What follows belongs to an exercise in optimizing a design on an open flow for a short achievable clock period and few clock cycles; a production flow would make more cautious choices. At most, simulation tests tie the RTL to the original design; equivalence was not proved. Not every run is shown, and edits may drop behaviour that the tests do not exercise. The RTL of run 2 was laid out without a check of its function. Power is estimated from default activity; no workload was simulated.

**design.v**
```verilog
module if_pp(
	input                            clk      ,
	input                            _rst     ,
	input                            jump_en  ,
	input     [32-1:0] jump_addr,
	output reg[32-1:0] inst_addr,
	input     [32-1:0]      inst_in  ,
	output    [32-1:0]      inst_out ,
	output    [32-1:0] pc       ,
	input                            stall    
);	
	always @(posedge clk) begin
		if (!_rst) begin
			inst_addr <= 32'b0;
		end
		else if (!stall) begin
			inst_addr <= jump_en ? jump_addr : (inst_addr + 32'h4);
		end
	end
	assign inst_out    = inst_in                                                ;
	assign pc          = inst_addr                                              ;
endmodule
module id_pp(
	input                                clk        ,
	input                                _rst       ,
	input [32-1:0]              inst_in    ,
	input [32-1:0]              pc         ,
	output [5-1:0]    rs1_addr   ,
	output [5-1:0]    rs2_addr   ,
	input [32-1:0]              rs1_in     ,
	input [32-1:0]              rs2_in     ,
	output reg[32-1:0]          opd1       ,
	output reg[32-1:0]          opd2       ,
	output reg[32-1:0]          base       ,
	output reg[32-1:0]          offset     ,
	output reg[4:0]                      op         ,
	output reg                           sel_to_me  ,
	output reg                           sel_to_if  ,
	output reg                           sel_mem_res,
	output reg                           jump       ,
	output reg                           cond_jump  ,
	output reg                           reg_w_en   ,
	output    [5-1:0] rd_addr    ,
	output reg                           mem_r_en   ,
	output reg                           mem_w_en   ,
	output reg[2:0]                      mem_sign   ,
	output reg[2:0]                      mem_whb    ,
	output reg[32-1:0]          mem_data   ,	
	input                                flush      ,
	input                                ex_mem_r_en,                           
	input                                ex_reg_w_en,
	input     [5-1:0] ex_rd_addr ,
	input     [32-1:0]          ex_reg_data,
	input                                me_reg_w_en,
	input     [5-1:0] me_rd_addr ,
	input     [32-1:0]          me_reg_data,
	input                                wb_reg_w_en,
	input     [5-1:0] wb_rd_addr ,
	input     [32-1:0]          wb_reg_data,
	output                               insert_nop
);
	reg [32-1:0] inst_q;
	reg [32-1:0] pc_q  ;
	always @(posedge clk) begin
		if (!_rst || flush) begin
			inst_q <= 32'b110011; 
			pc_q   <= 32'b0     ;
		end
		else if (!insert_nop) begin
			inst_q <= inst_in;
			pc_q   <= pc     ;
		end
	end
	wire[6:0] opcode       ;
	wire[2:0] func3        ;
	wire[6:0] func7        ; 
	wire      haz_rs1_ex_rd;
	wire      haz_rs2_ex_rd;
	reg                   opd1_sel   ;
	reg [1:0]             opd2_sel   ;
	reg [1:0]             base_sel   ;
	reg [1:0]             off_sel    ;
	reg [32-1:0] rs1_y      ;
	reg [32-1:0] rs2_y      ;
	reg                   mem_data_en;
	reg                   insert_nop1;
	reg                   insert_nop2;
	reg                   insert_nop3;
	assign opcode        = inst_q[6:0]                            ;
	assign func3         = inst_q[14:12]                          ;
	assign func7         = inst_q[31:25]                          ;
	assign rs1_addr      = inst_q[19:15]                          ;
	assign rs2_addr      = inst_q[24:20]                          ;
	assign rd_addr       = inst_q[11:7]                           ;
	assign insert_nop    = insert_nop1 | insert_nop2 | insert_nop3;
	assign haz_rs1_ex_rd = rs1_addr == ex_rd_addr && ex_reg_w_en  ;
	assign haz_rs2_ex_rd = rs2_addr == ex_rd_addr && ex_reg_w_en  ;
	always @(*) begin
		insert_nop1 = 1'b0;
		case(opd1_sel)
			1'h0:begin
				insert_nop1 = ex_mem_r_en && haz_rs1_ex_rd;
				opd1        = rs1_y                       ;
			end
			1'h1 :opd1 = pc_q  ;
		endcase
	end
	always @(*) begin
		insert_nop2 = 1'b0;
		case(opd2_sel)
			2'h0  :begin
				insert_nop2 = ex_mem_r_en && haz_rs2_ex_rd;
				opd2        = rs2_y                       ;
			end
			2'h1:opd2 = {{20{inst_q[31]}},inst_q[31:25],inst_q[11:7]}                            ;
			2'h2:opd2 = {{11{inst_q[31]}},inst_q[31],inst_q[19:12],inst_q[20],inst_q[30:21],1'b0};
			2'h3:opd2 = {{20{inst_q[31]}},inst_q[31:20]}                                         ;
		endcase
	end
	always @(*) begin
		insert_nop3 = mem_data_en && ex_mem_r_en && haz_rs2_ex_rd;
		mem_data    = rs2_y;
	end
	always @(*) begin
		if (haz_rs1_ex_rd) begin
			rs1_y = ex_reg_data;
		end
		else if (rs1_addr == me_rd_addr && me_reg_w_en ) begin
			rs1_y = me_reg_data;
		end
		else if (rs1_addr == wb_rd_addr && wb_reg_w_en) begin
			rs1_y = wb_reg_data;
		end 
		else begin
			rs1_y = rs1_in;
		end
	end
	always @(*) begin
		if (haz_rs2_ex_rd ) begin
			rs2_y = ex_reg_data;
		end
		else if (rs2_addr == me_rd_addr && me_reg_w_en ) begin
			rs2_y = me_reg_data;
		end
		else if (rs2_addr == wb_rd_addr && wb_reg_w_en ) begin
			rs2_y = wb_reg_data;
		end
		else begin
			rs2_y = rs2_in;
		end
	end
	always @(*) begin
		case(base_sel)
			1'h0: base = pc_q          ;
			1'h1 : base = 32'b0;
			default     : base = 32'b0;
		endcase
	end
	always @(*) begin
		case(off_sel)
			2'h0    : offset = 32'h4                                                         ;
			2'h1: offset = {{19{inst_q[31]}},inst_q[31],inst_q[7],inst_q[30:25],inst_q[11:8],1'b0};
			2'h2: offset = {inst_q[31:12],12'b0}                                                  ;
			default       : offset = 32'h4                                                         ;
		endcase
	end
	always @(*) begin
		op          = 5'h00       ;
		sel_to_me   = 1'b0          ;
		sel_to_if   = 1'b0          ;
		sel_mem_res = 1'b0          ;
		jump        = 1'b0          ;
		cond_jump   = 1'b0          ;
		reg_w_en    = 1'b0          ;
		mem_data_en = 1'b0          ;
		mem_r_en    = 1'b0          ;
		mem_w_en    = 1'b0          ;
		mem_sign    = 3'b000        ;
		mem_whb     = 3'b000        ;
		opd1_sel    = 1'h0 ;
		opd2_sel    = 2'h0 ;
		base_sel    = 1'h0  ;
		off_sel     = 2'h0    ;
		case(opcode)
			7'b0110011:begin
				reg_w_en = 1'b1;
				case(func3)
					3'h0:begin
						case(func7)
							7'h00:op = 5'h00;
							7'h20:op = 5'h01; 
						endcase
					end
					3'h4:op = 5'h02;
					3'h6:op = 5'h03 ;
					3'h7:op = 5'h04;
					3'h1:op = 5'h05;
					3'h5:begin
						case(func7)
							7'h00:op = 5'h06;
							7'h20:op = 5'h07;
						endcase
					end
					3'h2:op = 5'h08 ;
					3'h3:op = 5'h09; 
				endcase
			end
			7'b1100011:begin        
				off_sel   = 2'h1;                           
				cond_jump = 1'b1          ;
				case(func3)
					3'h0:op = 5'h11 ;
					3'h1:op = 5'h12 ;
					3'h4:op = 5'h13 ;
					3'h5:op = 5'h14 ;
					3'h6:op = 5'h15;
					3'h7:op = 5'h16;
				endcase
			end
			7'b0010011:begin
				opd2_sel = 2'h3;
				reg_w_en = 1'b1           ;
				case(func3)
					3'h0: op = 5'h00;
					3'h4: op = 5'h02;
					3'h6: op = 5'h03 ;
					3'h7: op = 5'h04;
					3'h1: op = 5'h05;
					3'h5: begin
						case(inst_q[31:25])
							7'h00:op = 5'h06;
							7'h20:op = 5'h07;
						endcase
					end
					3'h2: op = 5'h08 ;
					3'h3: op = 5'h09;
				endcase
			end
			7'b0000011:begin                       
				opd2_sel    = 2'h3;
				mem_r_en    = 1'b1           ;
				reg_w_en    = 1'b1           ;
				sel_mem_res = 1'b1           ;
				case(func3)
					3'h0,3'h4:mem_whb = 3'b001;
					3'h1,3'h5:mem_whb = 3'b010;
					3'h2:     mem_whb = 3'b100;
				endcase
				case(func3)
					3'h0:          mem_sign = 3'b001;
					3'h1:          mem_sign = 3'b010;
					3'h2,3'h4,3'h5:mem_sign = 3'b100;
				endcase
			end
			7'b1100111:begin                         
				opd2_sel    = 2'h3;
				jump        = 1'b1           ;
				reg_w_en    = 1'b1           ;
				sel_to_me   = 1'b1           ;
				sel_to_if   = 1'b1           ;
			end
			7'b1110011:begin
				case(inst_q[31:20])
					12'h0:op = 5'h1B ;
					12'h1:op = 5'h1C;
				endcase
			end
			7'b0100011:begin
				opd2_sel    = 2'h1;
				mem_w_en    = 1'b1           ;
				mem_data_en = 1'b1           ;
				case(func3)
					3'h0,3'h4:mem_whb = 3'b001;
					3'h1,3'h5:mem_whb = 3'b010;
					3'h2:     mem_whb = 3'b100;
				endcase
			end
			7'b0110111:begin
				base_sel  = 1'h1   ;
				off_sel   = 2'h2;
				reg_w_en  = 1'b1          ; 
				sel_to_me = 1'b1          ;
			end
			7'b0010111:begin
				off_sel   = 2'h2;
				reg_w_en  = 1'b1          ;
				sel_to_me = 1'b1          ; 
			end
			7'b1101111:begin
				opd1_sel    = 1'h1   ;
				opd2_sel    = 2'h2;
				jump        = 1'b1           ;
				reg_w_en    = 1'b1           ;
				sel_to_me   = 1'b1           ;
				sel_to_if   = 1'b1           ;
			end
		endcase
		if(rd_addr == 5'b0) begin
			reg_w_en = 1'b0;
		end
	end
endmodule
module ex_pp(
	input                                clk            ,
	input                                _rst           ,
	input     [32-1:0]          opd1           ,
	input     [32-1:0]          opd2           ,
	input     [32-1:0]          base           ,
	input     [32-1:0]          offset         ,
	input     [4:0]                      op             ,
	input                                sel_to_me      ,
	input                                sel_to_if      ,
	input                                sel_mem_res_in ,
	input                                jump           ,
	input                                cond_jump      ,
	input                                reg_w_en_in    ,
	input     [5-1:0] rd_addr_in     ,
	input                                mem_r_en_in    ,
	input                                mem_w_en_in    ,
	input     [2:0]                      mem_sign_in    ,
	input     [2:0]                      mem_whb_in     ,
	input     [32-1:0]          mem_data_in    ,	
	output reg                           reg_w_en_out   ,
	output reg[5-1:0] rd_addr_out    ,
	output reg                           mem_r_en_out   ,
	output reg                           mem_w_en_out   ,
	output reg[2:0]                      mem_sign_out   ,
	output reg[2:0]                      mem_whb_out    , 
	output reg[32-1:0]          mem_data_out   ,	
	output reg                           sel_mem_res_out,   
	output    [32-1:0]          res            ,
	output                               jump_en        ,
	output    [32-1:0]          jump_addr      ,
	input                                flush          ,
	output                               pb_mem_r_en    ,
	output                               pb_reg_w_en    ,
	output    [5-1:0] pb_rd_addr     ,
	output    [32-1:0]          pb_reg_data     
);
	reg [32-1:0]          opd1_q     ;
	reg [32-1:0]          opd2_q     ;
	reg [32-1:0]          base_q     ;
	reg [32-1:0]          offset_q   ;
	reg [32-1:0]          mem_data_q ;
	reg [4:0]                      op_q       ; 
	reg [2:0]                      sel_to_me_q;
	reg                            sel_to_if_q;
	reg                            jump_q     ;
	reg                            cond_jump_q;
	always @(posedge clk) begin
		if (!_rst || flush || jump_en) begin
			opd1_q          <= 32'b0         ; 
			opd2_q          <= 32'b0         ; 
			base_q          <= 32'b0         ; 
			offset_q        <= 32'b0         ; 
			mem_data_out    <= 32'b0         ; 
			rd_addr_out     <= 5'b0;
			op_q            <= 5'h00                ;
			sel_to_me_q     <= 2'h0                   ;
			sel_to_if_q     <= 1'b0                   ;
			sel_mem_res_out <= 1'b0                   ;
			jump_q          <= 1'b0                   ;
			cond_jump_q     <= 1'b0                   ;
			reg_w_en_out    <= 1'b0                   ;
			mem_r_en_out    <= 1'b0                   ;
			mem_w_en_out    <= 1'b0                   ;
			mem_sign_out    <= 3'b0                   ;
			mem_whb_out     <= 3'b0                   ;
		end
		else begin
			opd1_q          <= opd1                   ; 
			opd2_q          <= opd2                   ; 
			base_q          <= base                   ; 
			offset_q        <= offset                 ; 
			mem_data_out    <= mem_data_in            ;
			rd_addr_out     <= rd_addr_in             ;
			op_q            <= op                     ;
			sel_to_me_q     <= sel_to_me              ;
			sel_to_if_q     <= sel_to_if              ;
			sel_mem_res_out <= sel_mem_res_in         ;
			jump_q          <= jump                   ;
			cond_jump_q     <= cond_jump              ;
			reg_w_en_out    <= reg_w_en_in            ;
			mem_r_en_out    <= mem_r_en_in            ;
			mem_w_en_out    <= mem_w_en_in            ;
			mem_sign_out    <= mem_sign_in            ;
			mem_whb_out     <= mem_whb_in             ;
		end
	end
	wire[32-1:0] deputy_res;
	reg [32-1:0] main_res  ;
	reg                   cond      ;
	assign jump_en     = jump_q || cond && cond_jump_q      ;
	assign jump_addr   = sel_to_if_q ? main_res : deputy_res;
	assign res         = sel_to_me_q ? deputy_res: main_res ; 
	assign pb_mem_r_en = mem_r_en_out                       ;
	assign pb_reg_w_en = reg_w_en_out                       ;
	assign pb_rd_addr  = rd_addr_out                        ;
	assign pb_reg_data = res                                ;
	assign deputy_res = base_q + offset_q; 
	always @(*) begin
		main_res = 32'b0;
		cond     = 1'b0          ;
		case(op_q)
			5'h00  :main_res = opd1_q +  opd2_q                                  ;
			5'h01  :main_res = opd1_q -  opd2_q                                  ;
			5'h02  :main_res = opd1_q ^  opd2_q                                  ; 
			5'h03   :main_res = opd1_q |  opd2_q                                  ; 
			5'h04  :main_res = opd1_q &  opd2_q                                  ; 
			5'h05  :main_res = opd1_q << opd2_q[4:0]                             ; 
			5'h06  :main_res = opd1_q >> opd2_q[4:0]                             ;
			5'h07  :main_res = $signed(opd1_q) >>> opd2_q[4:0]                   ;
			5'h08  :main_res = ($signed(opd1_q) < $signed(opd2_q))  ?32'b1 :32'b0;
			5'h09 :main_res = (opd1_q <  opd2_q)                   ?32'b1 :32'b0;
			5'h11  :cond     = (opd1_q == opd2_q)                   ? 1'b1 : 1'b0;
			5'h12  :cond     = (opd1_q != opd2_q)                   ? 1'b1 : 1'b0;
			5'h13  :cond     = ($signed(opd1_q) <  $signed(opd2_q)) ? 1'b1 : 1'b0;
			5'h14  :cond     = ($signed(opd1_q) >= $signed(opd2_q)) ? 1'b1 : 1'b0;
			5'h15 :cond     = (opd1_q <  opd2_q)                   ? 1'b1 : 1'b0;
			5'h16 :cond     = (opd1_q >= opd2_q)                   ? 1'b1 : 1'b0;
		endcase
	end
endmodule
module d_in_ctrl(
	input      [3:0]  sel  ,
	input      [1:0]  addr ,
	input      [31:0] d_in ,
	output  reg[31:0] d_out
	);
	wire[31:0] d;
	assign d = {{8{sel[3]}},{8{sel[2]}},{8{sel[1]}},{8{sel[0]}}} & d_in;
	always @(*) begin
		d_out = 32'b0;
		case(addr)
			2'b00:
				d_out = d;
			2'b01:
				d_out[7:0] = d[15:8];
			2'b10:
				d_out[15:0] = d[31:16];
			2'b11:
				d_out[7:0] = d[31:24];
		endcase
	end	
endmodule
module d_out_ctrl(
	input      [3:0]  sel  ,
	input      [1:0]  addr ,
	input      [31:0] d_in ,
	output     [31:0] d_out
	);
	reg [31:0] d;
	assign d_out = {{8{sel[3]}},{8{sel[2]}},{8{sel[1]}},{8{sel[0]}}} & d;
	always @(*) begin
		d = 32'b0;
		case(addr)
			2'b00:
				d = d_in;
			2'b01:
				d[15:8] = d_in[7:0];
			2'b10:
				d[31:16] = d_in[15:0];
			2'b11:
				d[31:24] = d_in[7:0];
		endcase
	end
endmodule
module me_pp(
	input                                clk           ,
	input                                _rst          ,
	input                                reg_w_en_in   ,
	input    [5-1:0]  rd_addr_in    ,
	input                                mem_r_en_in   ,
	input                                mem_w_en_in   ,
	input    [2:0]                       mem_sign      ,
	input    [2:0]                       mem_whb       ,
	input    [32-1:0]           mem_data_in   ,
	input                                sel_mem_res   ,   
	input    [32-1:0]           res           ,
	output reg                           reg_w_en_out  ,
	output reg[5-1:0] rd_addr_out   ,
	output    [32-1:0]          reg_data      ,   
	output reg                           mem_r_en_out  ,  
	output reg                           mem_w_en_out  ,
	output reg [3:0]                     mem_sel       ,
	output     [32-1:0]    mem_addr_out  ,
	output     [32-1:0]    data_out  ,
	input     [32-1:0]          data_in   ,
	output                               pb_reg_w_en   ,
	output    [5-1:0] pb_rd_addr    ,
	output    [32-1:0]          pb_reg_data     
	);
	reg [2:0]                  mem_sign_q   ;
	reg [2:0]                  mem_whb_q    ;
	reg                        sel_mem_res_q;
	reg [32-1:0]      mem_data_q   ;
	reg [32-1:0]      res_q        ;
	always @(posedge clk) begin
		if (!_rst) begin
			res_q         <= 32'b0    ;
			rd_addr_out   <= 5'b0;
			reg_w_en_out  <= 1'b0                   ;
			mem_r_en_out  <= 1'b0                   ;
			mem_w_en_out  <= 1'b0                   ;
			mem_sign_q    <= 3'b0                   ;
			mem_whb_q     <= 3'b0                   ;
			mem_data_q    <= 32'b0         ;
			sel_mem_res_q <= 1'b0                   ;
		end
		else begin
			res_q         <= res        ;
			rd_addr_out   <= rd_addr_in ;
			reg_w_en_out  <= reg_w_en_in;
			mem_r_en_out  <= mem_r_en_in;
			mem_w_en_out  <= mem_w_en_in;
			mem_sign_q    <= mem_sign   ;
			mem_whb_q     <= mem_whb    ;
			mem_data_q    <= mem_data_in;
			sel_mem_res_q <= sel_mem_res;
		end
	end
	wire [32-1:0] dic_y     ;
	reg  [32-1:0] extend_y  ;
	d_in_ctrl  dic(mem_sel,res_q[1:0],data_in   ,dic_y   );
	d_out_ctrl doc(mem_sel,res_q[1:0],mem_data_q,data_out);
	assign reg_data     = sel_mem_res_q ? extend_y : res_q;
	assign mem_addr_out = res_q                           ;
	assign pb_reg_w_en  = reg_w_en_out                    ;
	assign pb_rd_addr   = rd_addr_out                     ;
	assign pb_reg_data  = reg_data                        ;
 	always @(*) begin
 		mem_sel = 4'b0000;
 		case(mem_whb_q)
 			3'b001:begin
 				case(mem_addr_out[1:0])
 					2'b00:mem_sel = 4'b0001;
 					2'b01:mem_sel = 4'b0010;
 					2'b10:mem_sel = 4'b0100;
 					2'b11:mem_sel = 4'b1000;
 				endcase
 			end
			3'b010:begin
				case(mem_addr_out[1])
					1'b0:mem_sel = 4'b0011;
					1'b1:mem_sel = 4'b1100;
				endcase
			end
			3'b100:begin
				mem_sel = 4'b1111;
			end
 		endcase
 	end 
	always @(*) begin
		extend_y = dic_y;
		case(mem_sign_q)
			3'b001:extend_y = {{24{dic_y[7]}},dic_y[7:0]}  ;
			3'b010:extend_y = {{16{dic_y[15]}},dic_y[15:0]};
			3'b100:extend_y = dic_y                        ;
		endcase
	end	
endmodule
module wb_pp(
	input                                clk           , 
	input                                _rst          , 
	input                                reg_w_en_in   ,
	input    [5-1:0]  rd_addr_in    , 
	input    [32-1:0]           reg_data_in   ,   
	output reg                           reg_w_en_out  ,
	output reg[5-1:0] rd_addr_out   ,
	output reg[32-1:0]          reg_data_out  ,
	output                               pb_reg_w_en   ,
	output    [5-1:0] pb_rd_addr    ,
	output    [32-1:0]          pb_reg_data     
);
	always @(posedge clk) begin
		if (!_rst) begin
			reg_data_out   <= 32'b0         ;
			rd_addr_out    <= 5'b0;
			reg_w_en_out   <= 1'b0                   ;
		end
		else begin
			reg_data_out   <= reg_data_in            ;
			rd_addr_out    <= rd_addr_in             ;
			reg_w_en_out   <= reg_w_en_in            ;
		end
	end
	assign pb_reg_w_en = reg_w_en_out;
	assign pb_rd_addr  = rd_addr_out ;
	assign pb_reg_data = reg_data_out;
endmodule
module reg_file(
	input                                 clk     ,
	input                                 _rst    , 
	input      [5-1:0] rs1_addr,
	input      [5-1:0] rs2_addr,
	output reg [32-1:0]          rs1     ,
	output reg [32-1:0]          rs2     ,
	input                                 w_en    ,
	input      [5-1:0] rd_addr , 
	input      [32-1:0]          w_in    
);
	integer i;
	reg[32-1:0] regs[1:32-1];
	always @(*) begin
		if (rs1_addr == 5'b0) begin
			rs1 = 32'b0;
		end
		else begin
			rs1 = regs[rs1_addr];
		end
	end
	always @(*) begin
		if (rs2_addr == 5'b0) begin
			rs2 = 32'b0;
		end
		else begin
			rs2 = regs[rs2_addr];
		end
	end
	always @(posedge clk ) begin
		if (_rst == 1'b0)begin 
			for(i = 1;i<32;i = i+1)begin
				regs[i] <= 32'b0;
			end	
		end
		else if (w_en && rd_addr != 5'b0) begin
			regs[rd_addr] <= w_in;
		end
	end
endmodule
module core(
	input                            clk      ,
	input                            _rst     ,
	output    [32-1:0] inst_addr,
	input     [32-1:0]      inst     ,
	output                           data_w_en,
	output                           data_r_en,
	output    [3:0]                  data_sel ,
	output    [32-1:0] data_addr,
	output    [32-1:0]      data_out ,
	input     [32-1:0]      data_in
);
	wire [32-1:0]          if_inst     ;
	wire [32-1:0]     if_pc       ;
	wire [5-1:0] id_rs1_addr   ;
	wire [5-1:0] id_rs2_addr   ;
	wire [32-1:0]          id_opd1       ;
	wire [32-1:0]          id_opd2       ;
	wire [32-1:0]          id_base       ;
	wire [32-1:0]          id_offset     ;
	wire [4:0]                      id_op         ;
	wire                            id_sel_to_me  ;
	wire                            id_sel_to_if  ;
	wire                            id_sel_mem_res;
	wire                            id_jump       ;
	wire                            id_cond_jump  ;
	wire [5-1:0] id_rd_addr    ;
	wire                            id_reg_w_en   ;
	wire                            id_mem_r_en   ;
	wire                            id_mem_w_en   ;
	wire [2:0]                      id_mem_sign   ;
	wire [2:0]                      id_mem_whb    ;
	wire [32-1:0]          id_mem_data   ;	
	wire                            id_insert_nop ;
	wire                            ex_reg_w_en   ;
	wire [5-1:0] ex_rd_addr    ;
	wire                            ex_mem_r_en   ;
	wire                            ex_mem_w_en   ;
	wire [2:0]                      ex_mem_sign   ;
	wire [2:0]                      ex_mem_whb    ; 
	wire [32-1:0]          ex_mem_data   ;
	wire                            ex_sel_mem_res;   
	wire [32-1:0]          ex_res        ;
	wire                            ex_pb_mem_r_en;
	wire                            ex_pb_reg_w_en;
	wire [5-1:0] ex_pb_rd_addr ;
	wire [32-1:0]          ex_pb_reg_data;
	wire                            ex_jump_en    ;
	wire [32-1:0]          ex_jump_addr  ;
	wire                            me_reg_w_en    ;
	wire [5-1:0] me_rd_addr     ;
	wire [32-1:0]          me_reg_data    ;   
	wire                            me_mem_r_en    ;  
	wire                            me_mem_w_en    ;
	wire [3:0]                      me_mem_sel     ;
	wire [32-1:0]     me_mem_addr    ;
	wire [32-1:0]     me_mem_data    ;
	wire                            me_pb_reg_w_en ;
	wire [5-1:0] me_pb_rd_addr  ;
	wire [32-1:0]          me_pb_reg_data ;  
	wire                            wb_reg_w_en    ;
	wire [5-1:0] wb_rd_addr     ;
	wire [32-1:0]          wb_reg_data    ;
	wire                            wb_pb_reg_w_en ;
	wire [5-1:0] wb_pb_rd_addr  ;
	wire [32-1:0]          wb_pb_reg_data ;
	wire [32-1:0]          rf_rs1;
	wire [32-1:0]          rf_rs2;
	if_pp if_pp_o(
		.clk      (clk          ),
		._rst     (_rst         ),
		.jump_en  (ex_jump_en   ),
		.jump_addr(ex_jump_addr ),
		.inst_addr(inst_addr ),
		.inst_in  (inst         ),
		.inst_out (if_inst      ),
		.pc       (if_pc        ),
		.stall    (id_insert_nop)
		);
	id_pp id_pp_o(
		.clk        (clk           ),
		._rst       (_rst          ),
		.inst_in    (if_inst       ),
		.pc         (if_pc         ),
		.rs1_addr   (id_rs1_addr   ),
		.rs2_addr   (id_rs2_addr   ),
		.rs1_in     (rf_rs1        ),
		.rs2_in     (rf_rs2        ),
		.opd1       (id_opd1       ),
		.opd2       (id_opd2       ),
		.base       (id_base       ),
		.offset     (id_offset     ),
		.op         (id_op         ),
		.sel_to_me  (id_sel_to_me  ),
		.sel_to_if  (id_sel_to_if  ),
		.sel_mem_res(id_sel_mem_res),
		.jump       (id_jump       ),
		.cond_jump  (id_cond_jump  ),
		.rd_addr    (id_rd_addr    ),
		.reg_w_en   (id_reg_w_en   ),
		.mem_r_en   (id_mem_r_en   ),
		.mem_w_en   (id_mem_w_en   ),
		.mem_sign   (id_mem_sign   ),
		.mem_whb    (id_mem_whb    ),
		.mem_data   (id_mem_data   ),	
		.flush      (ex_jump_en    ),
		.ex_mem_r_en(ex_pb_mem_r_en),                    
		.ex_reg_w_en(ex_pb_reg_w_en),
		.ex_rd_addr (ex_pb_rd_addr ),
		.ex_reg_data(ex_pb_reg_data),
		.me_reg_w_en(me_pb_reg_w_en),
		.me_rd_addr (me_pb_rd_addr ),
		.me_reg_data(me_pb_reg_data),
		.wb_reg_w_en(wb_pb_reg_w_en),
		.wb_rd_addr (wb_pb_rd_addr ),
		.wb_reg_data(wb_pb_reg_data),
		.insert_nop (id_insert_nop )
		);
	ex_pp ex_pp_o(
		.clk            (clk           ),
		._rst           (_rst          ),
		.opd1           (id_opd1       ),
		.opd2           (id_opd2       ),
		.base           (id_base       ),
		.offset         (id_offset     ),
		.op             (id_op         ),
		.sel_to_me      (id_sel_to_me  ),
		.sel_to_if      (id_sel_to_if  ),
		.sel_mem_res_in (id_sel_mem_res),
		.jump           (id_jump       ),
		.cond_jump      (id_cond_jump  ),
		.reg_w_en_in    (id_reg_w_en   ),
		.rd_addr_in     (id_rd_addr    ),
		.mem_r_en_in    (id_mem_r_en   ),
		.mem_w_en_in    (id_mem_w_en   ),
		.mem_sign_in    (id_mem_sign   ),
		.mem_whb_in     (id_mem_whb    ),
		.mem_data_in    (id_mem_data   ),	
		.reg_w_en_out   (ex_reg_w_en   ),
		.rd_addr_out    (ex_rd_addr    ),
		.mem_r_en_out   (ex_mem_r_en   ),
		.mem_w_en_out   (ex_mem_w_en   ),
		.mem_sign_out   (ex_mem_sign   ),
		.mem_whb_out    (ex_mem_whb    ), 
		.mem_data_out   (ex_mem_data   ),
		.sel_mem_res_out(ex_sel_mem_res),   
		.res            (ex_res        ),
		.flush          (id_insert_nop ),
		.pb_mem_r_en    (ex_pb_mem_r_en),
		.pb_reg_w_en    (ex_pb_reg_w_en),
		.pb_rd_addr     (ex_pb_rd_addr ),
		.pb_reg_data    (ex_pb_reg_data),
		.jump_en        (ex_jump_en    ),
		.jump_addr      (ex_jump_addr  )
		);
	me_pp me_pp_o(
		.clk           (clk           ),
		._rst          (_rst          ),
		.reg_w_en_in   (ex_reg_w_en   ),
		.rd_addr_in    (ex_rd_addr    ),
		.mem_r_en_in   (ex_mem_r_en   ),
		.mem_w_en_in   (ex_mem_w_en   ),
		.mem_sign      (ex_mem_sign   ),
		.mem_whb       (ex_mem_whb    ),
		.mem_data_in   (ex_mem_data   ),
		.sel_mem_res   (ex_sel_mem_res),   
		.res           (ex_res        ),
		.reg_w_en_out  (me_reg_w_en   ),
		.rd_addr_out   (me_rd_addr    ),
		.reg_data      (me_reg_data   ),   
		.mem_r_en_out  (data_r_en     ),  
		.mem_w_en_out  (data_w_en     ),
		.mem_sel       (data_sel      ),
		.mem_addr_out  (data_addr     ),
		.data_out      (data_out      ),
		.data_in       (data_in       ),
		.pb_reg_w_en   (me_pb_reg_w_en),
		.pb_rd_addr    (me_pb_rd_addr ),
		.pb_reg_data   (me_pb_reg_data) 
		);
	wb_pp wb_pp_o(
		.clk           (clk           ), 
		._rst          (_rst          ), 
		.reg_w_en_in   (me_reg_w_en   ),
		.rd_addr_in    (me_rd_addr    ), 
		.reg_data_in   (me_reg_data   ),   
		.reg_w_en_out  (wb_reg_w_en   ),
		.rd_addr_out   (wb_rd_addr    ),
		.reg_data_out  (wb_reg_data   ),
		.pb_reg_w_en   (wb_pb_reg_w_en),
		.pb_rd_addr    (wb_pb_rd_addr ),
		.pb_reg_data   (wb_pb_reg_data)  
		);
	reg_file rf(
		.clk     (clk ),
		._rst    (_rst), 
		.rs1_addr(id_rs1_addr),
		.rs2_addr(id_rs2_addr),
		.rs1     (rf_rs1),
		.rs2     (rf_rs2),
		.w_en    (wb_reg_w_en),
		.rd_addr (wb_rd_addr ), 
		.w_in    (wb_reg_data)
		);
endmodule
```
**run.sh**
```bash
#!/bin/bash
# synth_recipe.tcl (not shown) runs the flow's synth.tcl, then flattens the netlist and writes it again
# the make line also repeats each setting of config.mk as NAME=value (left out here)
make -C /OpenROAD-flow-scripts/flow DESIGN_CONFIG=/design/flow/config.mk WORK_HOME=/design/flow/orfs CLKGATE_MAP_FILE= SYNTH_SCRIPT=/design/flow/synth_recipe.tcl finish
```
**config.mk**
```make
export PLATFORM = sky130hd
export DESIGN_NAME = core
export DESIGN_NICKNAME = core
export VERILOG_FILES = /design/flow/design.v
export SDC_FILE = /design/flow/constraint.sdc
export NUM_CORES = 4
export LEC_CHECK = 0
export CAP_MARGIN = 20
export CORE_MARGIN = 2
export CORE_UTILIZATION = 40
export PLACE_DENSITY = 0.6
export SLEW_MARGIN = 20
```
**constraint.sdc**
```tcl
create_clock -name core_clock -period 7.0 [get_ports {clk}]
set_input_delay 1.4000 -clock core_clock [delete_from_list [all_inputs] [get_ports {clk}]]
set_output_delay 1.4000 -clock core_clock [all_outputs]
set_load 0.01 [all_outputs]
```
Figure 1. Met1 routing (run 1).
Supply wires on this layer in grey. Cells faint in the background.
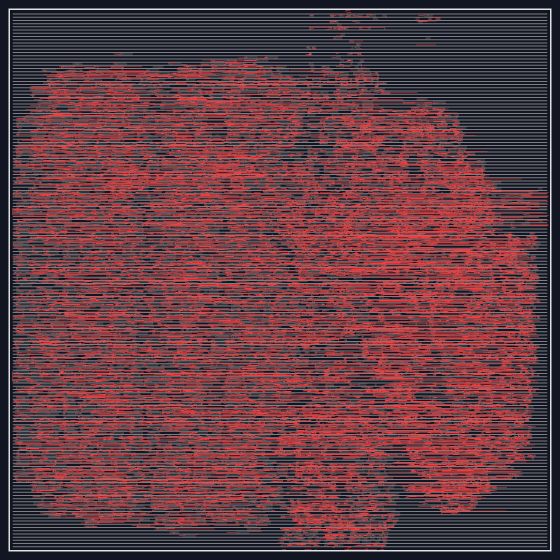
The layer carries 123 mm of wire. The wires run mostly horizontal. The longest straight run is 92.5 um.

Figure 2. M2 wires (run 1).
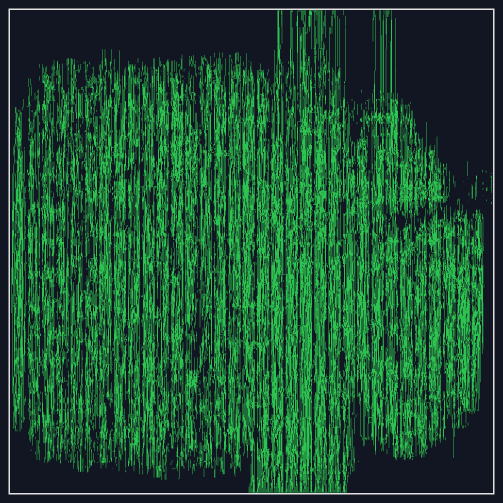
5,852 nets have wire on it. The wires run mostly vertical. The layer carries 159 mm of wire.
via count: 61.79k
met2 GRT Util: 0.5113
DRT Wirelength: 334.1 mm

Figure 3. Met3 routing (run 1).
The bar under the picture is 100 um long.
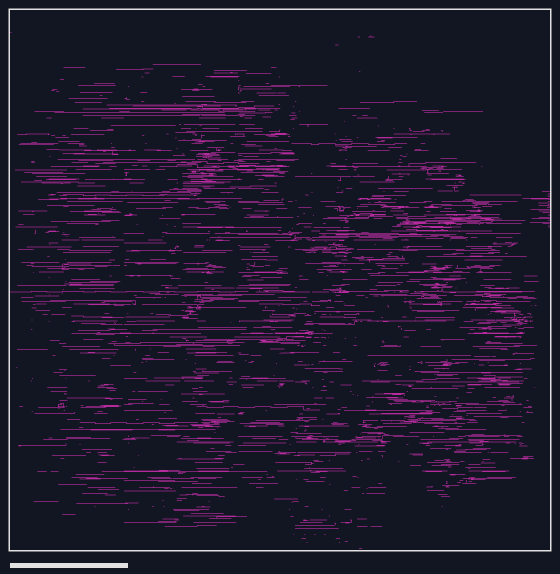
The layer carries 27.9 mm of wire. The layer holds 8.3% of the routed length. The wires run mostly horizontal. 995 nets have wire on it. The longest straight run is 144 um.
met3 Usage GRT: 0.05622

==> flow_summary.ini, run 1 <==
[logic_synthesis]
synth.distinct_cells = 94
netlist_instances = 6864
synthArstFlopShare = 0
synth_warnings = 8
synthFlopType = edfxtp_1
synth-seq-cells = 1427
seq_area_frac_synth = 0.4716
synth_edf_count = 1024
syn_area_sq_um = 82320
syn-mean-instance-area_sq_um = 11.99

[detailed_routing]
firstDrtPassIters = 8
drt_iter0_markers = 8366
via_per_inst = 6.430
ant_nets = 0
wl_per_cell_um = 34.77
drc = 0

[worst_setup_path]
worstPathArrival_ns = 6.29
start_kind = register
cp_cell_sequence = inv_1 > ha_1 > nand2b_1 > a221oi_1 > o211ai_1 > buf_4 > a21o_1 > a21oi_1 > or4_1 > o2111ai_2 > a211oi_4 > buf_4 > o21ai_1 > a31oi_1
cp_slowest_cell = a221oi_1
crit_path_end_kind = register
critical_path.max_stage_delay_ns = 0.71
crit_fanout = 27
path_buf_inv = 3
cp_top_family = compound AO/OA/AOI/OAI gates
crit_path_frequent_cell = buf_4
required_ns = 7.71
crit_type = reg -> reg

[die]
dieArea_sq_um = 209400
ios = 168
rows = 166
start_util = 0.4024
fp.coreArea_sq_um = 204600
die_y_um = 457.6
die_w_um = 457.6

[power_and_ir_drop]
static-leakage-power_uw = 0.03239
p_per_area_nw_per_um2 = 239.3
peakVddDrop_mv = 0.2602
p_total_uw = 22190

[worst_hold_path]
hp-class = reg -> reg

[global_routing]
grt_max_degree = 91
use_met1 = 0.3891
overflow = 0
antenna_found_initial = 18
track_usage = 0.3137
grt_pass1_wl_mm = 469.4
grt_pass1_vias = 60450
top_usage_layer = met2

[outcome]
status = complete, no violations

[sta]
fin_crit_sh = 0.7975
final_max_slew_viol_count = 0
tightest_slew_ns = 1.195
final.setup_skew_ns = 0.03441
hold_violations = 0
setup_viol = 0
slew_headroom = 0.2015
rsz0062_at_grt = false
fmax_mhz = 179.1
timing.final.crit_period_ns = 5.583
setup_tns_ns = 0

[clock_network]
cts.sinks = 1427
insertion_delay_ns = 0.82
cts_resized = 0
clock_path_buffers = 3
cts_root_buffer = clkbuf_16
cts_buffers = 161
clk_pin_slew_ns = 0.06
post_cts_buffers = 0
cts-htree-levels = 4
cts_tree = built
postCtsHoldBufs = 0

[cells_and_area]
final_nets = 6980
layout_commonest_cell = and2_1
layout_common_cells = and2_1 (1,151), edfxtp_1 (1,024), mux4_2 (706)
synthToLayoutAreaGrowth_pct = 12.67
drive_gt1_frac = 0.1968

[placed_design]
hpwl_mm = 231.7
gp_congestion = 1.031
io_buffers = 167

[job]
maxCapViolations = 0
-- run 1: synth_stat cells, types with 16 or more instances --
cell,n,area share
a221oi_1,55,0.0059
and2_1,1151,0.087
nor2_1,433,0.020
mux2_2,55,0.0075
a22oi_1,23,0.0021
o22ai_1,33,0.0025
xnor2_1,32,0.0034
buf_1,79,0.0036
nand4_1,32,0.0024
o21ai_0,227,0.014
mux2i_1,102,0.012
inv_1,137,0.0062
nand2_1,402,0.018
nand3_1,72,0.0044
a211o_1,20,0.0021
a211oi_1,74,0.0067
o211ai_1,65,0.0059
or3_1,18,0.0014
o221ai_1,16,0.0017
a221o_1,20,0.0024
or2_2,20,0.0015
a21o_1,29,0.0026
edfxtp_1,1024,0.37
ha_1,130,0.020
a31oi_1,60,0.0046
clkbuf_1,524,0.024
nand2b_1,21,0.0016
and3_1,52,0.0040
xor2_1,37,0.0039
nor3_1,61,0.0037
nor4_1,30,0.0023
dfxtp_1,403,0.098
a21oi_1,368,0.022
nor2b_1,18,0.0014
o21a_1,27,0.0025
buf_2,36,0.0022
mux4_2,706,0.19
-- run 1: path summary, 6_finish.rpt --
kind                                startpoint                               to  slack, ns  cells after the start
min          ex_pp_o.mem_whb_out[0]$_SDFF_PP0_  me_pp_o.mem_whb_q[0]$_SDFF_PN0_       0.44                      1
max               ex_pp_o.opd1_q[2]$_SDFF_PP0_    ex_pp_o.opd2_q[31]$_SDFF_PP0_       1.42                     14
max reg2reg       ex_pp_o.opd1_q[2]$_SDFF_PP0_    ex_pp_o.opd2_q[31]$_SDFF_PP0_       1.42                     14
min reg2reg  ex_pp_o.mem_whb_out[0]$_SDFF_PP0_  me_pp_o.mem_whb_q[0]$_SDFF_PN0_       0.44                      1
-- run 1: per-layer routing --
layer  vias up  wire, um
met2      3625    159200
li1      25690         -
met1     31590    122900
met3       874     27860
met5         -        60
met4        10     24040
-- run 1: layout make-up --
class / count / area, sq um
fillers: 18530 / 111800
inverters: 141 / 529.3
clock inverters: 82 / 793.3
flip-flops and latches: 1427 / 38890
clock buffers: 215 / 4420
well taps: 2688 / 3363
multi-input cells: 4681 / 41330
repair buffers: 369 / 3400
diodes: 6 / 15.01
-- run 1: per-stage QoR --
step	worst slack (ns)	instances	hold WS [ns]	instance area [sq um]	util
2_1_floorplan	2.065	6895	0.4119	82430	-
3_3_place_gp	1.537	9301	0.4261	87350	0.4270
3_5_place_dp	1.631	9305	0.4208	87440	0.4274
4_1_cts	1.582	9602	0.4406	92660	0.4529
5_1_grt	1.290	9604	0.4539	92730	0.4533
6_report	1.417	9609	0.4421	92740	0.4533
-- run 1: cell families after synthesis --
| logic type | synth area share |
|---|---|
| buffers and inverters | 0.03685 |
| XOR/XNOR | 0.007342 |
| multiplexers | 0.2131 |
| other | 0.00004556 |
| AO/OA/AOI/OAI | 0.09614 |
| adder cells (fa/ha/maj) | 0.02049 |
| flip-flops | 0.4716 |
| AND/OR/NAND/NOR | 0.1545 |
-- run 1: state kept, by name, indices dropped and copies added, names as in the netlist, 3 cells and up, named ones only --
register              cells
rf.regs                1024
ex_pp_o.base_q           32
ex_pp_o.mem_data_out     32
ex_pp_o.opd1_q           32
ex_pp_o.opd2_q           32
id_pp_o.inst_q           32
id_pp_o.pc_q             32
if_pp_o.inst_addr        32
me_pp_o.mem_data_q       32
me_pp_o.res_q            32
wb_pp_o.reg_data_out     32
ex_pp_o.offset_q         31
ex_pp_o.op_q              5
ex_pp_o.rd_addr_out       5
me_pp_o.rd_addr_out       5
wb_pp_o.rd_addr_out       5
ex_pp_o.mem_sign_out      3
ex_pp_o.mem_whb_out       3
me_pp_o.mem_sign_q        3
me_pp_o.mem_whb_q         3
-- run 1: report_power, final --
group	leakage (uW)	switching [uW]	internal (uW)
registers	0.0139	536	9380
logic	0.0160	2350	1400
clock network	0.00253	3630	4890
total	0.0324	6510	15700
--- run 2 (changed files replaced; the others as in run 1) ---
==> design.v <==
module core(
	input             clk      ,
	input             _rst     ,
	output     [31:0] inst_addr,
	input      [31:0] inst     ,
	output            data_w_en,
	output            data_r_en,
	output     [3:0]  data_sel ,
	output     [31:0] data_addr,
	output     [31:0] data_out ,
	input      [31:0] data_in
);
	reg  [31:0] pc_a, pc_b;
	reg         pc_sel;
	wire [31:0] pc = pc_sel ? pc_b : pc_a;
	reg         x_valid, x_luse;
	reg  [31:0] x_pc, x_cval, x_off, x_op1, x_op2, x_rs2v;
	reg         x_fa_m, x_fb_m, x_fs_m;
	reg  [4:0]  x_rd;
	reg         x_we, x_load, x_store, x_br, x_jal, x_jalr, x_pred;
	reg  [2:0]  x_f3;
	reg         x_c_eq, x_c_ne, x_c_lt, x_c_ge, x_c_ltu, x_c_geu, x_c_jalr;
	reg         x_r_add, x_r_sub, x_r_xor, x_r_or, x_r_and, x_r_sll, x_r_srl, x_r_sra,
	            x_r_slt, x_r_sltu, x_r_pci, x_r_cval;
	reg         m_valid, m_we, m_load;
	reg  [4:0]  m_rd;
	reg  [31:0] m_res;
	reg  [2:0]  m_f3;
	reg  [1:0]  m_a;
	reg         m_w_en, m_r_en;
	reg  [3:0]  m_sel;
	reg  [31:0] m_addr, m_wdata;
	reg  [31:0] rf [1:31];
	reg  [31:0] ld;
	wire [7:0]  ld_b = m_a[1] ? (m_a[0] ? data_in[31:24] : data_in[23:16])
	                          : (m_a[0] ? data_in[15:8]  : data_in[7:0]);
	wire [15:0] ld_h = m_a[1] ? data_in[31:16] : data_in[15:0];
	always @(*) begin
		case (m_f3)
			3'd0:    ld = {{24{ld_b[7]}}, ld_b};
			3'd1:    ld = {{16{ld_h[15]}}, ld_h};
			3'd4:    ld = {24'd0, ld_b};
			3'd5:    ld = {16'd0, ld_h};
			default: ld = data_in;
		endcase
	end
	wire [31:0] wval = m_load ? ld : m_res;
	assign inst_addr = pc;
	wire [4:0] opc = inst[6:2];
	wire [4:0] rd  = inst[11:7];
	wire [2:0] f3  = inst[14:12];
	wire [4:0] rs1 = inst[19:15];
	wire [4:0] rs2 = inst[24:20];
	wire d_lui   = opc == 5'b01101;
	wire d_auipc = opc == 5'b00101;
	wire d_jal   = opc == 5'b11011;
	wire d_jalr  = opc == 5'b11001;
	wire d_br    = opc == 5'b11000;
	wire d_load  = opc == 5'b00000;
	wire d_store = opc == 5'b01000;
	wire d_opi   = opc == 5'b00100;
	wire d_opr   = opc == 5'b01100;
	wire d_alu   = d_opi | d_opr;
	wire d_we    = (d_lui | d_auipc | d_jal | d_jalr | d_load | d_alu) & (rd != 5'd0);
	wire d_use1  = ~(d_lui | d_auipc | d_jal);
	wire d_use2  = d_br | d_store | d_opr;
	wire [31:0] imm_i = {{20{inst[31]}}, inst[31:20]};
	wire [31:0] imm_s = {{20{inst[31]}}, inst[31:25], inst[11:7]};
	wire [31:0] imm_b = {{19{inst[31]}}, inst[31], inst[7], inst[30:25], inst[11:8], 1'b0};
	wire [31:0] imm_u = {inst[31:12], 12'b0};
	wire [31:0] imm_j = {{11{inst[31]}}, inst[31], inst[19:12], inst[20], inst[30:21], 1'b0};
	wire [31:0] pc4 = pc + 32'd4;
	wire        d_pred = d_jal | (d_br & inst[31]);
	wire [31:0] pt_b   = pc + imm_b;
	wire [31:0] pt_j   = pc + imm_j;
	wire [31:0] ptgt   = d_jal ? pt_j : pt_b;
	wire [31:0] rs1v = (rs1 == 5'd0) ? 32'd0 : rf[rs1];
	wire [31:0] rs2v = (rs2 == 5'd0) ? 32'd0 : rf[rs2];
	wire d_b_imm = ~(d_opr | d_br);
	wire d_fa_m = x_valid & x_we & (x_rd == rs1);
	wire d_fa_w = m_valid & m_we & (m_rd == rs1);
	wire d_fb_m = x_valid & x_we & (x_rd == rs2);
	wire d_fb_w = m_valid & m_we & (m_rd == rs2);
	wire d_luse = x_valid & x_load & ((d_fa_m & d_use1) | (d_fb_m & d_use2));
	wire sub_or_sra = inst[30] & d_opr;    
	wire d_r_add  = d_load | d_store | (d_alu & f3 == 3'd0 & ~(inst[30] & d_opr));
	wire d_r_sub  = d_opr & f3 == 3'd0 & inst[30];
	wire d_r_sll  = d_alu & f3 == 3'd1;
	wire d_r_slt  = d_alu & f3 == 3'd2;
	wire d_r_sltu = d_alu & f3 == 3'd3;
	wire d_r_xor  = d_alu & f3 == 3'd4;
	wire d_r_srl  = d_alu & f3 == 3'd5 & ~inst[30];
	wire d_r_sra  = d_alu & f3 == 3'd5 &  inst[30];
	wire d_r_or   = d_alu & f3 == 3'd6;
	wire d_r_and  = d_alu & f3 == 3'd7;
	wire [31:0] ea = x_op1;
	wire [31:0] ob = x_op2;
	wire [31:0] eb = x_rs2v;
	wire [31:0] s_add = ea + ob;
	wire [31:0] s_sub = ~(~ea + ob);           
	wire [31:0] s_pci = x_pc + x_off;
	wire [4:0]  sh    = ob[4:0];
	wire [31:0] s_sll = ea << sh;
	wire [31:0] s_srl = ea >> sh;
	wire [31:0] s_sra = $signed(ea) >>> sh;
	wire [32:0] s_cmp = {1'b0, ob} + {1'b0, ~ea};
	wire        s_ltu = s_cmp[32];
	wire        s_lt  = (ea[31] ^ ob[31]) ? ea[31] : s_ltu;
	wire [31:0] res =
		({32{x_r_add }} & s_add) |
		({32{x_r_sub }} & s_sub) |
		({32{x_r_xor }} & (ea ^ ob)) |
		({32{x_r_or  }} & (ea | ob)) |
		({32{x_r_and }} & (ea & ob)) |
		({32{x_r_sll }} & s_sll) |
		({32{x_r_srl }} & s_srl) |
		({32{x_r_sra }} & s_sra) |
		({32{x_r_slt }} & {31'd0, s_lt }) |
		({32{x_r_sltu}} & {31'd0, s_ltu}) |
		({32{x_r_pci }} & s_pci) |
		({32{x_r_cval}} & x_cval);
	wire b_eq  = ea == ob;
	wire b_lt  = s_lt;
	wire b_ltu = s_ltu;
	wire        hold     = x_valid & x_luse;
	wire        mispred  = x_c_jalr |
	                       (x_c_eq  &  b_eq ) | (x_c_ne  & ~b_eq ) |
	                       (x_c_lt  &  b_lt ) | (x_c_ge  & ~b_lt ) |
	                       (x_c_ltu &  b_ltu) | (x_c_geu & ~b_ltu);
	wire        redirect = x_valid & ~x_luse & mispred;
	wire [31:0] target   = x_jalr ? {s_add[31:1], 1'b0} : x_pred ? x_cval : s_pci;
	assign data_w_en = m_w_en;
	assign data_r_en = m_r_en;
	assign data_sel  = m_sel;
	assign data_addr = m_addr;
	assign data_out  = m_wdata;
	always @(posedge clk) begin
		if (!_rst) begin
			pc_sel <= 1'b0;
			pc_a   <= 32'd0;
		end else begin
			pc_sel <= redirect;
			pc_a   <= hold ? pc : d_pred ? ptgt : pc4;
		end
		pc_b <= target;
	end
	always @(posedge clk) begin
		if (!_rst) begin
			x_valid <= 1'b0;
			x_luse  <= 1'b0;
		end else if (redirect) begin
			x_valid <= 1'b0;
			x_luse  <= 1'b0;
		end else if (hold) begin
			x_luse  <= 1'b0;
		end else begin
			x_valid <= 1'b1;
			x_luse  <= d_luse;
		end
	end
	always @(posedge clk) begin
		if (hold) begin
			if (x_fa_m) x_op1  <= wval;
			if (x_fb_m) x_op2  <= wval;
			if (x_fs_m) x_rs2v <= wval;
			x_fa_m <= 1'b0;
			x_fb_m <= 1'b0;
			x_fs_m <= 1'b0;
		end else begin
			x_pc     <= pc;
			x_cval   <= d_lui ? imm_u : pc4;
			x_off    <= d_br ? imm_b : d_jal ? imm_j : imm_u;
			x_op1    <= d_fa_m ? res : d_fa_w ? wval : rs1v;
			x_op2    <= d_b_imm ? (d_store ? imm_s : imm_i) : d_fb_m ? res : d_fb_w ? wval : rs2v;
			x_rs2v   <= d_fb_m ? res : d_fb_w ? wval : rs2v;
			x_fa_m   <= d_fa_m;
			x_fb_m   <= d_fb_m & ~d_b_imm;
			x_fs_m   <= d_fb_m;
			x_rd     <= rd;
			x_we     <= d_we;
			x_load   <= d_load;
			x_store  <= d_store;
			x_br     <= d_br;
			x_jal    <= d_jal;
			x_jalr   <= d_jalr;
			x_pred   <= d_pred;
			x_f3     <= f3;
			x_c_eq   <= d_br & (d_pred ? f3 == 3'd1 : f3 == 3'd0);
			x_c_ne   <= d_br & (d_pred ? f3 == 3'd0 : f3 == 3'd1);
			x_c_lt   <= d_br & (d_pred ? f3 == 3'd5 : f3 == 3'd4);
			x_c_ge   <= d_br & (d_pred ? f3 == 3'd4 : f3 == 3'd5);
			x_c_ltu  <= d_br & (d_pred ? f3 == 3'd7 : f3 == 3'd6);
			x_c_geu  <= d_br & (d_pred ? f3 == 3'd6 : f3 == 3'd7);
			x_c_jalr <= d_jalr;
			x_r_add  <= d_r_add;
			x_r_sub  <= d_r_sub;
			x_r_xor  <= d_r_xor;
			x_r_or   <= d_r_or;
			x_r_and  <= d_r_and;
			x_r_sll  <= d_r_sll;
			x_r_srl  <= d_r_srl;
			x_r_sra  <= d_r_sra;
			x_r_slt  <= d_r_slt;
			x_r_sltu <= d_r_sltu;
			x_r_pci  <= d_auipc;
			x_r_cval <= d_lui | d_jal | d_jalr;
		end
	end
	wire x_go = x_valid & ~x_luse;
	always @(posedge clk) begin
		if (!_rst) begin
			m_valid <= 1'b0;
			m_w_en  <= 1'b0;
			m_r_en  <= 1'b0;
		end else begin
			m_valid <= x_go;
			m_w_en  <= x_go & x_store;
			m_r_en  <= x_go & x_load;
		end
	end
	always @(posedge clk) begin
		m_we    <= x_we;
		m_load  <= x_load;
		m_rd    <= x_rd;
		m_res   <= res;
		m_f3    <= x_f3;
		m_a     <= s_add[1:0];
		m_addr  <= s_add;
		case (x_f3[1:0])
			2'd0: begin
				m_sel   <= 4'b0001 << s_add[1:0];
				m_wdata <= {4{eb[7:0]}};
			end
			2'd1: begin
				m_sel   <= s_add[1] ? 4'b1100 : 4'b0011;
				m_wdata <= {2{eb[15:0]}};
			end
			default: begin
				m_sel   <= 4'b1111;
				m_wdata <= eb;
			end
		endcase
	end
	integer i;
	always @(posedge clk) begin
		if (!_rst) begin
			for (i = 1; i < 32; i = i + 1) rf[i] <= 32'd0;
		end else if (m_valid & m_we) begin
			rf[m_rd] <= wval;
		end
	end
endmodule
==> config.mk <==
export PLATFORM = sky130hd
export DESIGN_NAME = core
export DESIGN_NICKNAME = core
export VERILOG_FILES = /design/flow/design.v
export SDC_FILE = /design/flow/constraint.sdc
export NUM_CORES = 4
export LEC_CHECK = 0
export ABC_CLOCK_PERIOD_IN_PS = 3000
export CAP_MARGIN = 20
export CORE_MARGIN = 2
export CORE_UTILIZATION = 40
export PLACE_DENSITY = 0.6
export SETUP_SLACK_MARGIN = 3.2
export SLEW_MARGIN = 20
export TNS_END_PERCENT = 50
Figure 4. The worst timing path (run 2).
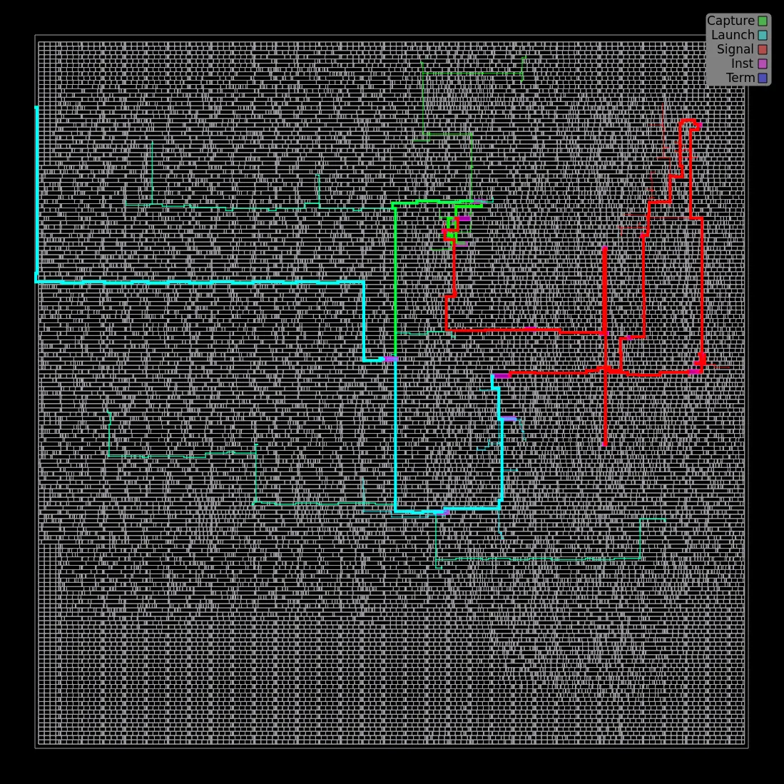
fin util: 0.4753
setup TNS: 0 ns
non-filler instance count after layout: 9,616

Figure 5. Met3 routing (run 2).
The bar under the picture is 100 um long.
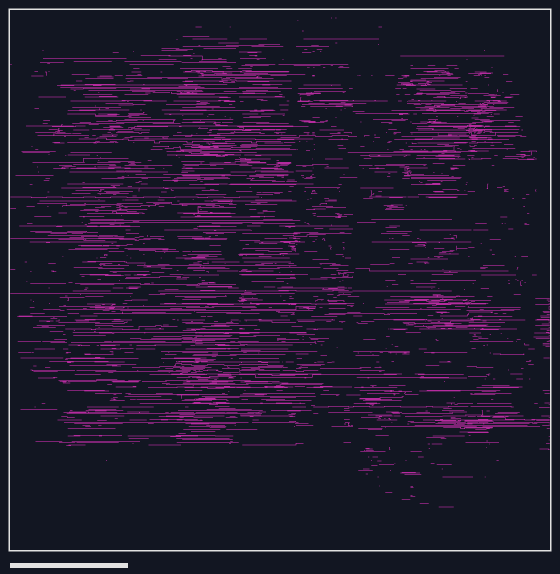
The wires run mostly horizontal. 1,082 nets have wire on it. The longest straight run is 206 um. The layer holds 10% of the routed length.
met3 Usage GRT: 0.06994
via count: 62.72k
DRT Wirelength: 338.5 mm

Figure 6. M2 wires (run 2).
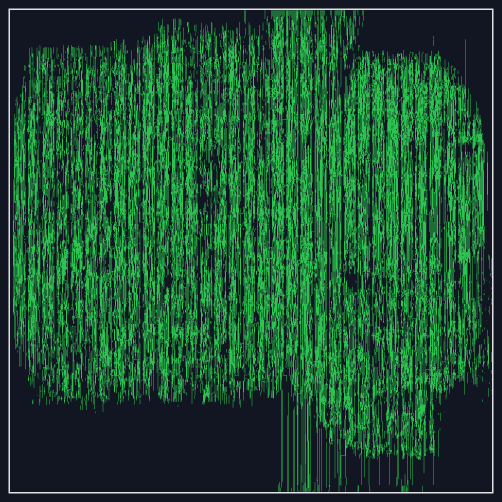
6,119 nets have wire on it. The layer carries 158 mm of wire.

Figure 7. Met1 routing (run 2).
Supply wires on this layer in grey. Cells faint in the background.
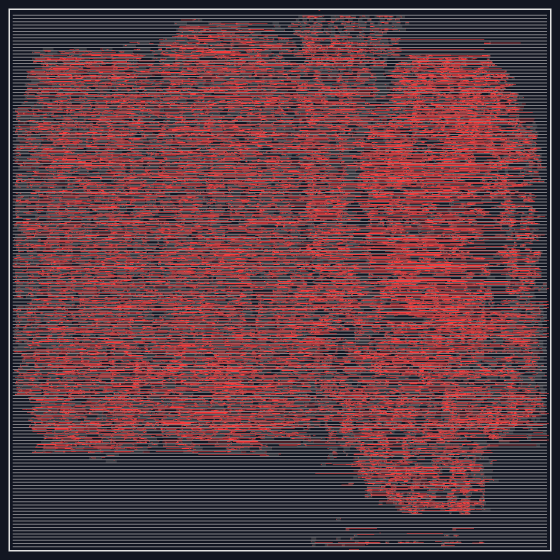
The layer holds 36% of the routed length. The layer carries 121 mm of wire. The longest straight run is 85.3 um. The wires run mostly horizontal. 6,722 nets have wire on it.
met1 Use GR: 0.3934

==> run 2 against run 1 <==
Still clean on timing, DRC and antenna. Fmax is 38% higher. Die area decreased by 0.72%. Utilization up 2.2 points. Critical path depth shrank 3. Clock power shrank 3.2%. Count of clock-buffer cells in the layout down 6. Wire length is 1.3% higher. Synthesized area is 0.72% lower. First-iteration DRC count up 5.6%. Total power increased by 7.7%. Worst setup slack gained 1.5 ns. Sequential cell count is 2 higher. Critical endpoint is now x_rs2v[24]$_DFFE_PP_. Largest cell class is now sequential cells. Largest power group unchanged.
==> flow_summary.ini, run 2 <==
[worst_setup_path]
crit_path_end_kind = register
start_kind = register
critical_path.max_stage_delay_ns = 0.58
cp_slowest_cell = a31oi_1
path_buf_inv = 4
worstPathArrival_ns = 4.56
required_ns = 7.52
crit_type = reg -> reg
r2r-start = x_op2[3]$_DFFE_PP_
cp_top_family = compound AO/OA/AOI/OAI gates
crit_fanout = 39
crit_start = x_op2[3]$_DFFE_PP_
cp_cell_sequence = buf_12 > buf_4 > buf_12 > buf_4 > nor2_1 > o2111ai_1 > a31oi_1 > o211ai_1 > a221oi_2 > a21boi_4 > a221oi_1
reg2reg_to = x_rs2v[24]$_DFFE_PP_
timing.reg2reg.setup_slack_ns = 2.96
reg2regPathDepth = 11
crit_end = x_rs2v[24]$_DFFE_PP_
worst-path-stages = 11

[clock_network]
clk_pin_slew_ns = 0.06
cts-htree-levels = 4
insertion_delay_ns = 0.82
cts.sinks = 1429
cts_tree = built
clock_path_buffers = 3
cts_buffers = 156
cts_root_buffer = clkbuf_16
postCtsHoldBufs = 0

[placed_design]
hpwl_mm = 219.8
io_buffers = 165
placed_area_sq_um = 86520
gp_congestion = 0.9922

[detailed_routing]
drc = 0
drt_iter0_markers = 8837
firstDrtPassIters = 6
via_per_inst = 6.522
ant_nets = 0
wl_per_cell_um = 35.20

[cells_and_area]
layout_common_cells = nor2_1 (1,285), edfxtp_1 (1,246), mux4_2 (682)
layout_commonest_cell = nor2_1
fin_area_sq_um = 96260
multi_input_comb_area_sq_um = 40210
final_nets = 7041
fillers = 17900
regArea_sq_um = 41090
drive_gt1_frac = 0.2652
largest_reg_flops = 1024
largest-register = rf
synthToLayoutAreaGrowth_pct = 17.79

[power_and_ir_drop]
peakVddDrop_mv = 0.3228
swShare = 0.3081
p_per_area_nw_per_um2 = 248.2
pwr-share-comb = 0.232
p_total_uw = 23890
internal_power_uw = 16530
pwr-share-seq = 0.423
clockPowerShare = 0.345
switchingPower_uw = 7361
static-leakage-power_uw = 0.03492

[sta]
final_max_slew_viol_count = 0
fin_crit_sh = 0.5773
fmax_mhz = 247.5
tightest_slew_ns = 1.350
slew_headroom = 0.09628
setup_viol = 0
final.setup_skew_ns = 0.06034
hold_violations = 0
rsz0062_at_grt = true
timing.final.crit_period_ns = 4.041

[logic_synthesis]
synth_warnings = 1
synthFlopType = edfxtp_1
seq_area_frac_synth = 0.5027
synth-seq-cells = 1429
yosys-top-cells-area = edfxtp_1 (46%), mux4_2 (19%), nor2_1 (6.0%), dfxtp_1 (4.5%), ha_1 (2.4%)
yosysTopAreaCell = edfxtp_1
synth_commonest_cells = nor2_1 (1,298), edfxtp_1 (1,246), mux4_2 (682), clkbuf_1 (444), nand2_1 (390)
syn-mean-instance-area_sq_um = 12.24
synthArstFlopShare = 0
synth.distinct_cells = 109
synth_top_area_frac = 0.4578
synth_edf_count = 1246
netlist_instances = 6674
syn_area_sq_um = 81720
yosysMostFrequentCell = nor2_1

[global_routing]
grt_pass1_vias = 60910
grt_max_degree = 89
antenna_found_initial = 8
overflow = 0
grt_pass1_wl_mm = 465.9
track_usage = 0.3159

[die]
die_w_um = 456.0
die_y_um = 456.0
ios = 168
fp.coreArea_sq_um = 202500
dieArea_sq_um = 207900
rows = 165
start_util = 0.4035

[worst_hold_path]
hp-class = reg -> reg

[job]
maxCapViolations = 0

[outcome]
status = complete, no violations
[run 2: changes by cell type in the layout (fill, tap and decap cells not counted), sizes merged, moves of 50 or more]
cell,previous run,this run
xnor2,32,101
nor2,433,1298
and2,1153,33
mux2i,102,197
dfxtp,403,183
clkdlybuf4s50,166,116
a21oi,369,311
a21o,29,99
buf,203,400
inv,150,215
edfxtp,1024,1246
[run 2: worst min path at each step]
stage | from | endpoint | depth (start not counted)
2_1_floorplan | x_f3[2]$_DFFE_PN_ | m_f3[2]$_DFF_P_ | 0
3_3_place_gp | x_load$_DFFE_PN_ | m_load$_DFF_P_ | 0
3_5_place_dp | x_load$_DFFE_PN_ | m_load$_DFF_P_ | 0
4_1_cts | x_load$_DFFE_PN_ | m_load$_DFF_P_ | 0
5_1_grt | x_load$_DFFE_PN_ | m_load$_DFF_P_ | 0
6_report | x_load$_DFFE_PN_ | m_load$_DFF_P_ | 0
[run 2: cell type report]
type	count	area share
sequential	1429	0.4268
multi-input combinational	4447	0.4178
timing repair buffer	567	0.05969
clock buffer	209	0.04425
tap	2672	0.03473
inverter	212	0.008644
clock inverter	74	0.007942
antenna	6	0.0001560
[run 2: timing repair]
action                     4_1_cts  5_1_grt
pin swaps                       80       99
setup endpoints to repair      255      288
resized for setup              406      221
gates cloned                    20        5
setup buffers                  129       54
[run 2: kinds of logic (layout without fill, tap and decap cells)]
group | count (synthesis) | count (layout) | synth area share
buffers and inverters | 804 | 1062 | 0.03892
flip-flops | 1429 | 1429 | 0.5027
multiplexers | 933 | 934 | 0.2195
AO/OA/AOI/OAI | 1166 | 1171 | 0.09479
adder cells (fa/ha/maj) | 162 | 162 | 0.02508
XOR/XNOR | 138 | 138 | 0.01479
AND/OR/NAND/NOR | 2042 | 2042 | 0.1042
other | 0 | 6 | 0
[run 2: power by group through the flow]
| stage | Clock, uW | Combinational (uW) | Sequential (uW) |
|---|---|---|---|
| floorplan | 0 | 2670 | 10200 |
| global placement | 0 | 4610 | 10300 |
| detailed placement | 0 | 4620 | 10300 |
| CTS | 8310 | 5160 | 10100 |
| global route | 8640 | 5700 | 10100 |
| finish | 8250 | 5550 | 10100 |
[run 2: through the flow]
stage / hold slack, ns / instances / worst slack (ns)
after floorplan: 0.3233 / 6674 / 1.831
after global placement: 0.3673 / 9116 / 0.7977
after detailed placement: 0.3679 / 9116 / 0.7778
after CTS: 0.3851 / 9548 / 3.007
after global routing: 0.4168 / 9610 / 2.981
final: 0.3894 / 9616 / 2.959
[run 2: routing by layer]
layer,global-route usage,vias up,share of wire
met5,0,-,0.00014
met4,0.1902,6,0.071
met3,0.06994,940,0.10
met2,0.5042,4167,0.47
met1,0.3934,32000,0.36
li1,-,25600,-
## Run 3: files that changed since run 2, shown whole
==> design.v <==
module core(
	input             clk      ,
	input             _rst     ,
	output     [31:0] inst_addr,
	input      [31:0] inst     ,
	output            data_w_en,
	output            data_r_en,
	output     [3:0]  data_sel ,
	output     [31:0] data_addr,
	output     [31:0] data_out ,
	input      [31:0] data_in
);
	reg  [31:0] pc_a, pc_b;
	reg         pc_sel;
	reg         x_valid;
	reg  [31:0] x_pc, x_cval, x_off, x_op1, x_op2, x_rs2v;
	reg  [4:0]  x_shamt;
	reg  [4:0]  x_rd;
	reg         x_we, x_load, x_store;
	reg  [2:0]  x_f3;
	reg         x_c_eq, x_c_ne, x_c_lt, x_c_ge, x_c_ltu, x_c_geu, x_c_jalr, x_pred;
	reg         x_r_add, x_r_sub, x_r_xor, x_r_or, x_r_and, x_r_sll, x_r_sr,
	            x_r_slt, x_r_sltu, x_r_pci, x_r_cval;
	reg         x_sra;
	reg         m_valid, m_we, m_load;
	reg  [4:0]  m_rd;
	reg  [31:0] m_res;
	reg  [2:0]  m_f3;
	reg  [1:0]  m_a;
	reg         m_w_en, m_r_en;
	reg  [3:0]  m_sel;
	reg  [31:0] m_addr, m_wdata;
	reg  [31:0] rf [1:31];
	reg         rst_q;
	reg  [31:0] ld;
	wire [7:0]  ld_b = m_a[1] ? (m_a[0] ? data_in[31:24] : data_in[23:16])
	                          : (m_a[0] ? data_in[15:8]  : data_in[7:0]);
	wire [15:0] ld_h = m_a[1] ? data_in[31:16] : data_in[15:0];
	always @(*) begin
		case (m_f3)
			3'd0:    ld = {{24{ld_b[7]}}, ld_b};
			3'd1:    ld = {{16{ld_h[15]}}, ld_h};
			3'd4:    ld = {24'd0, ld_b};
			3'd5:    ld = {16'd0, ld_h};
			default: ld = data_in;
		endcase
	end
	wire [31:0] wval = m_load ? ld : m_res;
	wire        m_wr = m_valid & m_we;
	assign data_w_en = m_w_en;
	assign data_r_en = m_r_en;
	assign data_sel  = m_sel;
	assign data_addr = m_addr;
	assign data_out  = m_wdata;
	wire [31:0] pc = pc_sel ? pc_b : pc_a;
	assign inst_addr = pc;
	wire [4:0] opc = inst[6:2];
	wire [4:0] rd  = inst[11:7];
	wire [2:0] f3  = inst[14:12];
	wire [4:0] rs1 = inst[19:15];
	wire [4:0] rs2 = inst[24:20];
	wire d_lui   = opc == 5'b01101;
	wire d_auipc = opc == 5'b00101;
	wire d_jal   = opc == 5'b11011;
	wire d_jalr  = opc == 5'b11001;
	wire d_br    = opc == 5'b11000;
	wire d_load  = opc == 5'b00000;
	wire d_store = opc == 5'b01000;
	wire d_opi   = opc == 5'b00100;
	wire d_opr   = opc == 5'b01100;
	wire d_alu   = d_opi | d_opr;
	wire d_we    = (d_lui | d_auipc | d_jal | d_jalr | d_load | d_alu) & (rd != 5'd0);
	wire d_use1  = ~(d_lui | d_auipc | d_jal);
	wire d_use2  = d_br | d_store | d_opr;
	wire d_b_imm = ~(d_opr | d_br);
	wire [31:0] imm_i = {{20{inst[31]}}, inst[31:20]};
	wire [31:0] imm_s = {{20{inst[31]}}, inst[31:25], inst[11:7]};
	wire [31:0] imm_b = {{19{inst[31]}}, inst[31], inst[7], inst[30:25], inst[11:8], 1'b0};
	wire [31:0] imm_u = {inst[31:12], 12'b0};
	wire [31:0] imm_j = {{11{inst[31]}}, inst[31], inst[19:12], inst[20], inst[30:21], 1'b0};
	wire [31:0] pc4 = pc + 32'd4;
	wire        d_pred = d_jal | (d_br & inst[31]);
	wire [31:0] pt_b   = pc + imm_b;
	wire [31:0] pt_j   = pc + imm_j;
	wire [31:0] ptgt   = d_jal ? pt_j : pt_b;
	wire [31:0] rs1v = (rs1 == 5'd0) ? 32'd0 : rf[rs1];
	wire [31:0] rs2v = (rs2 == 5'd0) ? 32'd0 : rf[rs2];
	wire d_fa_m = x_valid & x_we & (x_rd == rs1);
	wire d_fa_w = m_wr & (m_rd == rs1);
	wire d_fb_m = x_valid & x_we & (x_rd == rs2);
	wire d_fb_w = m_wr & (m_rd == rs2);
	wire d_luse = x_valid & x_load & ((d_fa_m & d_use1) | (d_fb_m & d_use2));
	wire d_r_add  = d_load | d_store | (d_alu & f3 == 3'd0 & ~(inst[30] & d_opr));
	wire d_r_sub  = d_opr & f3 == 3'd0 & inst[30];
	wire d_r_sll  = d_alu & f3 == 3'd1;
	wire d_r_slt  = d_alu & f3 == 3'd2;
	wire d_r_sltu = d_alu & f3 == 3'd3;
	wire d_r_xor  = d_alu & f3 == 3'd4;
	wire d_r_sr   = d_alu & f3 == 3'd5;
	wire d_r_or   = d_alu & f3 == 3'd6;
	wire d_r_and  = d_alu & f3 == 3'd7;
	wire [31:0] ea = x_op1;
	wire [31:0] ob = x_op2;
	wire [31:0] eb = x_rs2v;
	wire [31:0] s_add = ea + ob;
	wire [31:0] s_sub = ~(~ea + ob);           
	wire [31:0] s_pci = x_pc + x_off;
	wire [31:0] s_sll = ea << x_shamt;
	wire [32:0] s_sr  = $signed({x_sra & ea[31], ea}) >>> x_shamt;
	wire [32:0] s_cmp = {1'b0, ob} + {1'b0, ~ea};
	wire        s_ltu = s_cmp[32];
	wire        s_lt  = (ea[31] ^ ob[31]) ? ea[31] : s_ltu;
	wire        s_eq  = ea == ob;
	wire [31:0] res =
		({32{x_r_add }} & s_add) |
		({32{x_r_sub }} & s_sub) |
		({32{x_r_xor }} & (ea ^ ob)) |
		({32{x_r_or  }} & (ea | ob)) |
		({32{x_r_and }} & (ea & ob)) |
		({32{x_r_sll }} & s_sll) |
		({32{x_r_sr  }} & s_sr[31:0]) |
		({32{x_r_slt }} & {31'd0, s_lt }) |
		({32{x_r_sltu}} & {31'd0, s_ltu}) |
		({32{x_r_pci }} & s_pci) |
		({32{x_r_cval}} & x_cval);
	wire        mispred  = x_c_jalr |
	                       (x_c_eq  &  s_eq ) | (x_c_ne  & ~s_eq ) |
	                       (x_c_lt  &  s_lt ) | (x_c_ge  & ~s_lt ) |
	                       (x_c_ltu &  s_ltu) | (x_c_geu & ~s_ltu);
	wire        redirect = x_valid & mispred;
	wire [31:0] target   = x_c_jalr ? {s_add[31:1], 1'b0} : x_pred ? x_cval : s_pci;
	always @(posedge clk) begin
		if (!_rst) begin
			pc_sel <= 1'b0;
			pc_a   <= 32'd0;
		end else begin
			pc_sel <= redirect;
			pc_a   <= d_luse ? pc : d_pred ? ptgt : pc4;
		end
		pc_b <= target;
	end
	always @(posedge clk) begin
		if (!_rst) begin
			x_valid <= 1'b0;
		end else begin
			x_valid <= ~redirect & ~d_luse;
		end
	end
	always @(posedge clk) begin
		x_pc     <= pc;
		x_cval   <= d_lui ? imm_u : pc4;
		x_off    <= d_br ? imm_b : d_jal ? imm_j : imm_u;
		x_op1    <= d_fa_m ? res : d_fa_w ? wval : rs1v;
		x_op2    <= d_b_imm ? (d_store ? imm_s : imm_i) : d_fb_m ? res : d_fb_w ? wval : rs2v;
		x_rs2v   <= d_fb_m ? res : d_fb_w ? wval : rs2v;
		x_shamt  <= d_opr ? (d_fb_m ? res[4:0] : d_fb_w ? wval[4:0] : rs2v[4:0]) : inst[24:20];
		x_sra    <= inst[30];
		x_rd     <= rd;
		x_we     <= d_we;
		x_load   <= d_load;
		x_store  <= d_store;
		x_pred   <= d_pred;
		x_f3     <= f3;
		x_c_eq   <= d_br & (d_pred ? f3 == 3'd1 : f3 == 3'd0);
		x_c_ne   <= d_br & (d_pred ? f3 == 3'd0 : f3 == 3'd1);
		x_c_lt   <= d_br & (d_pred ? f3 == 3'd5 : f3 == 3'd4);
		x_c_ge   <= d_br & (d_pred ? f3 == 3'd4 : f3 == 3'd5);
		x_c_ltu  <= d_br & (d_pred ? f3 == 3'd7 : f3 == 3'd6);
		x_c_geu  <= d_br & (d_pred ? f3 == 3'd6 : f3 == 3'd7);
		x_c_jalr <= d_jalr;
		x_r_add  <= d_r_add;
		x_r_sub  <= d_r_sub;
		x_r_xor  <= d_r_xor;
		x_r_or   <= d_r_or;
		x_r_and  <= d_r_and;
		x_r_sll  <= d_r_sll;
		x_r_sr   <= d_r_sr;
		x_r_slt  <= d_r_slt;
		x_r_sltu <= d_r_sltu;
		x_r_pci  <= d_auipc;
		x_r_cval <= d_lui | d_jal | d_jalr;
	end
	always @(posedge clk) begin
		if (!_rst) begin
			m_valid <= 1'b0;
			m_w_en  <= 1'b0;
			m_r_en  <= 1'b0;
		end else begin
			m_valid <= x_valid;
			m_w_en  <= x_valid & x_store;
			m_r_en  <= x_valid & x_load;
		end
	end
	always @(posedge clk) begin
		m_we    <= x_we;
		m_load  <= x_load;
		m_rd    <= x_rd;
		m_res   <= res;
		m_f3    <= x_f3;
		m_a     <= s_add[1:0];
		m_addr  <= s_add;
		case (x_f3[1:0])
			2'd0: begin
				m_sel   <= 4'b0001 << s_add[1:0];
				m_wdata <= {4{eb[7:0]}};
			end
			2'd1: begin
				m_sel   <= s_add[1] ? 4'b1100 : 4'b0011;
				m_wdata <= {2{eb[15:0]}};
			end
			default: begin
				m_sel   <= 4'b1111;
				m_wdata <= eb;
			end
		endcase
	end
	integer i;
	always @(posedge clk) begin
		rst_q <= _rst;
		if (!rst_q) begin
			for (i = 1; i < 32; i = i + 1) rf[i] <= 32'd0;
		end else if (m_wr) begin
			rf[m_rd] <= wval;
		end
	end
endmodule
==> config.mk <==
export PLATFORM = sky130hd
export DESIGN_NAME = core
export DESIGN_NICKNAME = core
export VERILOG_FILES = /design/flow/design.v
export SDC_FILE = /design/flow/constraint.sdc
export NUM_CORES = 4
export LEC_CHECK = 0
export ABC_CLOCK_PERIOD_IN_PS = 3000
export CAP_MARGIN = 20
export CORE_MARGIN = 2
export CORE_UTILIZATION = 40
export PLACE_DENSITY = 0.6
export SETUP_SLACK_MARGIN = 3.6
export SLEW_MARGIN = 20
export TNS_END_PERCENT = 50
Figure 8. The worst timing path (run 3).
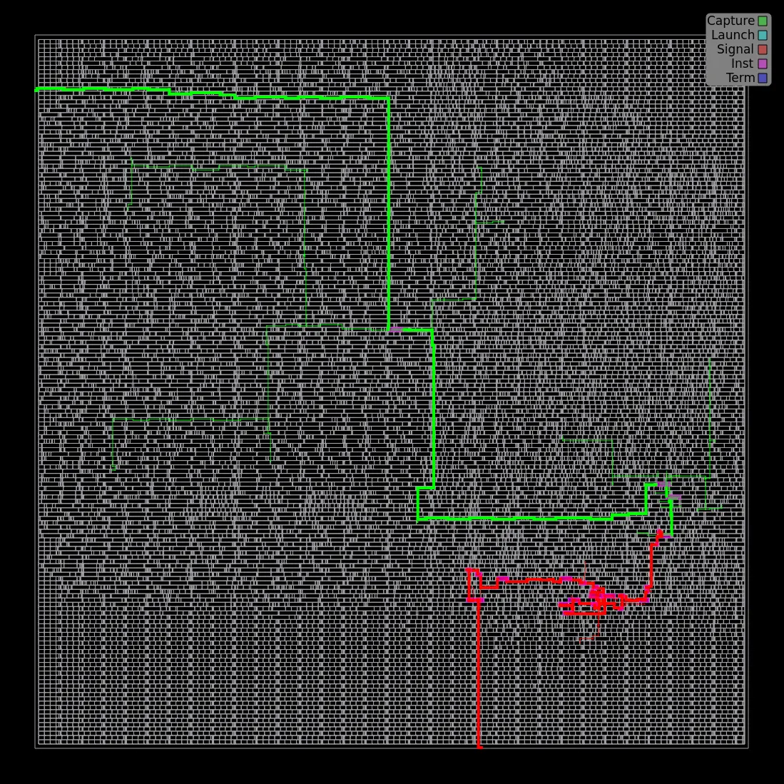
worst setup margin: 2.944 ns
Tmin final: 4.056 ns

Figure 9. Met1 routing (run 3).
Supply wires on this layer in grey. Cells faint in the background.
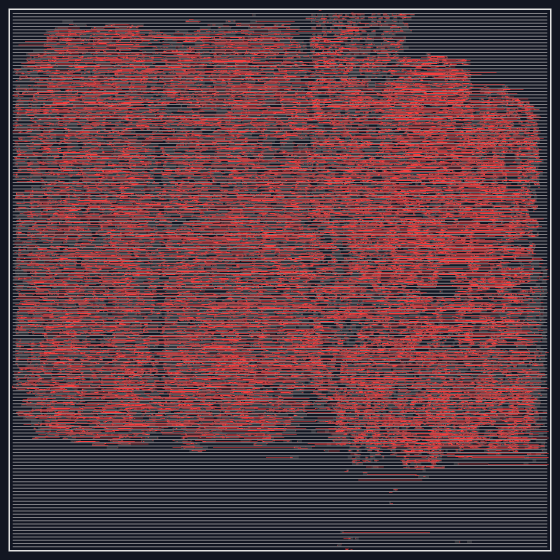
via count: 63.02k
met1 Use GR: 0.3801
DRT Wirelength: 331.1 mm

Figure 10. M2 wires (run 3).
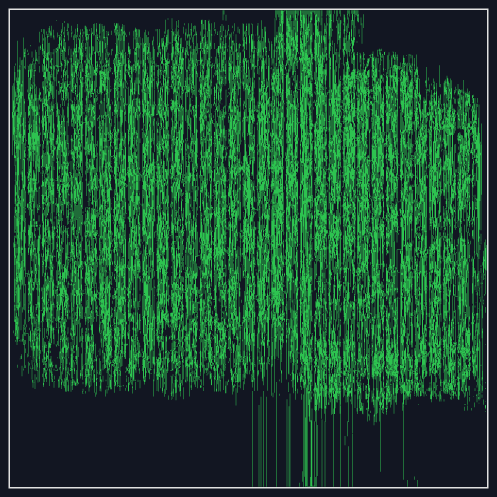
The wires run mostly vertical. The layer carries 154 mm of wire.

Figure 11. Met4 routing (run 3).
Supply wires on this layer in grey.
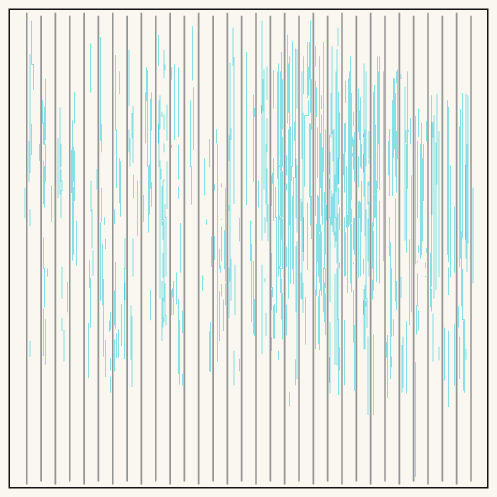
301 nets have wire on it. The longest straight run is 215 um. The layer carries 24.3 mm of wire. The layer holds 7.4% of the routed length. The wires run mostly vertical.

==> run 3 against run 2 <==
Still clean on timing, DRC and antenna. Utilization grew 1.4 points. Final area is 1.4% higher. Sequential share of layout area down 2.7 points. Final cell count rose by 1.4%. Synthesized cell count fell by 0.18%. Critical endpoint is now pc_a[22]$_SDFF_PN0_. Largest cell class is now multi-input combinational cells. Largest power group unchanged.
==> flow_summary.ini, run 3 <==
[outcome]
status = complete, no violations

[placed_design]
hpwl_mm = 207.3
io_buffers = 165
gp_congestion = 1.011

[die]
fp.coreArea_sq_um = 199500
die_w_um = 451.7
ios = 168

[logic_synthesis]
synthArstFlopShare = 0
yosys-top-cells-area = edfxtp_1 (38%), mux4_2 (20%), dfxtp_1 (10%), nor2_1 (6.1%), ha_1 (2.5%)
syn-mean-instance-area_sq_um = 12.04
synth-seq-cells = 1431
yosysTopAreaCell = edfxtp_1
synth_edf_count = 1024
synth_top_area_frac = 0.3835
synth_warnings = 1
yosysMostFrequentCell = nor2_1
synthFlopType = edfxtp_1
netlist_instances = 6662
seq_area_frac_synth = 0.4851
syn_area_sq_um = 80180

[sta]
rsz0062_at_grt = true
fmax_mhz = 246.6
tightest_slew_ns = 1.224
final_max_slew_viol_count = 0
setup_viol = 0
slew_headroom = 0.1811
hold_violations = 0

[detailed_routing]
firstDrtPassIters = 6
via_per_inst = 6.462
ant_nets = 0
drc = 0
wl_per_cell_um = 33.95

[cells_and_area]
largest-register = rf
drive_gt1_frac = 0.3124
final_nets = 7192
layout_commonest_cell = nor2_1
synthToLayoutAreaGrowth_pct = 21.77
layout_common_cells = nor2_1 (1,281), edfxtp_1 (1,024), mux4_2 (699)

[global_routing]
track_usage = 0.3139
grt_pass1_wl_mm = 454.9
antenna_found_initial = 14
overflow = 0
grt_max_degree = 69

[worst_setup_path]
reg2regPathDepth = 23
r2r-start = pc_sel$_SDFF_PN0_
crit_start = inst[4]
required_ns = 7.75
crit_fanout = 5
crit_end = pc_a[22]$_SDFF_PN0_
worstPathArrival_ns = 4.81
crit_path_end_kind = register
crit_type = in -> reg

[clock_network]
clk_pin_slew_ns = 0.06
postCtsHoldBufs = 0
clock_path_buffers = 3
cts_tree = built
cts_root_buffer = clkbuf_16

[power_and_ir_drop]
peakVddDrop_mv = 0.2397

[worst_hold_path]
hp-class = reg -> reg
Testbench counts for the RTL of run 3, summed over its fixed seeds: cycles 56,739.
run 3: what timing repair did:
item | CTS | global route
pin swaps | 117 | 117
setup endpoints to repair | 966 | 384
setup buffers | 202 | 150
cloned | 24 | 8
gates resized for setup | 789 | 278
run 3: how the worst min path moves through the flow:
stage | start | slack [ns] | end | cells after the start
after global placement | x_load$_DFF_P_ | 0.34 | m_load$_DFF_P_ | 0
after floorplan | x_f3[2]$_DFF_P_ | 0.31 | m_f3[2]$_DFF_P_ | 0
final | x_load$_DFF_P_ | 0.36 | m_load$_DFF_P_ | 0
after CTS | x_load$_DFF_P_ | 0.35 | m_load$_DFF_P_ | 0
after detailed placement | x_load$_DFF_P_ | 0.35 | m_load$_DFF_P_ | 0
after global routing | x_load$_DFF_P_ | 0.37 | m_load$_DFF_P_ | 0
run 3: kinds of logic after synthesis:
| family | share of synthesized area |
|---|---|
| buf+inv | 0.04082 |
| flops | 0.4851 |
| mux | 0.2308 |
| simple gates | 0.1098 |
| compound gates | 0.09360 |
| xor+xnor | 0.01442 |
| fa+ha+maj | 0.02540 |
run 3: where the power goes:
group	leakage, uW	internal (uW)	switching (uW)
sequential	0.0139	9550	397
combinational	0.0192	2400	3350
clock	0.00246	4590	3690
total	0.0355	16500	7440
run 3: area by class of cell:
cell class / count / area (sq um)
sequential: 1431 / 38990
multi-input combinational: 4432 / 41530
clock inverter: 75 / 996.0
timing repair buffer: 745 / 7870
fill: 17470 / 101800
tap: 2656 / 3323
antenna: 12 / 30.03
clock buffer: 197 / 4070
inverter: 205 / 829.5
run 3: worst max-delay path, cell delays in order:
cell,delay (ns)
buf_8,0.10
nor2b_4,0.11
and2_4,0.14
and3_4,0.24
buf_12,0.12
buf_12,0.10
nor2_4,0.05
buf_6,0.13
a21o_1,0.18
ha_4,0.29
and4_4,0.25
buf_12,0.11
nand3_4,0.10
a21oi_4,0.16
a211oi_4,0.08
buf_4,0.16
buf_6,0.11
o21ba_4,0.18
or3_1,0.38
a21oi_2,0.16
o21ai_1,0.09
a21oi_1,0.16
run 3: layer usage:
metal	wire length [um]	vias to the layer above	track usage
met4	24330	10	0.1973
met1	115000	31960	0.3801
met3	37540	983	0.08024
li1	-	25780	-
met2	154200	4295	0.5012
met5	57	-	0
run 3: stage by stage:
| step | cell area [sq um] | power [uW] | std cells | util | hold WS, ns |
|---|---|---|---|---|---|
| 2_1_floorplan | 80950 | 12690 | 6662 | - | 0.3096 |
| 3_3_place_gp | 84790 | 14580 | 9085 | 0.4251 | 0.3395 |
| 3_5_place_dp | 84790 | 14620 | 9085 | 0.4251 | 0.3458 |
| 4_1_cts | 95060 | 23450 | 9583 | 0.4766 | 0.3544 |
| 5_1_grt | 97610 | 24550 | 9743 | 0.4894 | 0.3654 |
| 6_report | 97640 | 23980 | 9753 | 0.4895 | 0.3584 |
--- run 4 (diff from run 3) ---
--- a/design.v
+++ b/design.v
@@ -30,6 +30,9 @@
 	reg         m_w_en, m_r_en;
 	reg  [3:0]  m_sel;
 	reg  [31:0] m_addr, m_wdata;
+	reg         w_wr;
+	reg  [4:0]  w_rd;
+	reg  [31:0] w_val;
 	reg  [31:0] rf [1:31];
 	reg         rst_q;
 	reg  [31:0] ld;
@@ -80,15 +83,29 @@
 	wire [31:0] imm_j = {{11{inst[31]}}, inst[31], inst[19:12], inst[20], inst[30:21], 1'b0};
 	wire [31:0] pc4 = pc + 32'd4;
 	wire        d_pred = d_jal | (d_br & inst[31]);
-	wire [31:0] pt_b   = pc + imm_b;
-	wire [31:0] pt_j   = pc + imm_j;
-	wire [31:0] ptgt   = d_jal ? pt_j : pt_b;
+	wire [13:0] pb_lo  = {1'b0, pc[12:0]} + {1'b0, imm_b[12:0]};
+	wire [21:0] pj_lo  = {1'b0, pc[20:0]} + {1'b0, imm_j[20:0]};
+	wire [18:0] pb_hi0 = pc[31:13];
+	wire [18:0] pb_hip = pc[31:13] + 19'd1;
+	wire [18:0] pb_him = pc[31:13] - 19'd1;
+	wire [10:0] pj_hi0 = pc[31:21];
+	wire [10:0] pj_hip = pc[31:21] + 11'd1;
+	wire [10:0] pj_him = pc[31:21] - 11'd1;
+	wire [18:0] pb_hi  = (pb_lo[13] ^ inst[31]) ? (inst[31] ? pb_him : pb_hip) : pb_hi0;
+	wire [10:0] pj_hi  = (pj_lo[21] ^ inst[31]) ? (inst[31] ? pj_him : pj_hip) : pj_hi0;
+	wire [31:0] pt_b   = {pb_hi, pb_lo[12:0]};
+	wire [31:0] pt_j   = {pj_hi, pj_lo[20:0]};
+	wire [31:0] ptgt   = ({32{inst[3]}} & pt_j) | ({32{~inst[3]}} & pt_b);
 	wire [31:0] rs1v = (rs1 == 5'd0) ? 32'd0 : rf[rs1];
 	wire [31:0] rs2v = (rs2 == 5'd0) ? 32'd0 : rf[rs2];
 	wire d_fa_m = x_valid & x_we & (x_rd == rs1);
 	wire d_fa_w = m_wr & (m_rd == rs1);
+	wire d_fa_v = w_wr & (w_rd == rs1);
 	wire d_fb_m = x_valid & x_we & (x_rd == rs2);
 	wire d_fb_w = m_wr & (m_rd == rs2);
+	wire d_fb_v = w_wr & (w_rd == rs2);
+	wire [31:0] d_rs1v = d_fa_v ? w_val : rs1v;
+	wire [31:0] d_rs2v = d_fb_v ? w_val : rs2v;
 	wire d_luse = x_valid & x_load & ((d_fa_m & d_use1) | (d_fb_m & d_use2));
 	wire d_r_add  = d_load | d_store | (d_alu & f3 == 3'd0 & ~(inst[30] & d_opr));
 	wire d_r_sub  = d_opr & f3 == 3'd0 & inst[30];
@@ -150,10 +167,10 @@
 		x_pc     <= pc;
 		x_cval   <= d_lui ? imm_u : pc4;
 		x_off    <= d_br ? imm_b : d_jal ? imm_j : imm_u;
-		x_op1    <= d_fa_m ? res : d_fa_w ? wval : rs1v;
-		x_op2    <= d_b_imm ? (d_store ? imm_s : imm_i) : d_fb_m ? res : d_fb_w ? wval : rs2v;
-		x_rs2v   <= d_fb_m ? res : d_fb_w ? wval : rs2v;
-		x_shamt  <= d_opr ? (d_fb_m ? res[4:0] : d_fb_w ? wval[4:0] : rs2v[4:0]) : inst[24:20];
+		x_op1    <= d_fa_m ? res : d_fa_w ? wval : d_rs1v;
+		x_op2    <= d_b_imm ? (d_store ? imm_s : imm_i) : d_fb_m ? res : d_fb_w ? wval : d_rs2v;
+		x_rs2v   <= d_fb_m ? res : d_fb_w ? wval : d_rs2v;
+		x_shamt  <= d_opr ? (d_fb_m ? res[4:0] : d_fb_w ? wval[4:0] : d_rs2v[4:0]) : inst[24:20];
 		x_sra    <= inst[30];
 		x_rd     <= rd;
 		x_we     <= d_we;
@@ -214,13 +231,22 @@
 			end
 		endcase
 	end
+	always @(posedge clk) begin
+		if (!_rst) begin
+			w_wr <= 1'b0;
+		end else begin
+			w_wr <= m_wr;
+		end
+		w_rd  <= m_rd;
+		w_val <= wval;
+	end
 	integer i;
 	always @(posedge clk) begin
 		rst_q <= _rst;
 		if (!rst_q) begin
 			for (i = 1; i < 32; i = i + 1) rf[i] <= 32'd0;
-		end else if (m_wr) begin
-			rf[m_rd] <= wval;
+		end else if (w_wr) begin
+			rf[w_rd] <= w_val;
 		end
 	end
 endmodule
Figure 12. The worst timing path (run 4).
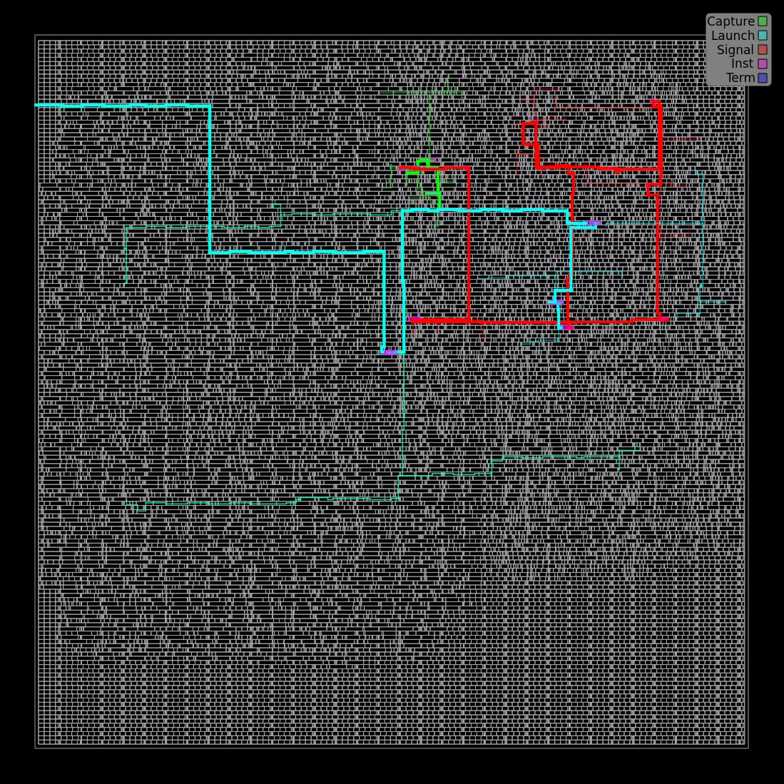
fin util: 0.4929
worst setup margin: 3.305 ns
Tmin final: 3.695 ns
non-filler instance count after layout: 10.41k

Figure 13. M2 wires (run 4).
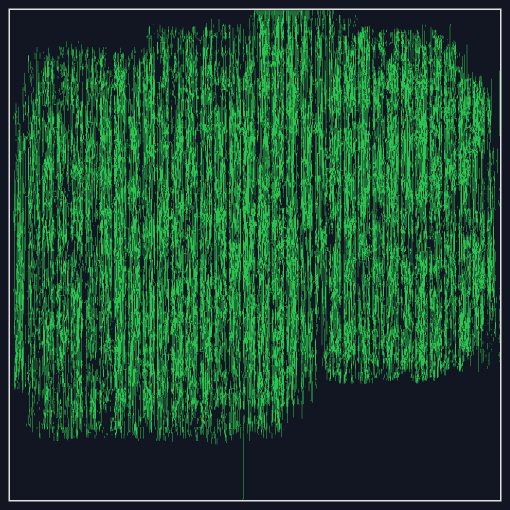
The layer carries 158 mm of wire. The wires run mostly vertical. 6,587 nets have wire on it. The longest straight run is 130 um.
via count: 66.19k
DRT Wirelength: 350.4 mm
met2 GRT Util: 0.4858

Figure 14. Met4 routing (run 4).
Supply wires on this layer in grey.
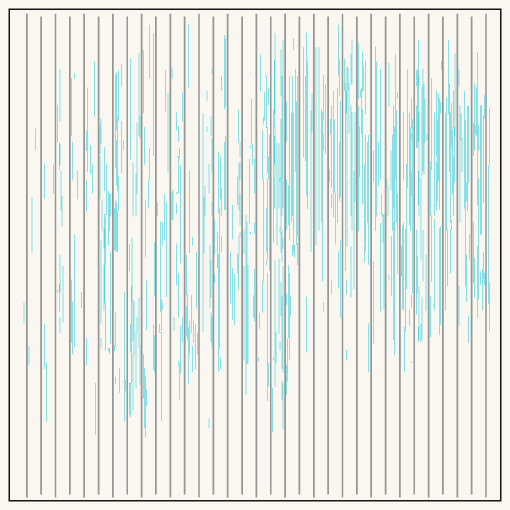
The layer carries 24.3 mm of wire. The layer holds 6.9% of the routed length. The wires run mostly vertical. The longest straight run is 207 um. 307 nets have wire on it.

Figure 15. Met3 routing (run 4).
The bar under the picture is 100 um long.
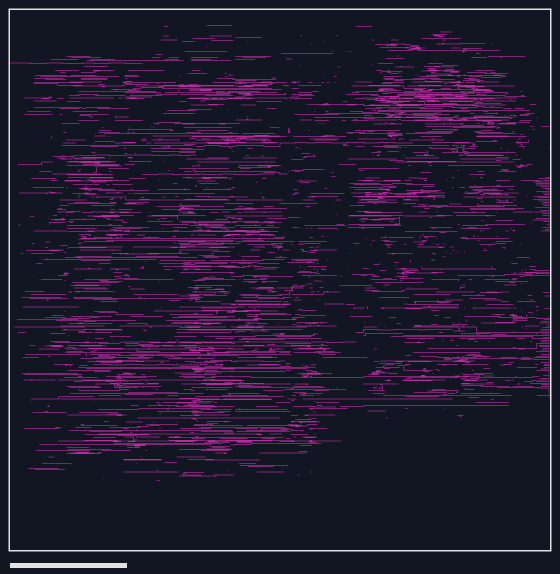
met3 Usage GRT: 0.07248

==> run 4 against run 3 <==
Global-route usage fell by 0.053 points. Sequential power rose by 4%. Non-clock buffer count up 25. Clock power rose by 3.6%. Count of clock-buffer cells in the layout grew 14. Sequential cell count rose by 38. Sequential share of layout area shrank 1.4 points. Largest power group unchanged.
==> flow_summary.ini, run 4 <==
[placed_design]
hpwl_mm = 216.7
io_buffers = 165
placed_area_sq_um = 89590
gp_congestion = 0.9975

[worst_setup_path]
crit_path_end_kind = register
required_ns = 7.75
cp_cell_sequence = nand2_1 > nor2_2 > nand2_1 > nand4_1 > a21oi_2 > o22ai_4 > buf_4 > buf_4
path_buf_inv = 2
cp_top_family = simple AND/OR/NAND/NOR gates
worstPathArrival_ns = 4.44
cp_slowest_cell = dfxtp_1
critical_path.max_stage_delay_ns = 0.82
crit_type = reg -> reg
crit_fanout = 13

[cells_and_area]
final_nets = 7705
layout_commonest_cell = edfxtp_1
fillers = 18360
synthToLayoutAreaGrowth_pct = 22.40
fin_area_sq_um = 103300
layout_common_cells = edfxtp_1 (1,024), and2_1 (1,011), mux4_2 (570)
largest-register = rf
drive_gt1_frac = 0.2874

[logic_synthesis]
yosys-top-cells-area = edfxtp_1 (36%), mux4_2 (15%), dfxtp_1 (11%), and2_1 (7.5%), mux2i_1 (3.3%)
syn_area_sq_um = 84400
synth_top_area_frac = 0.3643
yosysTopAreaCell = edfxtp_1
syn-mean-instance-area_sq_um = 11.79
synthFlopType = edfxtp_1
yosysMostFrequentCell = edfxtp_1
synthArstFlopShare = 0
netlist_instances = 7161
synth-seq-cells = 1469
synth_warnings = 1
synth_edf_count = 1024
seq_area_frac_synth = 0.4699

[sta]
fmax_mhz = 270.6
hold_violations = 0
setup_viol = 0
setup_tns_ns = 0
tightest_slew_ns = 1.179
slew_headroom = 0.2132
rsz0062_at_grt = true
final_max_slew_viol_count = 0
fin_crit_sh = 0.5279

[clock_network]
cts_root_buffer = clkbuf_16
cts_tree = built
postCtsHoldBufs = 0
clock_path_buffers = 3
clk_pin_slew_ns = 0.08
cts.sinks = 1469

[power_and_ir_drop]
internal_power_uw = 16930
clockPowerShare = 0.349
pwr-share-seq = 0.419
switchingPower_uw = 7648
peakVddDrop_mv = 0.2711
pwr-share-comb = 0.232
swShare = 0.3112

[global_routing]
overflow = 0
track_usage = 0.3133
grt_max_degree = 66
grt_pass1_wl_mm = 482.2
antenna_found_initial = 18

[die]
ios = 168
dieArea_sq_um = 214700
fp.coreArea_sq_um = 209600
die_w_um = 463.4

[detailed_routing]
wl_per_cell_um = 33.66
ant_nets = 0
via_per_inst = 6.359
firstDrtPassIters = 7
drc = 0

[outcome]
status = complete, no violations

[worst_hold_path]
hp-class = reg -> reg
Testbench counts for the RTL of run 4, summed over its fixed seeds: cycles 56,739.
[run 4: path summary, 6_finish.rpt]
path                startpoint                 end  slack, ns  cells after the start
max            x_r_sll$_DFF_P_   x_rs2v[4]$_DFF_P_       3.30                      8
min          x_rs2v[5]$_DFF_P_  m_wdata[5]$_DFF_P_       0.39                      0
max reg2reg    x_r_sll$_DFF_P_   x_rs2v[4]$_DFF_P_       3.30                      8
min reg2reg  x_rs2v[5]$_DFF_P_  m_wdata[5]$_DFF_P_       0.39                      0
[run 4: logic make-up (layout without fill, tap and decap cells)]
group | Yosys count | after routing | synth area share
AND/OR/NAND/NOR | 2150 | 2151 | 0.1351
flip-flops | 1469 | 1469 | 0.4699
AO/OA/AOI/OAI | 1433 | 1433 | 0.1115
multiplexers | 962 | 962 | 0.2003
buffers and inverters | 797 | 1228 | 0.03838
adder cells (fa/ha/maj) | 176 | 176 | 0.02662
XOR/XNOR | 174 | 176 | 0.01814
other | 0 | 8 | 0
[run 4: area by class of cell]
class,instances,area (sq um),share of cell area
inverter,165,708.2,0.006855
multi-input combinational,4898,45520,0.4406
antenna,8,20.02,0.0001938
clock buffer,211,4359,0.04220
tap,2805,3510,0.03397
sequential,1469,39790,0.3852
timing repair buffer,770,8514,0.08242
clock inverter,82,884.6,0.008563
[run 4: routing by layer]
metal / GRT usage / share of wire / vias to the layer above / routed length, um
met1: 0.4026 / 0.37 / 33510 / 130000
li1: - / - / 27430 / -
met3: 0.07248 / 0.11 / 1000 / 38230
met4: 0.1797 / 0.069 / 14 / 24300
met5: 0 / 0.00025 / - / 87
met2: 0.4858 / 0.45 / 4237 / 157700
[run 4: power groups by stage]
stage / registers, uW / clock network (uW) / logic [uW]
2_1_floorplan: 10200 / 0 / 2710
6_report: 10300 / 8580 / 5690
5_1_grt: 10300 / 8970 / 5860
3_3_place_gp: 10400 / 0 / 4440
4_1_cts: 10300 / 8640 / 5170
3_5_place_dp: 10500 / 0 / 4460
[run 4: what timing repair did]
item / 4_1_cts / 5_1_grt
pin swaps: 97 / 137
endpoints found under the setup margin: 284 / 285
cloned: 24 / 14
buffers inserted: 240 / 127
gates resized for setup: 755 / 337
[run 4: per-stage QoR]
| stage | instances | hold slack [ns] | power [uW] | setup WS [ns] | util |
|---|---|---|---|---|---|
| after CTS | 10260 | 0.3767 | 24080 | 3.384 | 0.4792 |
| after floorplan | 7161 | 0.3096 | 12950 | 3.058 | - |
| after global placement | 9699 | 0.3762 | 14870 | 1.545 | 0.4272 |
| after global routing | 10400 | 0.3901 | 25160 | 3.310 | 0.4929 |
| final | 10410 | 0.3850 | 24580 | 3.305 | 0.4929 |
| after detailed placement | 9701 | 0.3816 | 14920 | 1.587 | 0.4275 |
==> run 5: a larger rewrite; changed files in full <==
==> design.v <==
module core(
	input             clk      ,
	input             _rst     ,
	output     [31:0] inst_addr,
	input      [31:0] inst     ,
	output            data_w_en,
	output            data_r_en,
	output     [3:0]  data_sel ,
	output     [31:0] data_addr,
	output     [31:0] data_out ,
	input      [31:0] data_in
);
	reg  [31:0] pc_a, pc_b;
	reg         pc_sel;
	reg         x_valid;
	reg  [31:0] x_pc, x_cval, x_off, x_op1, x_op2, x_rs2v;
	reg  [4:0]  x_shamt;
	reg  [4:0]  x_rd;
	reg         x_we, x_load, x_store;
	reg  [2:0]  x_f3;
	reg         x_c_eq, x_c_ne, x_c_lt, x_c_ge, x_c_ltu, x_c_geu, x_c_jalr, x_pred;
	reg         x_r_add, x_r_sub, x_r_xor, x_r_or, x_r_and, x_r_sll, x_r_sr,
	            x_r_slt, x_r_sltu, x_r_pci, x_r_cval;
	reg         x_sra;
	reg         m_valid, m_we, m_load;
	reg  [4:0]  m_rd;
	reg  [31:0] m_res;
	reg  [2:0]  m_f3;
	reg  [1:0]  m_a;
	reg         m_w_en, m_r_en;
	reg  [3:0]  m_sel;
	reg  [31:0] m_addr, m_wdata;
	reg         w_wr;
	reg  [4:0]  w_rd;
	reg  [31:0] w_val;
	reg  [63:0]  bht;
	reg         x_fwd;
	reg         u_en, u_val;
	reg  [5:0]  u_idx;
	reg  [31:0] x_aval;
	reg         x_auipc;
	reg  [31:0] rf [1:31];
	reg         rst_q;
	reg  [31:0] ld;
	wire [7:0]  ld_b = m_a[1] ? (m_a[0] ? data_in[31:24] : data_in[23:16])
	                          : (m_a[0] ? data_in[15:8]  : data_in[7:0]);
	wire [15:0] ld_h = m_a[1] ? data_in[31:16] : data_in[15:0];
	always @(*) begin
		case (m_f3)
			3'd0:    ld = {{24{ld_b[7]}}, ld_b};
			3'd1:    ld = {{16{ld_h[15]}}, ld_h};
			3'd4:    ld = {24'd0, ld_b};
			3'd5:    ld = {16'd0, ld_h};
			default: ld = data_in;
		endcase
	end
	wire [31:0] wval = m_load ? ld : m_res;
	wire        m_wr = m_valid & m_we;
	assign data_w_en = m_w_en;
	assign data_r_en = m_r_en;
	assign data_sel  = m_sel;
	assign data_addr = m_addr;
	assign data_out  = m_wdata;
	wire [31:0] pc = pc_sel ? pc_b : pc_a;
	assign inst_addr = pc;
	wire [4:0] opc = inst[6:2];
	wire [4:0] rd  = inst[11:7];
	wire [2:0] f3  = inst[14:12];
	wire [4:0] rs1 = inst[19:15];
	wire [4:0] rs2 = inst[24:20];
	wire d_lui   = opc == 5'b01101;
	wire d_auipc = opc == 5'b00101;
	wire d_jal   = opc == 5'b11011;
	wire d_jalr  = opc == 5'b11001;
	wire d_br    = opc == 5'b11000;
	wire d_load  = opc == 5'b00000;
	wire d_store = opc == 5'b01000;
	wire d_opi   = opc == 5'b00100;
	wire d_opr   = opc == 5'b01100;
	wire d_alu   = d_opi | d_opr;
	wire d_we    = (d_lui | d_auipc | d_jal | d_jalr | d_load | d_alu) & (rd != 5'd0);
	wire d_use1  = ~(d_lui | d_auipc | d_jal);
	wire d_use2  = d_br | d_store | d_opr;
	wire d_b_imm = ~(d_opr | d_br);
	wire [31:0] imm_i = {{20{inst[31]}}, inst[31:20]};
	wire [31:0] imm_s = {{20{inst[31]}}, inst[31:25], inst[11:7]};
	wire [31:0] imm_b = {{19{inst[31]}}, inst[31], inst[7], inst[30:25], inst[11:8], 1'b0};
	wire [31:0] imm_u = {inst[31:12], 12'b0};
	wire [31:0] imm_j = {{11{inst[31]}}, inst[31], inst[19:12], inst[20], inst[30:21], 1'b0};
	wire [31:0] pc4_a, pc4_b, pt_b_a, pt_b_b, pt_j_a, pt_j_b;
	wire [19:0] av_a, av_b;
	fetch_calc fc_a(.pc(pc_a), .inst(inst), .pc4(pc4_a), .pt_b(pt_b_a), .pt_j(pt_j_a), .aval_hi(av_a));
	fetch_calc fc_b(.pc(pc_b), .inst(inst), .pc4(pc4_b), .pt_b(pt_b_b), .pt_j(pt_j_b), .aval_hi(av_b));
	wire [31:0] pc4       = pc_sel ? pc4_b  : pc4_a;
	wire [31:0] pt_b      = pc_sel ? pt_b_b : pt_b_a;
	wire [31:0] pt_j      = pc_sel ? pt_j_b : pt_j_a;
	wire [19:0] d_aval_hi = pc_sel ? av_b   : av_a;
	wire        d_fuse;
	wire        d_spred = d_jal | (d_br & inst[31]) | d_fuse;
	wire        bht_t   = pc_sel ? bht[pc_b[7:2]] : bht[pc_a[7:2]];
	wire        d_bpred = d_br & ~inst[31] & bht_t;
	wire        d_pred  = d_spred | d_bpred;
	wire [12:0] pr_lo  = {1'b0, x_aval[11:0]} + {1'b0, imm_i[11:0]};
	wire [19:0] pr_hi0 = x_aval[31:12];
	wire [19:0] pr_hip = x_aval[31:12] + 20'd1;
	wire [19:0] pr_him = x_aval[31:12] - 20'd1;
	wire [19:0] pr_hi  = (pr_lo[12] ^ inst[31]) ? (inst[31] ? pr_him : pr_hip) : pr_hi0;
	wire [31:0] pt_r   = {pr_hi, pr_lo[11:1], 1'b0};
	wire [31:0] ptgt   = ({32{inst[3]}} & pt_j) | ({32{~inst[3] & inst[2]}} & pt_r) |
	                     ({32{~inst[3] & ~inst[2]}} & pt_b);
	wire [31:0] rs1v = (rs1 == 5'd0) ? 32'd0 : rf[rs1];
	wire [31:0] rs2v = (rs2 == 5'd0) ? 32'd0 : rf[rs2];
	wire d_fa_m = x_valid & x_we & (x_rd == rs1);
	assign d_fuse = d_jalr & d_fa_m & x_auipc;
	wire d_fb_m2 = d_fb_m & ~d_b_imm;
	wire d_fa_w = m_wr & (m_rd == rs1);
	wire d_fa_v = w_wr & (w_rd == rs1);
	wire d_fb_m = x_valid & x_we & (x_rd == rs2);
	wire d_fb_w = m_wr & (m_rd == rs2);
	wire d_fb_v = w_wr & (w_rd == rs2);
	wire [31:0] d_rs1v = d_fa_v ? w_val : rs1v;
	wire [31:0] d_rs2v = d_fb_v ? w_val : rs2v;
	wire d_luse = x_valid & x_load & ((d_fa_m & d_use1) | (d_fb_m & d_use2));
	wire d_r_add  = d_load | d_store | (d_alu & f3 == 3'd0 & ~(inst[30] & d_opr));
	wire d_r_sub  = d_opr & f3 == 3'd0 & inst[30];
	wire d_r_sll  = d_alu & f3 == 3'd1;
	wire d_r_slt  = d_alu & f3 == 3'd2;
	wire d_r_sltu = d_alu & f3 == 3'd3;
	wire d_r_xor  = d_alu & f3 == 3'd4;
	wire d_r_sr   = d_alu & f3 == 3'd5;
	wire d_r_or   = d_alu & f3 == 3'd6;
	wire d_r_and  = d_alu & f3 == 3'd7;
	wire [31:0] ea = x_op1;
	wire [31:0] ob = x_op2;
	wire [31:0] eb = x_rs2v;
	wire [31:0] s_add = ea + ob;
	wire [31:0] s_sub = ~(~ea + ob);           
	wire [31:0] s_pci = x_pc + x_off;
	wire [31:0] s_sll = ea << x_shamt;
	wire [32:0] s_sr  = $signed({x_sra & ea[31], ea}) >>> x_shamt;
	wire [32:0] s_cmp = {1'b0, ob} + {1'b0, ~ea};
	wire        s_ltu = s_cmp[32];
	wire        s_lt  = (ea[31] ^ ob[31]) ? ea[31] : s_ltu;
	wire        s_eq  = ea == ob;
	wire [31:0] res_o =
		({32{x_r_xor }} & (ea ^ ob)) |
		({32{x_r_or  }} & (ea | ob)) |
		({32{x_r_and }} & (ea & ob)) |
		({32{x_r_sll }} & s_sll) |
		({32{x_r_sr  }} & s_sr[31:0]) |
		({32{x_r_slt }} & {31'd0, s_lt }) |
		({32{x_r_sltu}} & {31'd0, s_ltu}) |
		({32{x_r_pci }} & x_aval) |
		({32{x_r_cval}} & x_cval);
	wire [31:0] res = ({32{x_r_add}} & s_add) | ({32{x_r_sub}} & s_sub) | res_o;
	wire        mispred  = x_c_jalr |
	                       (x_c_eq  &  s_eq ) | (x_c_ne  & ~s_eq ) |
	                       (x_c_lt  &  s_lt ) | (x_c_ge  & ~s_lt ) |
	                       (x_c_ltu &  s_ltu) | (x_c_geu & ~s_ltu);
	wire        redirect = x_valid & mispred;
	wire [31:0] target   = x_c_jalr ? {s_add[31:1], 1'b0} : x_pred ? x_cval : s_pci;
	always @(posedge clk) begin
		if (!_rst) begin
			pc_sel <= 1'b0;
			pc_a   <= 32'd0;
		end else begin
			pc_sel <= redirect;
			pc_a   <= (d_bpred & ~d_luse) ? pt_b : d_luse ? pc : d_spred ? ptgt : pc4;
		end
		pc_b <= target;
	end
	always @(posedge clk) begin
		if (!_rst) begin
			x_valid <= 1'b0;
		end else begin
			x_valid <= ~redirect & ~d_luse;
		end
	end
	always @(posedge clk) begin
		x_pc     <= pc;
		x_cval   <= d_lui ? imm_u : pc4;
		x_off    <= d_br ? imm_b : d_jal ? imm_j : imm_u;
		x_op1    <= ({32{d_fa_m & x_r_add}} & s_add) | ({32{d_fa_m & x_r_sub}} & s_sub) |
		            ({32{d_fa_m}} & res_o) | ({32{~d_fa_m}} & (d_fa_w ? wval : d_rs1v));
		x_op2    <= ({32{d_fb_m2 & x_r_add}} & s_add) | ({32{d_fb_m2 & x_r_sub}} & s_sub) |
		            ({32{d_fb_m2}} & res_o) |
		            ({32{~d_fb_m2}} & (d_b_imm ? (d_store ? imm_s : imm_i) : d_fb_w ? wval : d_rs2v));
		x_rs2v   <= ({32{d_fb_m & x_r_add}} & s_add) | ({32{d_fb_m & x_r_sub}} & s_sub) |
		            ({32{d_fb_m}} & res_o) | ({32{~d_fb_m}} & (d_fb_w ? wval : d_rs2v));
		x_shamt  <= d_opr ? (d_fb_m ? res[4:0] : d_fb_w ? wval[4:0] : d_rs2v[4:0]) : inst[24:20];
		x_sra    <= inst[30];
		x_rd     <= rd;
		x_we     <= d_we;
		x_load   <= d_load;
		x_store  <= d_store;
		x_pred   <= d_pred;
		x_fwd    <= d_br & ~inst[31];
		x_f3     <= f3;
		x_c_eq   <= d_br & (d_pred ? f3 == 3'd1 : f3 == 3'd0);
		x_c_ne   <= d_br & (d_pred ? f3 == 3'd0 : f3 == 3'd1);
		x_c_lt   <= d_br & (d_pred ? f3 == 3'd5 : f3 == 3'd4);
		x_c_ge   <= d_br & (d_pred ? f3 == 3'd4 : f3 == 3'd5);
		x_c_ltu  <= d_br & (d_pred ? f3 == 3'd7 : f3 == 3'd6);
		x_c_geu  <= d_br & (d_pred ? f3 == 3'd6 : f3 == 3'd7);
		x_c_jalr <= d_jalr & ~d_fuse;
		x_aval   <= {d_aval_hi, pc[11:0]};
		x_auipc  <= d_auipc;
		x_r_add  <= d_r_add;
		x_r_sub  <= d_r_sub;
		x_r_xor  <= d_r_xor;
		x_r_or   <= d_r_or;
		x_r_and  <= d_r_and;
		x_r_sll  <= d_r_sll;
		x_r_sr   <= d_r_sr;
		x_r_slt  <= d_r_slt;
		x_r_sltu <= d_r_sltu;
		x_r_pci  <= d_auipc;
		x_r_cval <= d_lui | d_jal | d_jalr;
	end
	always @(posedge clk) begin
		if (!_rst) begin
			m_valid <= 1'b0;
			m_w_en  <= 1'b0;
			m_r_en  <= 1'b0;
		end else begin
			m_valid <= x_valid;
			m_w_en  <= x_valid & x_store;
			m_r_en  <= x_valid & x_load;
		end
	end
	always @(posedge clk) begin
		m_we    <= x_we;
		m_load  <= x_load;
		m_rd    <= x_rd;
		m_res   <= res;
		m_f3    <= x_f3;
		m_a     <= s_add[1:0];
		m_addr  <= s_add;
		case (x_f3[1:0])
			2'd0: begin
				m_sel   <= 4'b0001 << s_add[1:0];
				m_wdata <= {4{eb[7:0]}};
			end
			2'd1: begin
				m_sel   <= s_add[1] ? 4'b1100 : 4'b0011;
				m_wdata <= {2{eb[15:0]}};
			end
			default: begin
				m_sel   <= 4'b1111;
				m_wdata <= eb;
			end
		endcase
	end
	always @(posedge clk) begin
		if (!_rst) begin
			w_wr <= 1'b0;
		end else begin
			w_wr <= m_wr;
		end
		w_rd  <= m_rd;
		w_val <= wval;
	end
	always @(posedge clk) begin
		u_en  <= x_valid & x_fwd;
		u_idx <= x_pc[7:2];
		u_val <= x_pred ^ mispred;
	end
	genvar gb;
	generate
		for (gb = 0; gb < 64; gb = gb + 1) begin : g_bht
			always @(posedge clk) begin
				if (!rst_q) begin
					bht[gb] <= 1'b0;
				end else if (u_en && u_idx == gb) begin
					bht[gb] <= u_val;
				end
			end
		end
	endgenerate
	integer i;
	always @(posedge clk) begin
		rst_q <= _rst;
		if (!rst_q) begin
			for (i = 1; i < 32; i = i + 1) rf[i] <= 32'd0;
		end else if (w_wr) begin
			rf[w_rd] <= w_val;
		end
	end
endmodule
module fetch_calc(
	input      [31:0] pc,
	input      [31:0] inst,
	output     [31:0] pc4,
	output     [31:0] pt_b,
	output     [31:0] pt_j,
	output     [19:0] aval_hi
);
	wire [31:0] imm_b = {{19{inst[31]}}, inst[31], inst[7], inst[30:25], inst[11:8], 1'b0};
	wire [31:0] imm_j = {{11{inst[31]}}, inst[31], inst[19:12], inst[20], inst[30:21], 1'b0};
	assign pc4 = pc + 32'd4;
	wire [13:0] pb_lo  = {1'b0, pc[12:0]} + {1'b0, imm_b[12:0]};
	wire [21:0] pj_lo  = {1'b0, pc[20:0]} + {1'b0, imm_j[20:0]};
	wire [18:0] pb_hip = pc[31:13] + 19'd1;
	wire [18:0] pb_him = pc[31:13] - 19'd1;
	wire [10:0] pj_hip = pc[31:21] + 11'd1;
	wire [10:0] pj_him = pc[31:21] - 11'd1;
	wire [18:0] pb_hi  = (pb_lo[13] ^ inst[31]) ? (inst[31] ? pb_him : pb_hip) : pc[31:13];
	wire [10:0] pj_hi  = (pj_lo[21] ^ inst[31]) ? (inst[31] ? pj_him : pj_hip) : pc[31:21];
	assign pt_b = {pb_hi, pb_lo[12:0]};
	assign pt_j = {pj_hi, pj_lo[20:0]};
	assign aval_hi = pc[31:12] + inst[31:12];
endmodule
Figure 16. Met4 routing (run 5).
Supply wires on this layer in grey.
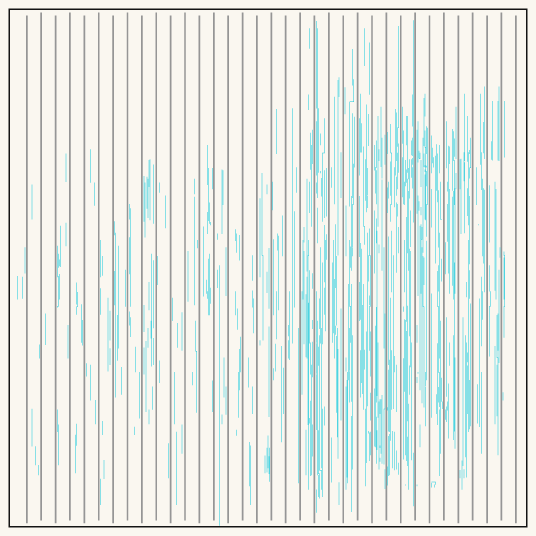
DRT Wirelength: 381.2 mm
via count: 73.68k

Figure 17. The worst timing path (run 5).
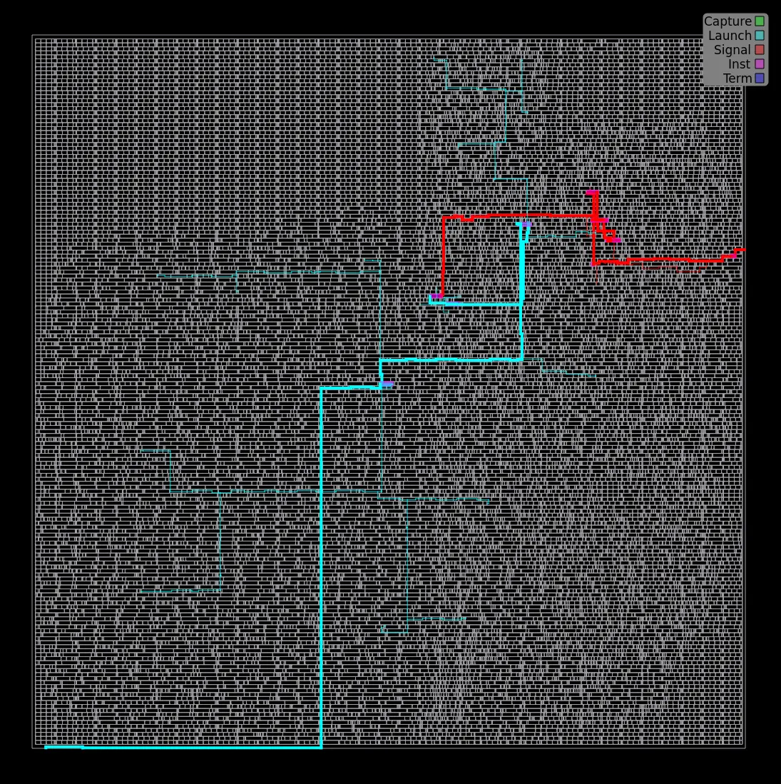
worst setup margin: 3.346 ns
non-filler instance count after layout: 11.55k

Figure 18. Met3 routing (run 5).
The bar under the picture is 100 um long.
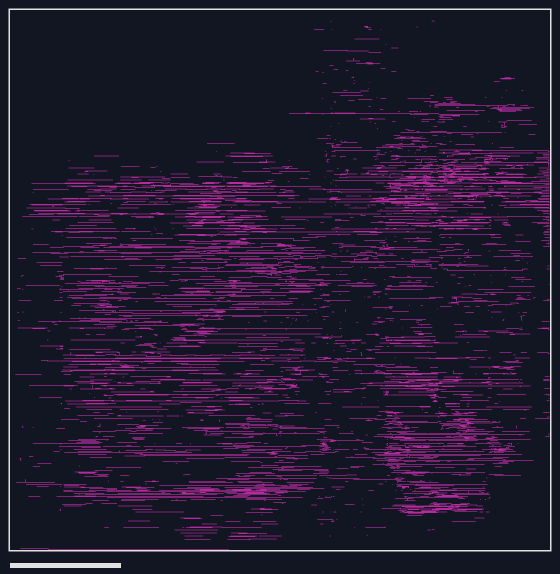
The longest straight run is 191 um. The layer holds 11% of the routed length.
met3 Usage GRT: 0.07226

Figure 19. Met1 routing (run 5).
Supply wires on this layer in grey. Cells faint in the background.
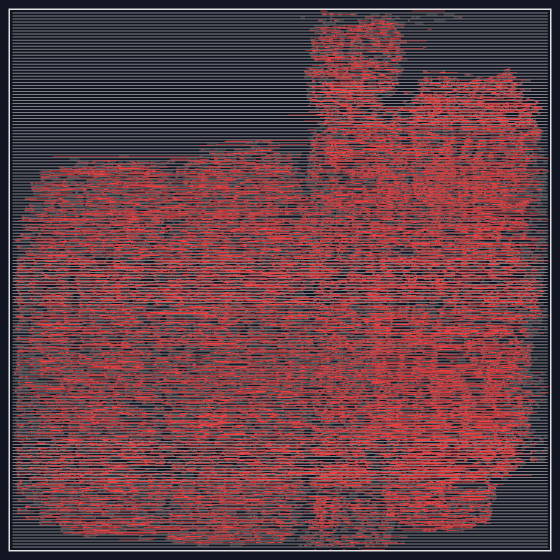
met1 Use GR: 0.3856

==> run 5 against run 4 <==
Still clean. Clock power increased by 12%. Combinational power rose by 16%. First-iteration DRC count up 9.2%. Utilization fell by 0.30 points. Global-route usage shrank 0.29 points. Worst hold slack worse by 0.010 ns. Worst setup slack improved by 0.041 ns.
==> flow_summary.ini, run 5 <==
[cells_and_area]
reg_top3 = rf (1024), bht (64)
drive_gt1_frac = 0.2944
final_core_util = 0.4900
largest-register = rf
fin_area_sq_um = 113800
layout_commonest_cell = edfxtp_1
largest_reg_flops = 1024
synthToLayoutAreaGrowth_pct = 22.06
fillers = 20120
layout_common_cells = edfxtp_1 (1,024), and2_1 (1,012), mux4_2 (718)
final_nets = 8693

[logic_synthesis]
synthArstFlopShare = 0
synth_top_area_frac = 0.3297
yosysTopAreaCell = edfxtp_1
synth_edf_count = 1024
synthFlopType = edfxtp_1
yosysMostFrequentCell = edfxtp_1
netlist_instances = 8066
yosys-top-cells-area = edfxtp_1 (33%), mux4_2 (17%), dfxtp_1 (12%), and2_1 (6.8%), ha_1 (3.5%)
syn-mean-instance-area_sq_um = 11.56
syn_area_sq_um = 93260
synth_commonest_cells = edfxtp_1 (1,024), and2_1 (1,016), mux4_2 (718), dfxtp_1 (538), clkbuf_1 (513)
synth.distinct_cells = 99
synth-seq-cells = 1562
synth_warnings = 1
seq_area_frac_synth = 0.4452

[worst_setup_path]
worstPathArrival_ns = 2.25
required_ns = 5.60
start_kind = register
crit_path_end_kind = primary output
crit_type = reg -> out
crit_fanout = 7

[power_and_ir_drop]
peakVddDrop_mv = 0.2335
p_per_area_nw_per_um2 = 239.4
p_total_uw = 27250
static-leakage-power_uw = 0.04229
clockPowerShare = 0.352
switchingPower_uw = 8701
internal_power_uw = 18550
pwr-share-comb = 0.243
pwr-share-seq = 0.406
swShare = 0.3193

[sta]
setup_tns_ns = 0
timing.final.crit_period_ns = 3.654
slew_headroom = 0.2273
final.setup_skew_ns = 0.1030
tightest_slew_ns = 1.156
whs_ns = 0.3748
setup_viol = 0
hold_violations = 0
rsz0062_at_grt = true
fin_crit_sh = 0.5220
fmax_mhz = 273.7
final_max_slew_viol_count = 0

[global_routing]
grt_pass1_wl_mm = 528.0
overflow = 0
antenna_found_initial = 16
grt_max_degree = 85
track_usage = 0.3104
grt_pass1_vias = 71240

[clock_network]
postCtsHoldBufs = 0
cts_buffers = 174
cts_tree = built
clock_path_buffers = 3
cts_root_buffer = clkbuf_16
cts-htree-levels = 4
clk_pin_slew_ns = 0.07
insertion_delay_ns = 0.91
cts.sinks = 1562

[die]
start_util = 0.4014
rows = 177
die_w_um = 486.9
ios = 168
fp.coreArea_sq_um = 232300
die_y_um = 486.9
dieArea_sq_um = 237000

[placed_design]
hpwl_mm = 236.6
io_buffers = 165
placed_area_sq_um = 98810
gp_congestion = 0.9851

[worst_hold_path]
hp-class = reg -> reg

[job]
maxCapViolations = 0

[detailed_routing]
firstDrtPassIters = 6
via_per_inst = 6.381
drt_iter0_markers = 9711
drc = 0
wl_per_cell_um = 33.01
ant_nets = 0

[outcome]
status = complete, no violations
Testbench counts for the RTL of run 5, summed over its fixed seeds: cycles 54,821.
==> run 5: final cells by class <==
type                            instances  area [sq um]  area share
Clock buffer                          217          4618     0.04057
Multi-Input combinational cell       5593         52960      0.4652
Tap cell                             3043          3807     0.03345
Timing Repair inverter                  3         22.52   0.0001979
Antenna cell                            8         20.02   0.0001759
Sequential cell                      1562         41720      0.3665
Clock inverter                        101          1289     0.01132
Inverter                              249          1041    0.009145
Timing Repair Buffer                  771          8358     0.07343
==> run 5: power groups by stage <==
stage / logic (uW) / clock network (uW) / registers (uW)
after floorplan: 3400 / 0 / 10800
after global placement: 5240 / 0 / 11200
after detailed placement: 5260 / 0 / 11200
after CTS: 6100 / 9650 / 11000
after global routing: 6870 / 10000 / 11100
final: 6610 / 9590 / 11100
==> run 5: per-stage QoR <==
step	instances	setup slack, ns
2_1_floorplan	8066	2.558
3_3_place_gp	10790	0.9117
3_5_place_dp	10800	0.9148
4_1_cts	11430	3.335
5_1_grt	11540	3.288
6_report	11550	3.346
==> run 5: metal layers <==
metal / vias to the layer above / wire length [um] / track usage
met1: 37230 / 138900 / 0.3856
met2: 4546 / 176400 / 0.4945
met4: 8 / 25700 / 0.1826
met3: 1156 / 40060 / 0.07226
met5: - / 68 / 0
li1: 30740 / - / -
==> run 5: timing repair <==
action | CTS | global route
resized for setup | 1003 | 312
setup endpoints to repair | 297 | 193
pin swaps | 163 | 150
endpoints found under the hold margin | 0 | 0
setup buffers | 274 | 98
gates cloned | 41 | 12
==> run 5: path summary, 6_finish.rpt <==
kind                startpoint                 to  slack [ns]  cells after the start
max          pc_sel$_SDFF_PN0_      inst_addr[16]        3.35                      6
min               x_we$_DFF_P_       m_we$_DFF_P_        0.37                      0
max reg2reg   x_op1[0]$_DFF_P_  pc_sel$_SDFF_PN0_        3.37                     16
min reg2reg       x_we$_DFF_P_       m_we$_DFF_P_        0.37                      0
==> run 5: worst max-delay path: stages, from the launching register on <==
cell and delay (ns):
dfxtp_4 0.48, buf_6 0.14, buf_12 0.09, buf_16 0.14, mux2i_4 0.30, inv_4 0.09, buf_6 0.13
==> run 5: cells by family (layout without fill, tap and decap cells) <==
kind of cell	Yosys count	in the layout	share of synthesized area
AND/OR/NAND/NOR	2466	2468	0.1375
AO/OA/AOI/OAI	1576	1576	0.1102
flip-flops	1562	1562	0.4452
multiplexers	1007	1007	0.2060
buffers and inverters	915	1341	0.03826
adder cells (fa/ha/maj)	273	273	0.03775
XOR/XNOR	267	269	0.02508
other	0	8	0

-- port drivers added, routing unchanged --
The flow's constraints put no driver on any port. The routed layouts listed below were extracted and timed again, unchanged, in two steps.
Step 1, drivers: a clkbuf_16 drives clk and a buf_2 each remaining input, both assumed.
Step 2, shift: input delay + t, output delay - t, t = (earliest + latest rising clock arrival at the registers) / 2. This alone moves slack from input paths to output paths.
a / b / c = ideal / step 1 / step 2; a / b = the first two.
run | t (ns) | setup slack, ns | worst register clock-pin slew, ns
run 1 | 0.887 | 1.417 / 1.417 / 1.417 | 0.07 / 0.07
run 2 | 0.878 | 2.959 / 2.945 / 2.179 | 0.07 / 0.07
run 3 | 0.891 | 2.944 / 2.914 / 2.023 | 0.08 / 0.08
run 4 | 0.889 | 3.305 / 3.105 / 2.216 | 0.08 / 0.08
run 5 | 0.944 | 3.346 / 3.067 / 2.123 | 0.08 / 0.08
After both steps setup and hold are still met in every run listed. For run 5, which loses most, drivers alone change the setup slack by -0.279 ns; drivers and shift together by -1.223 ns.
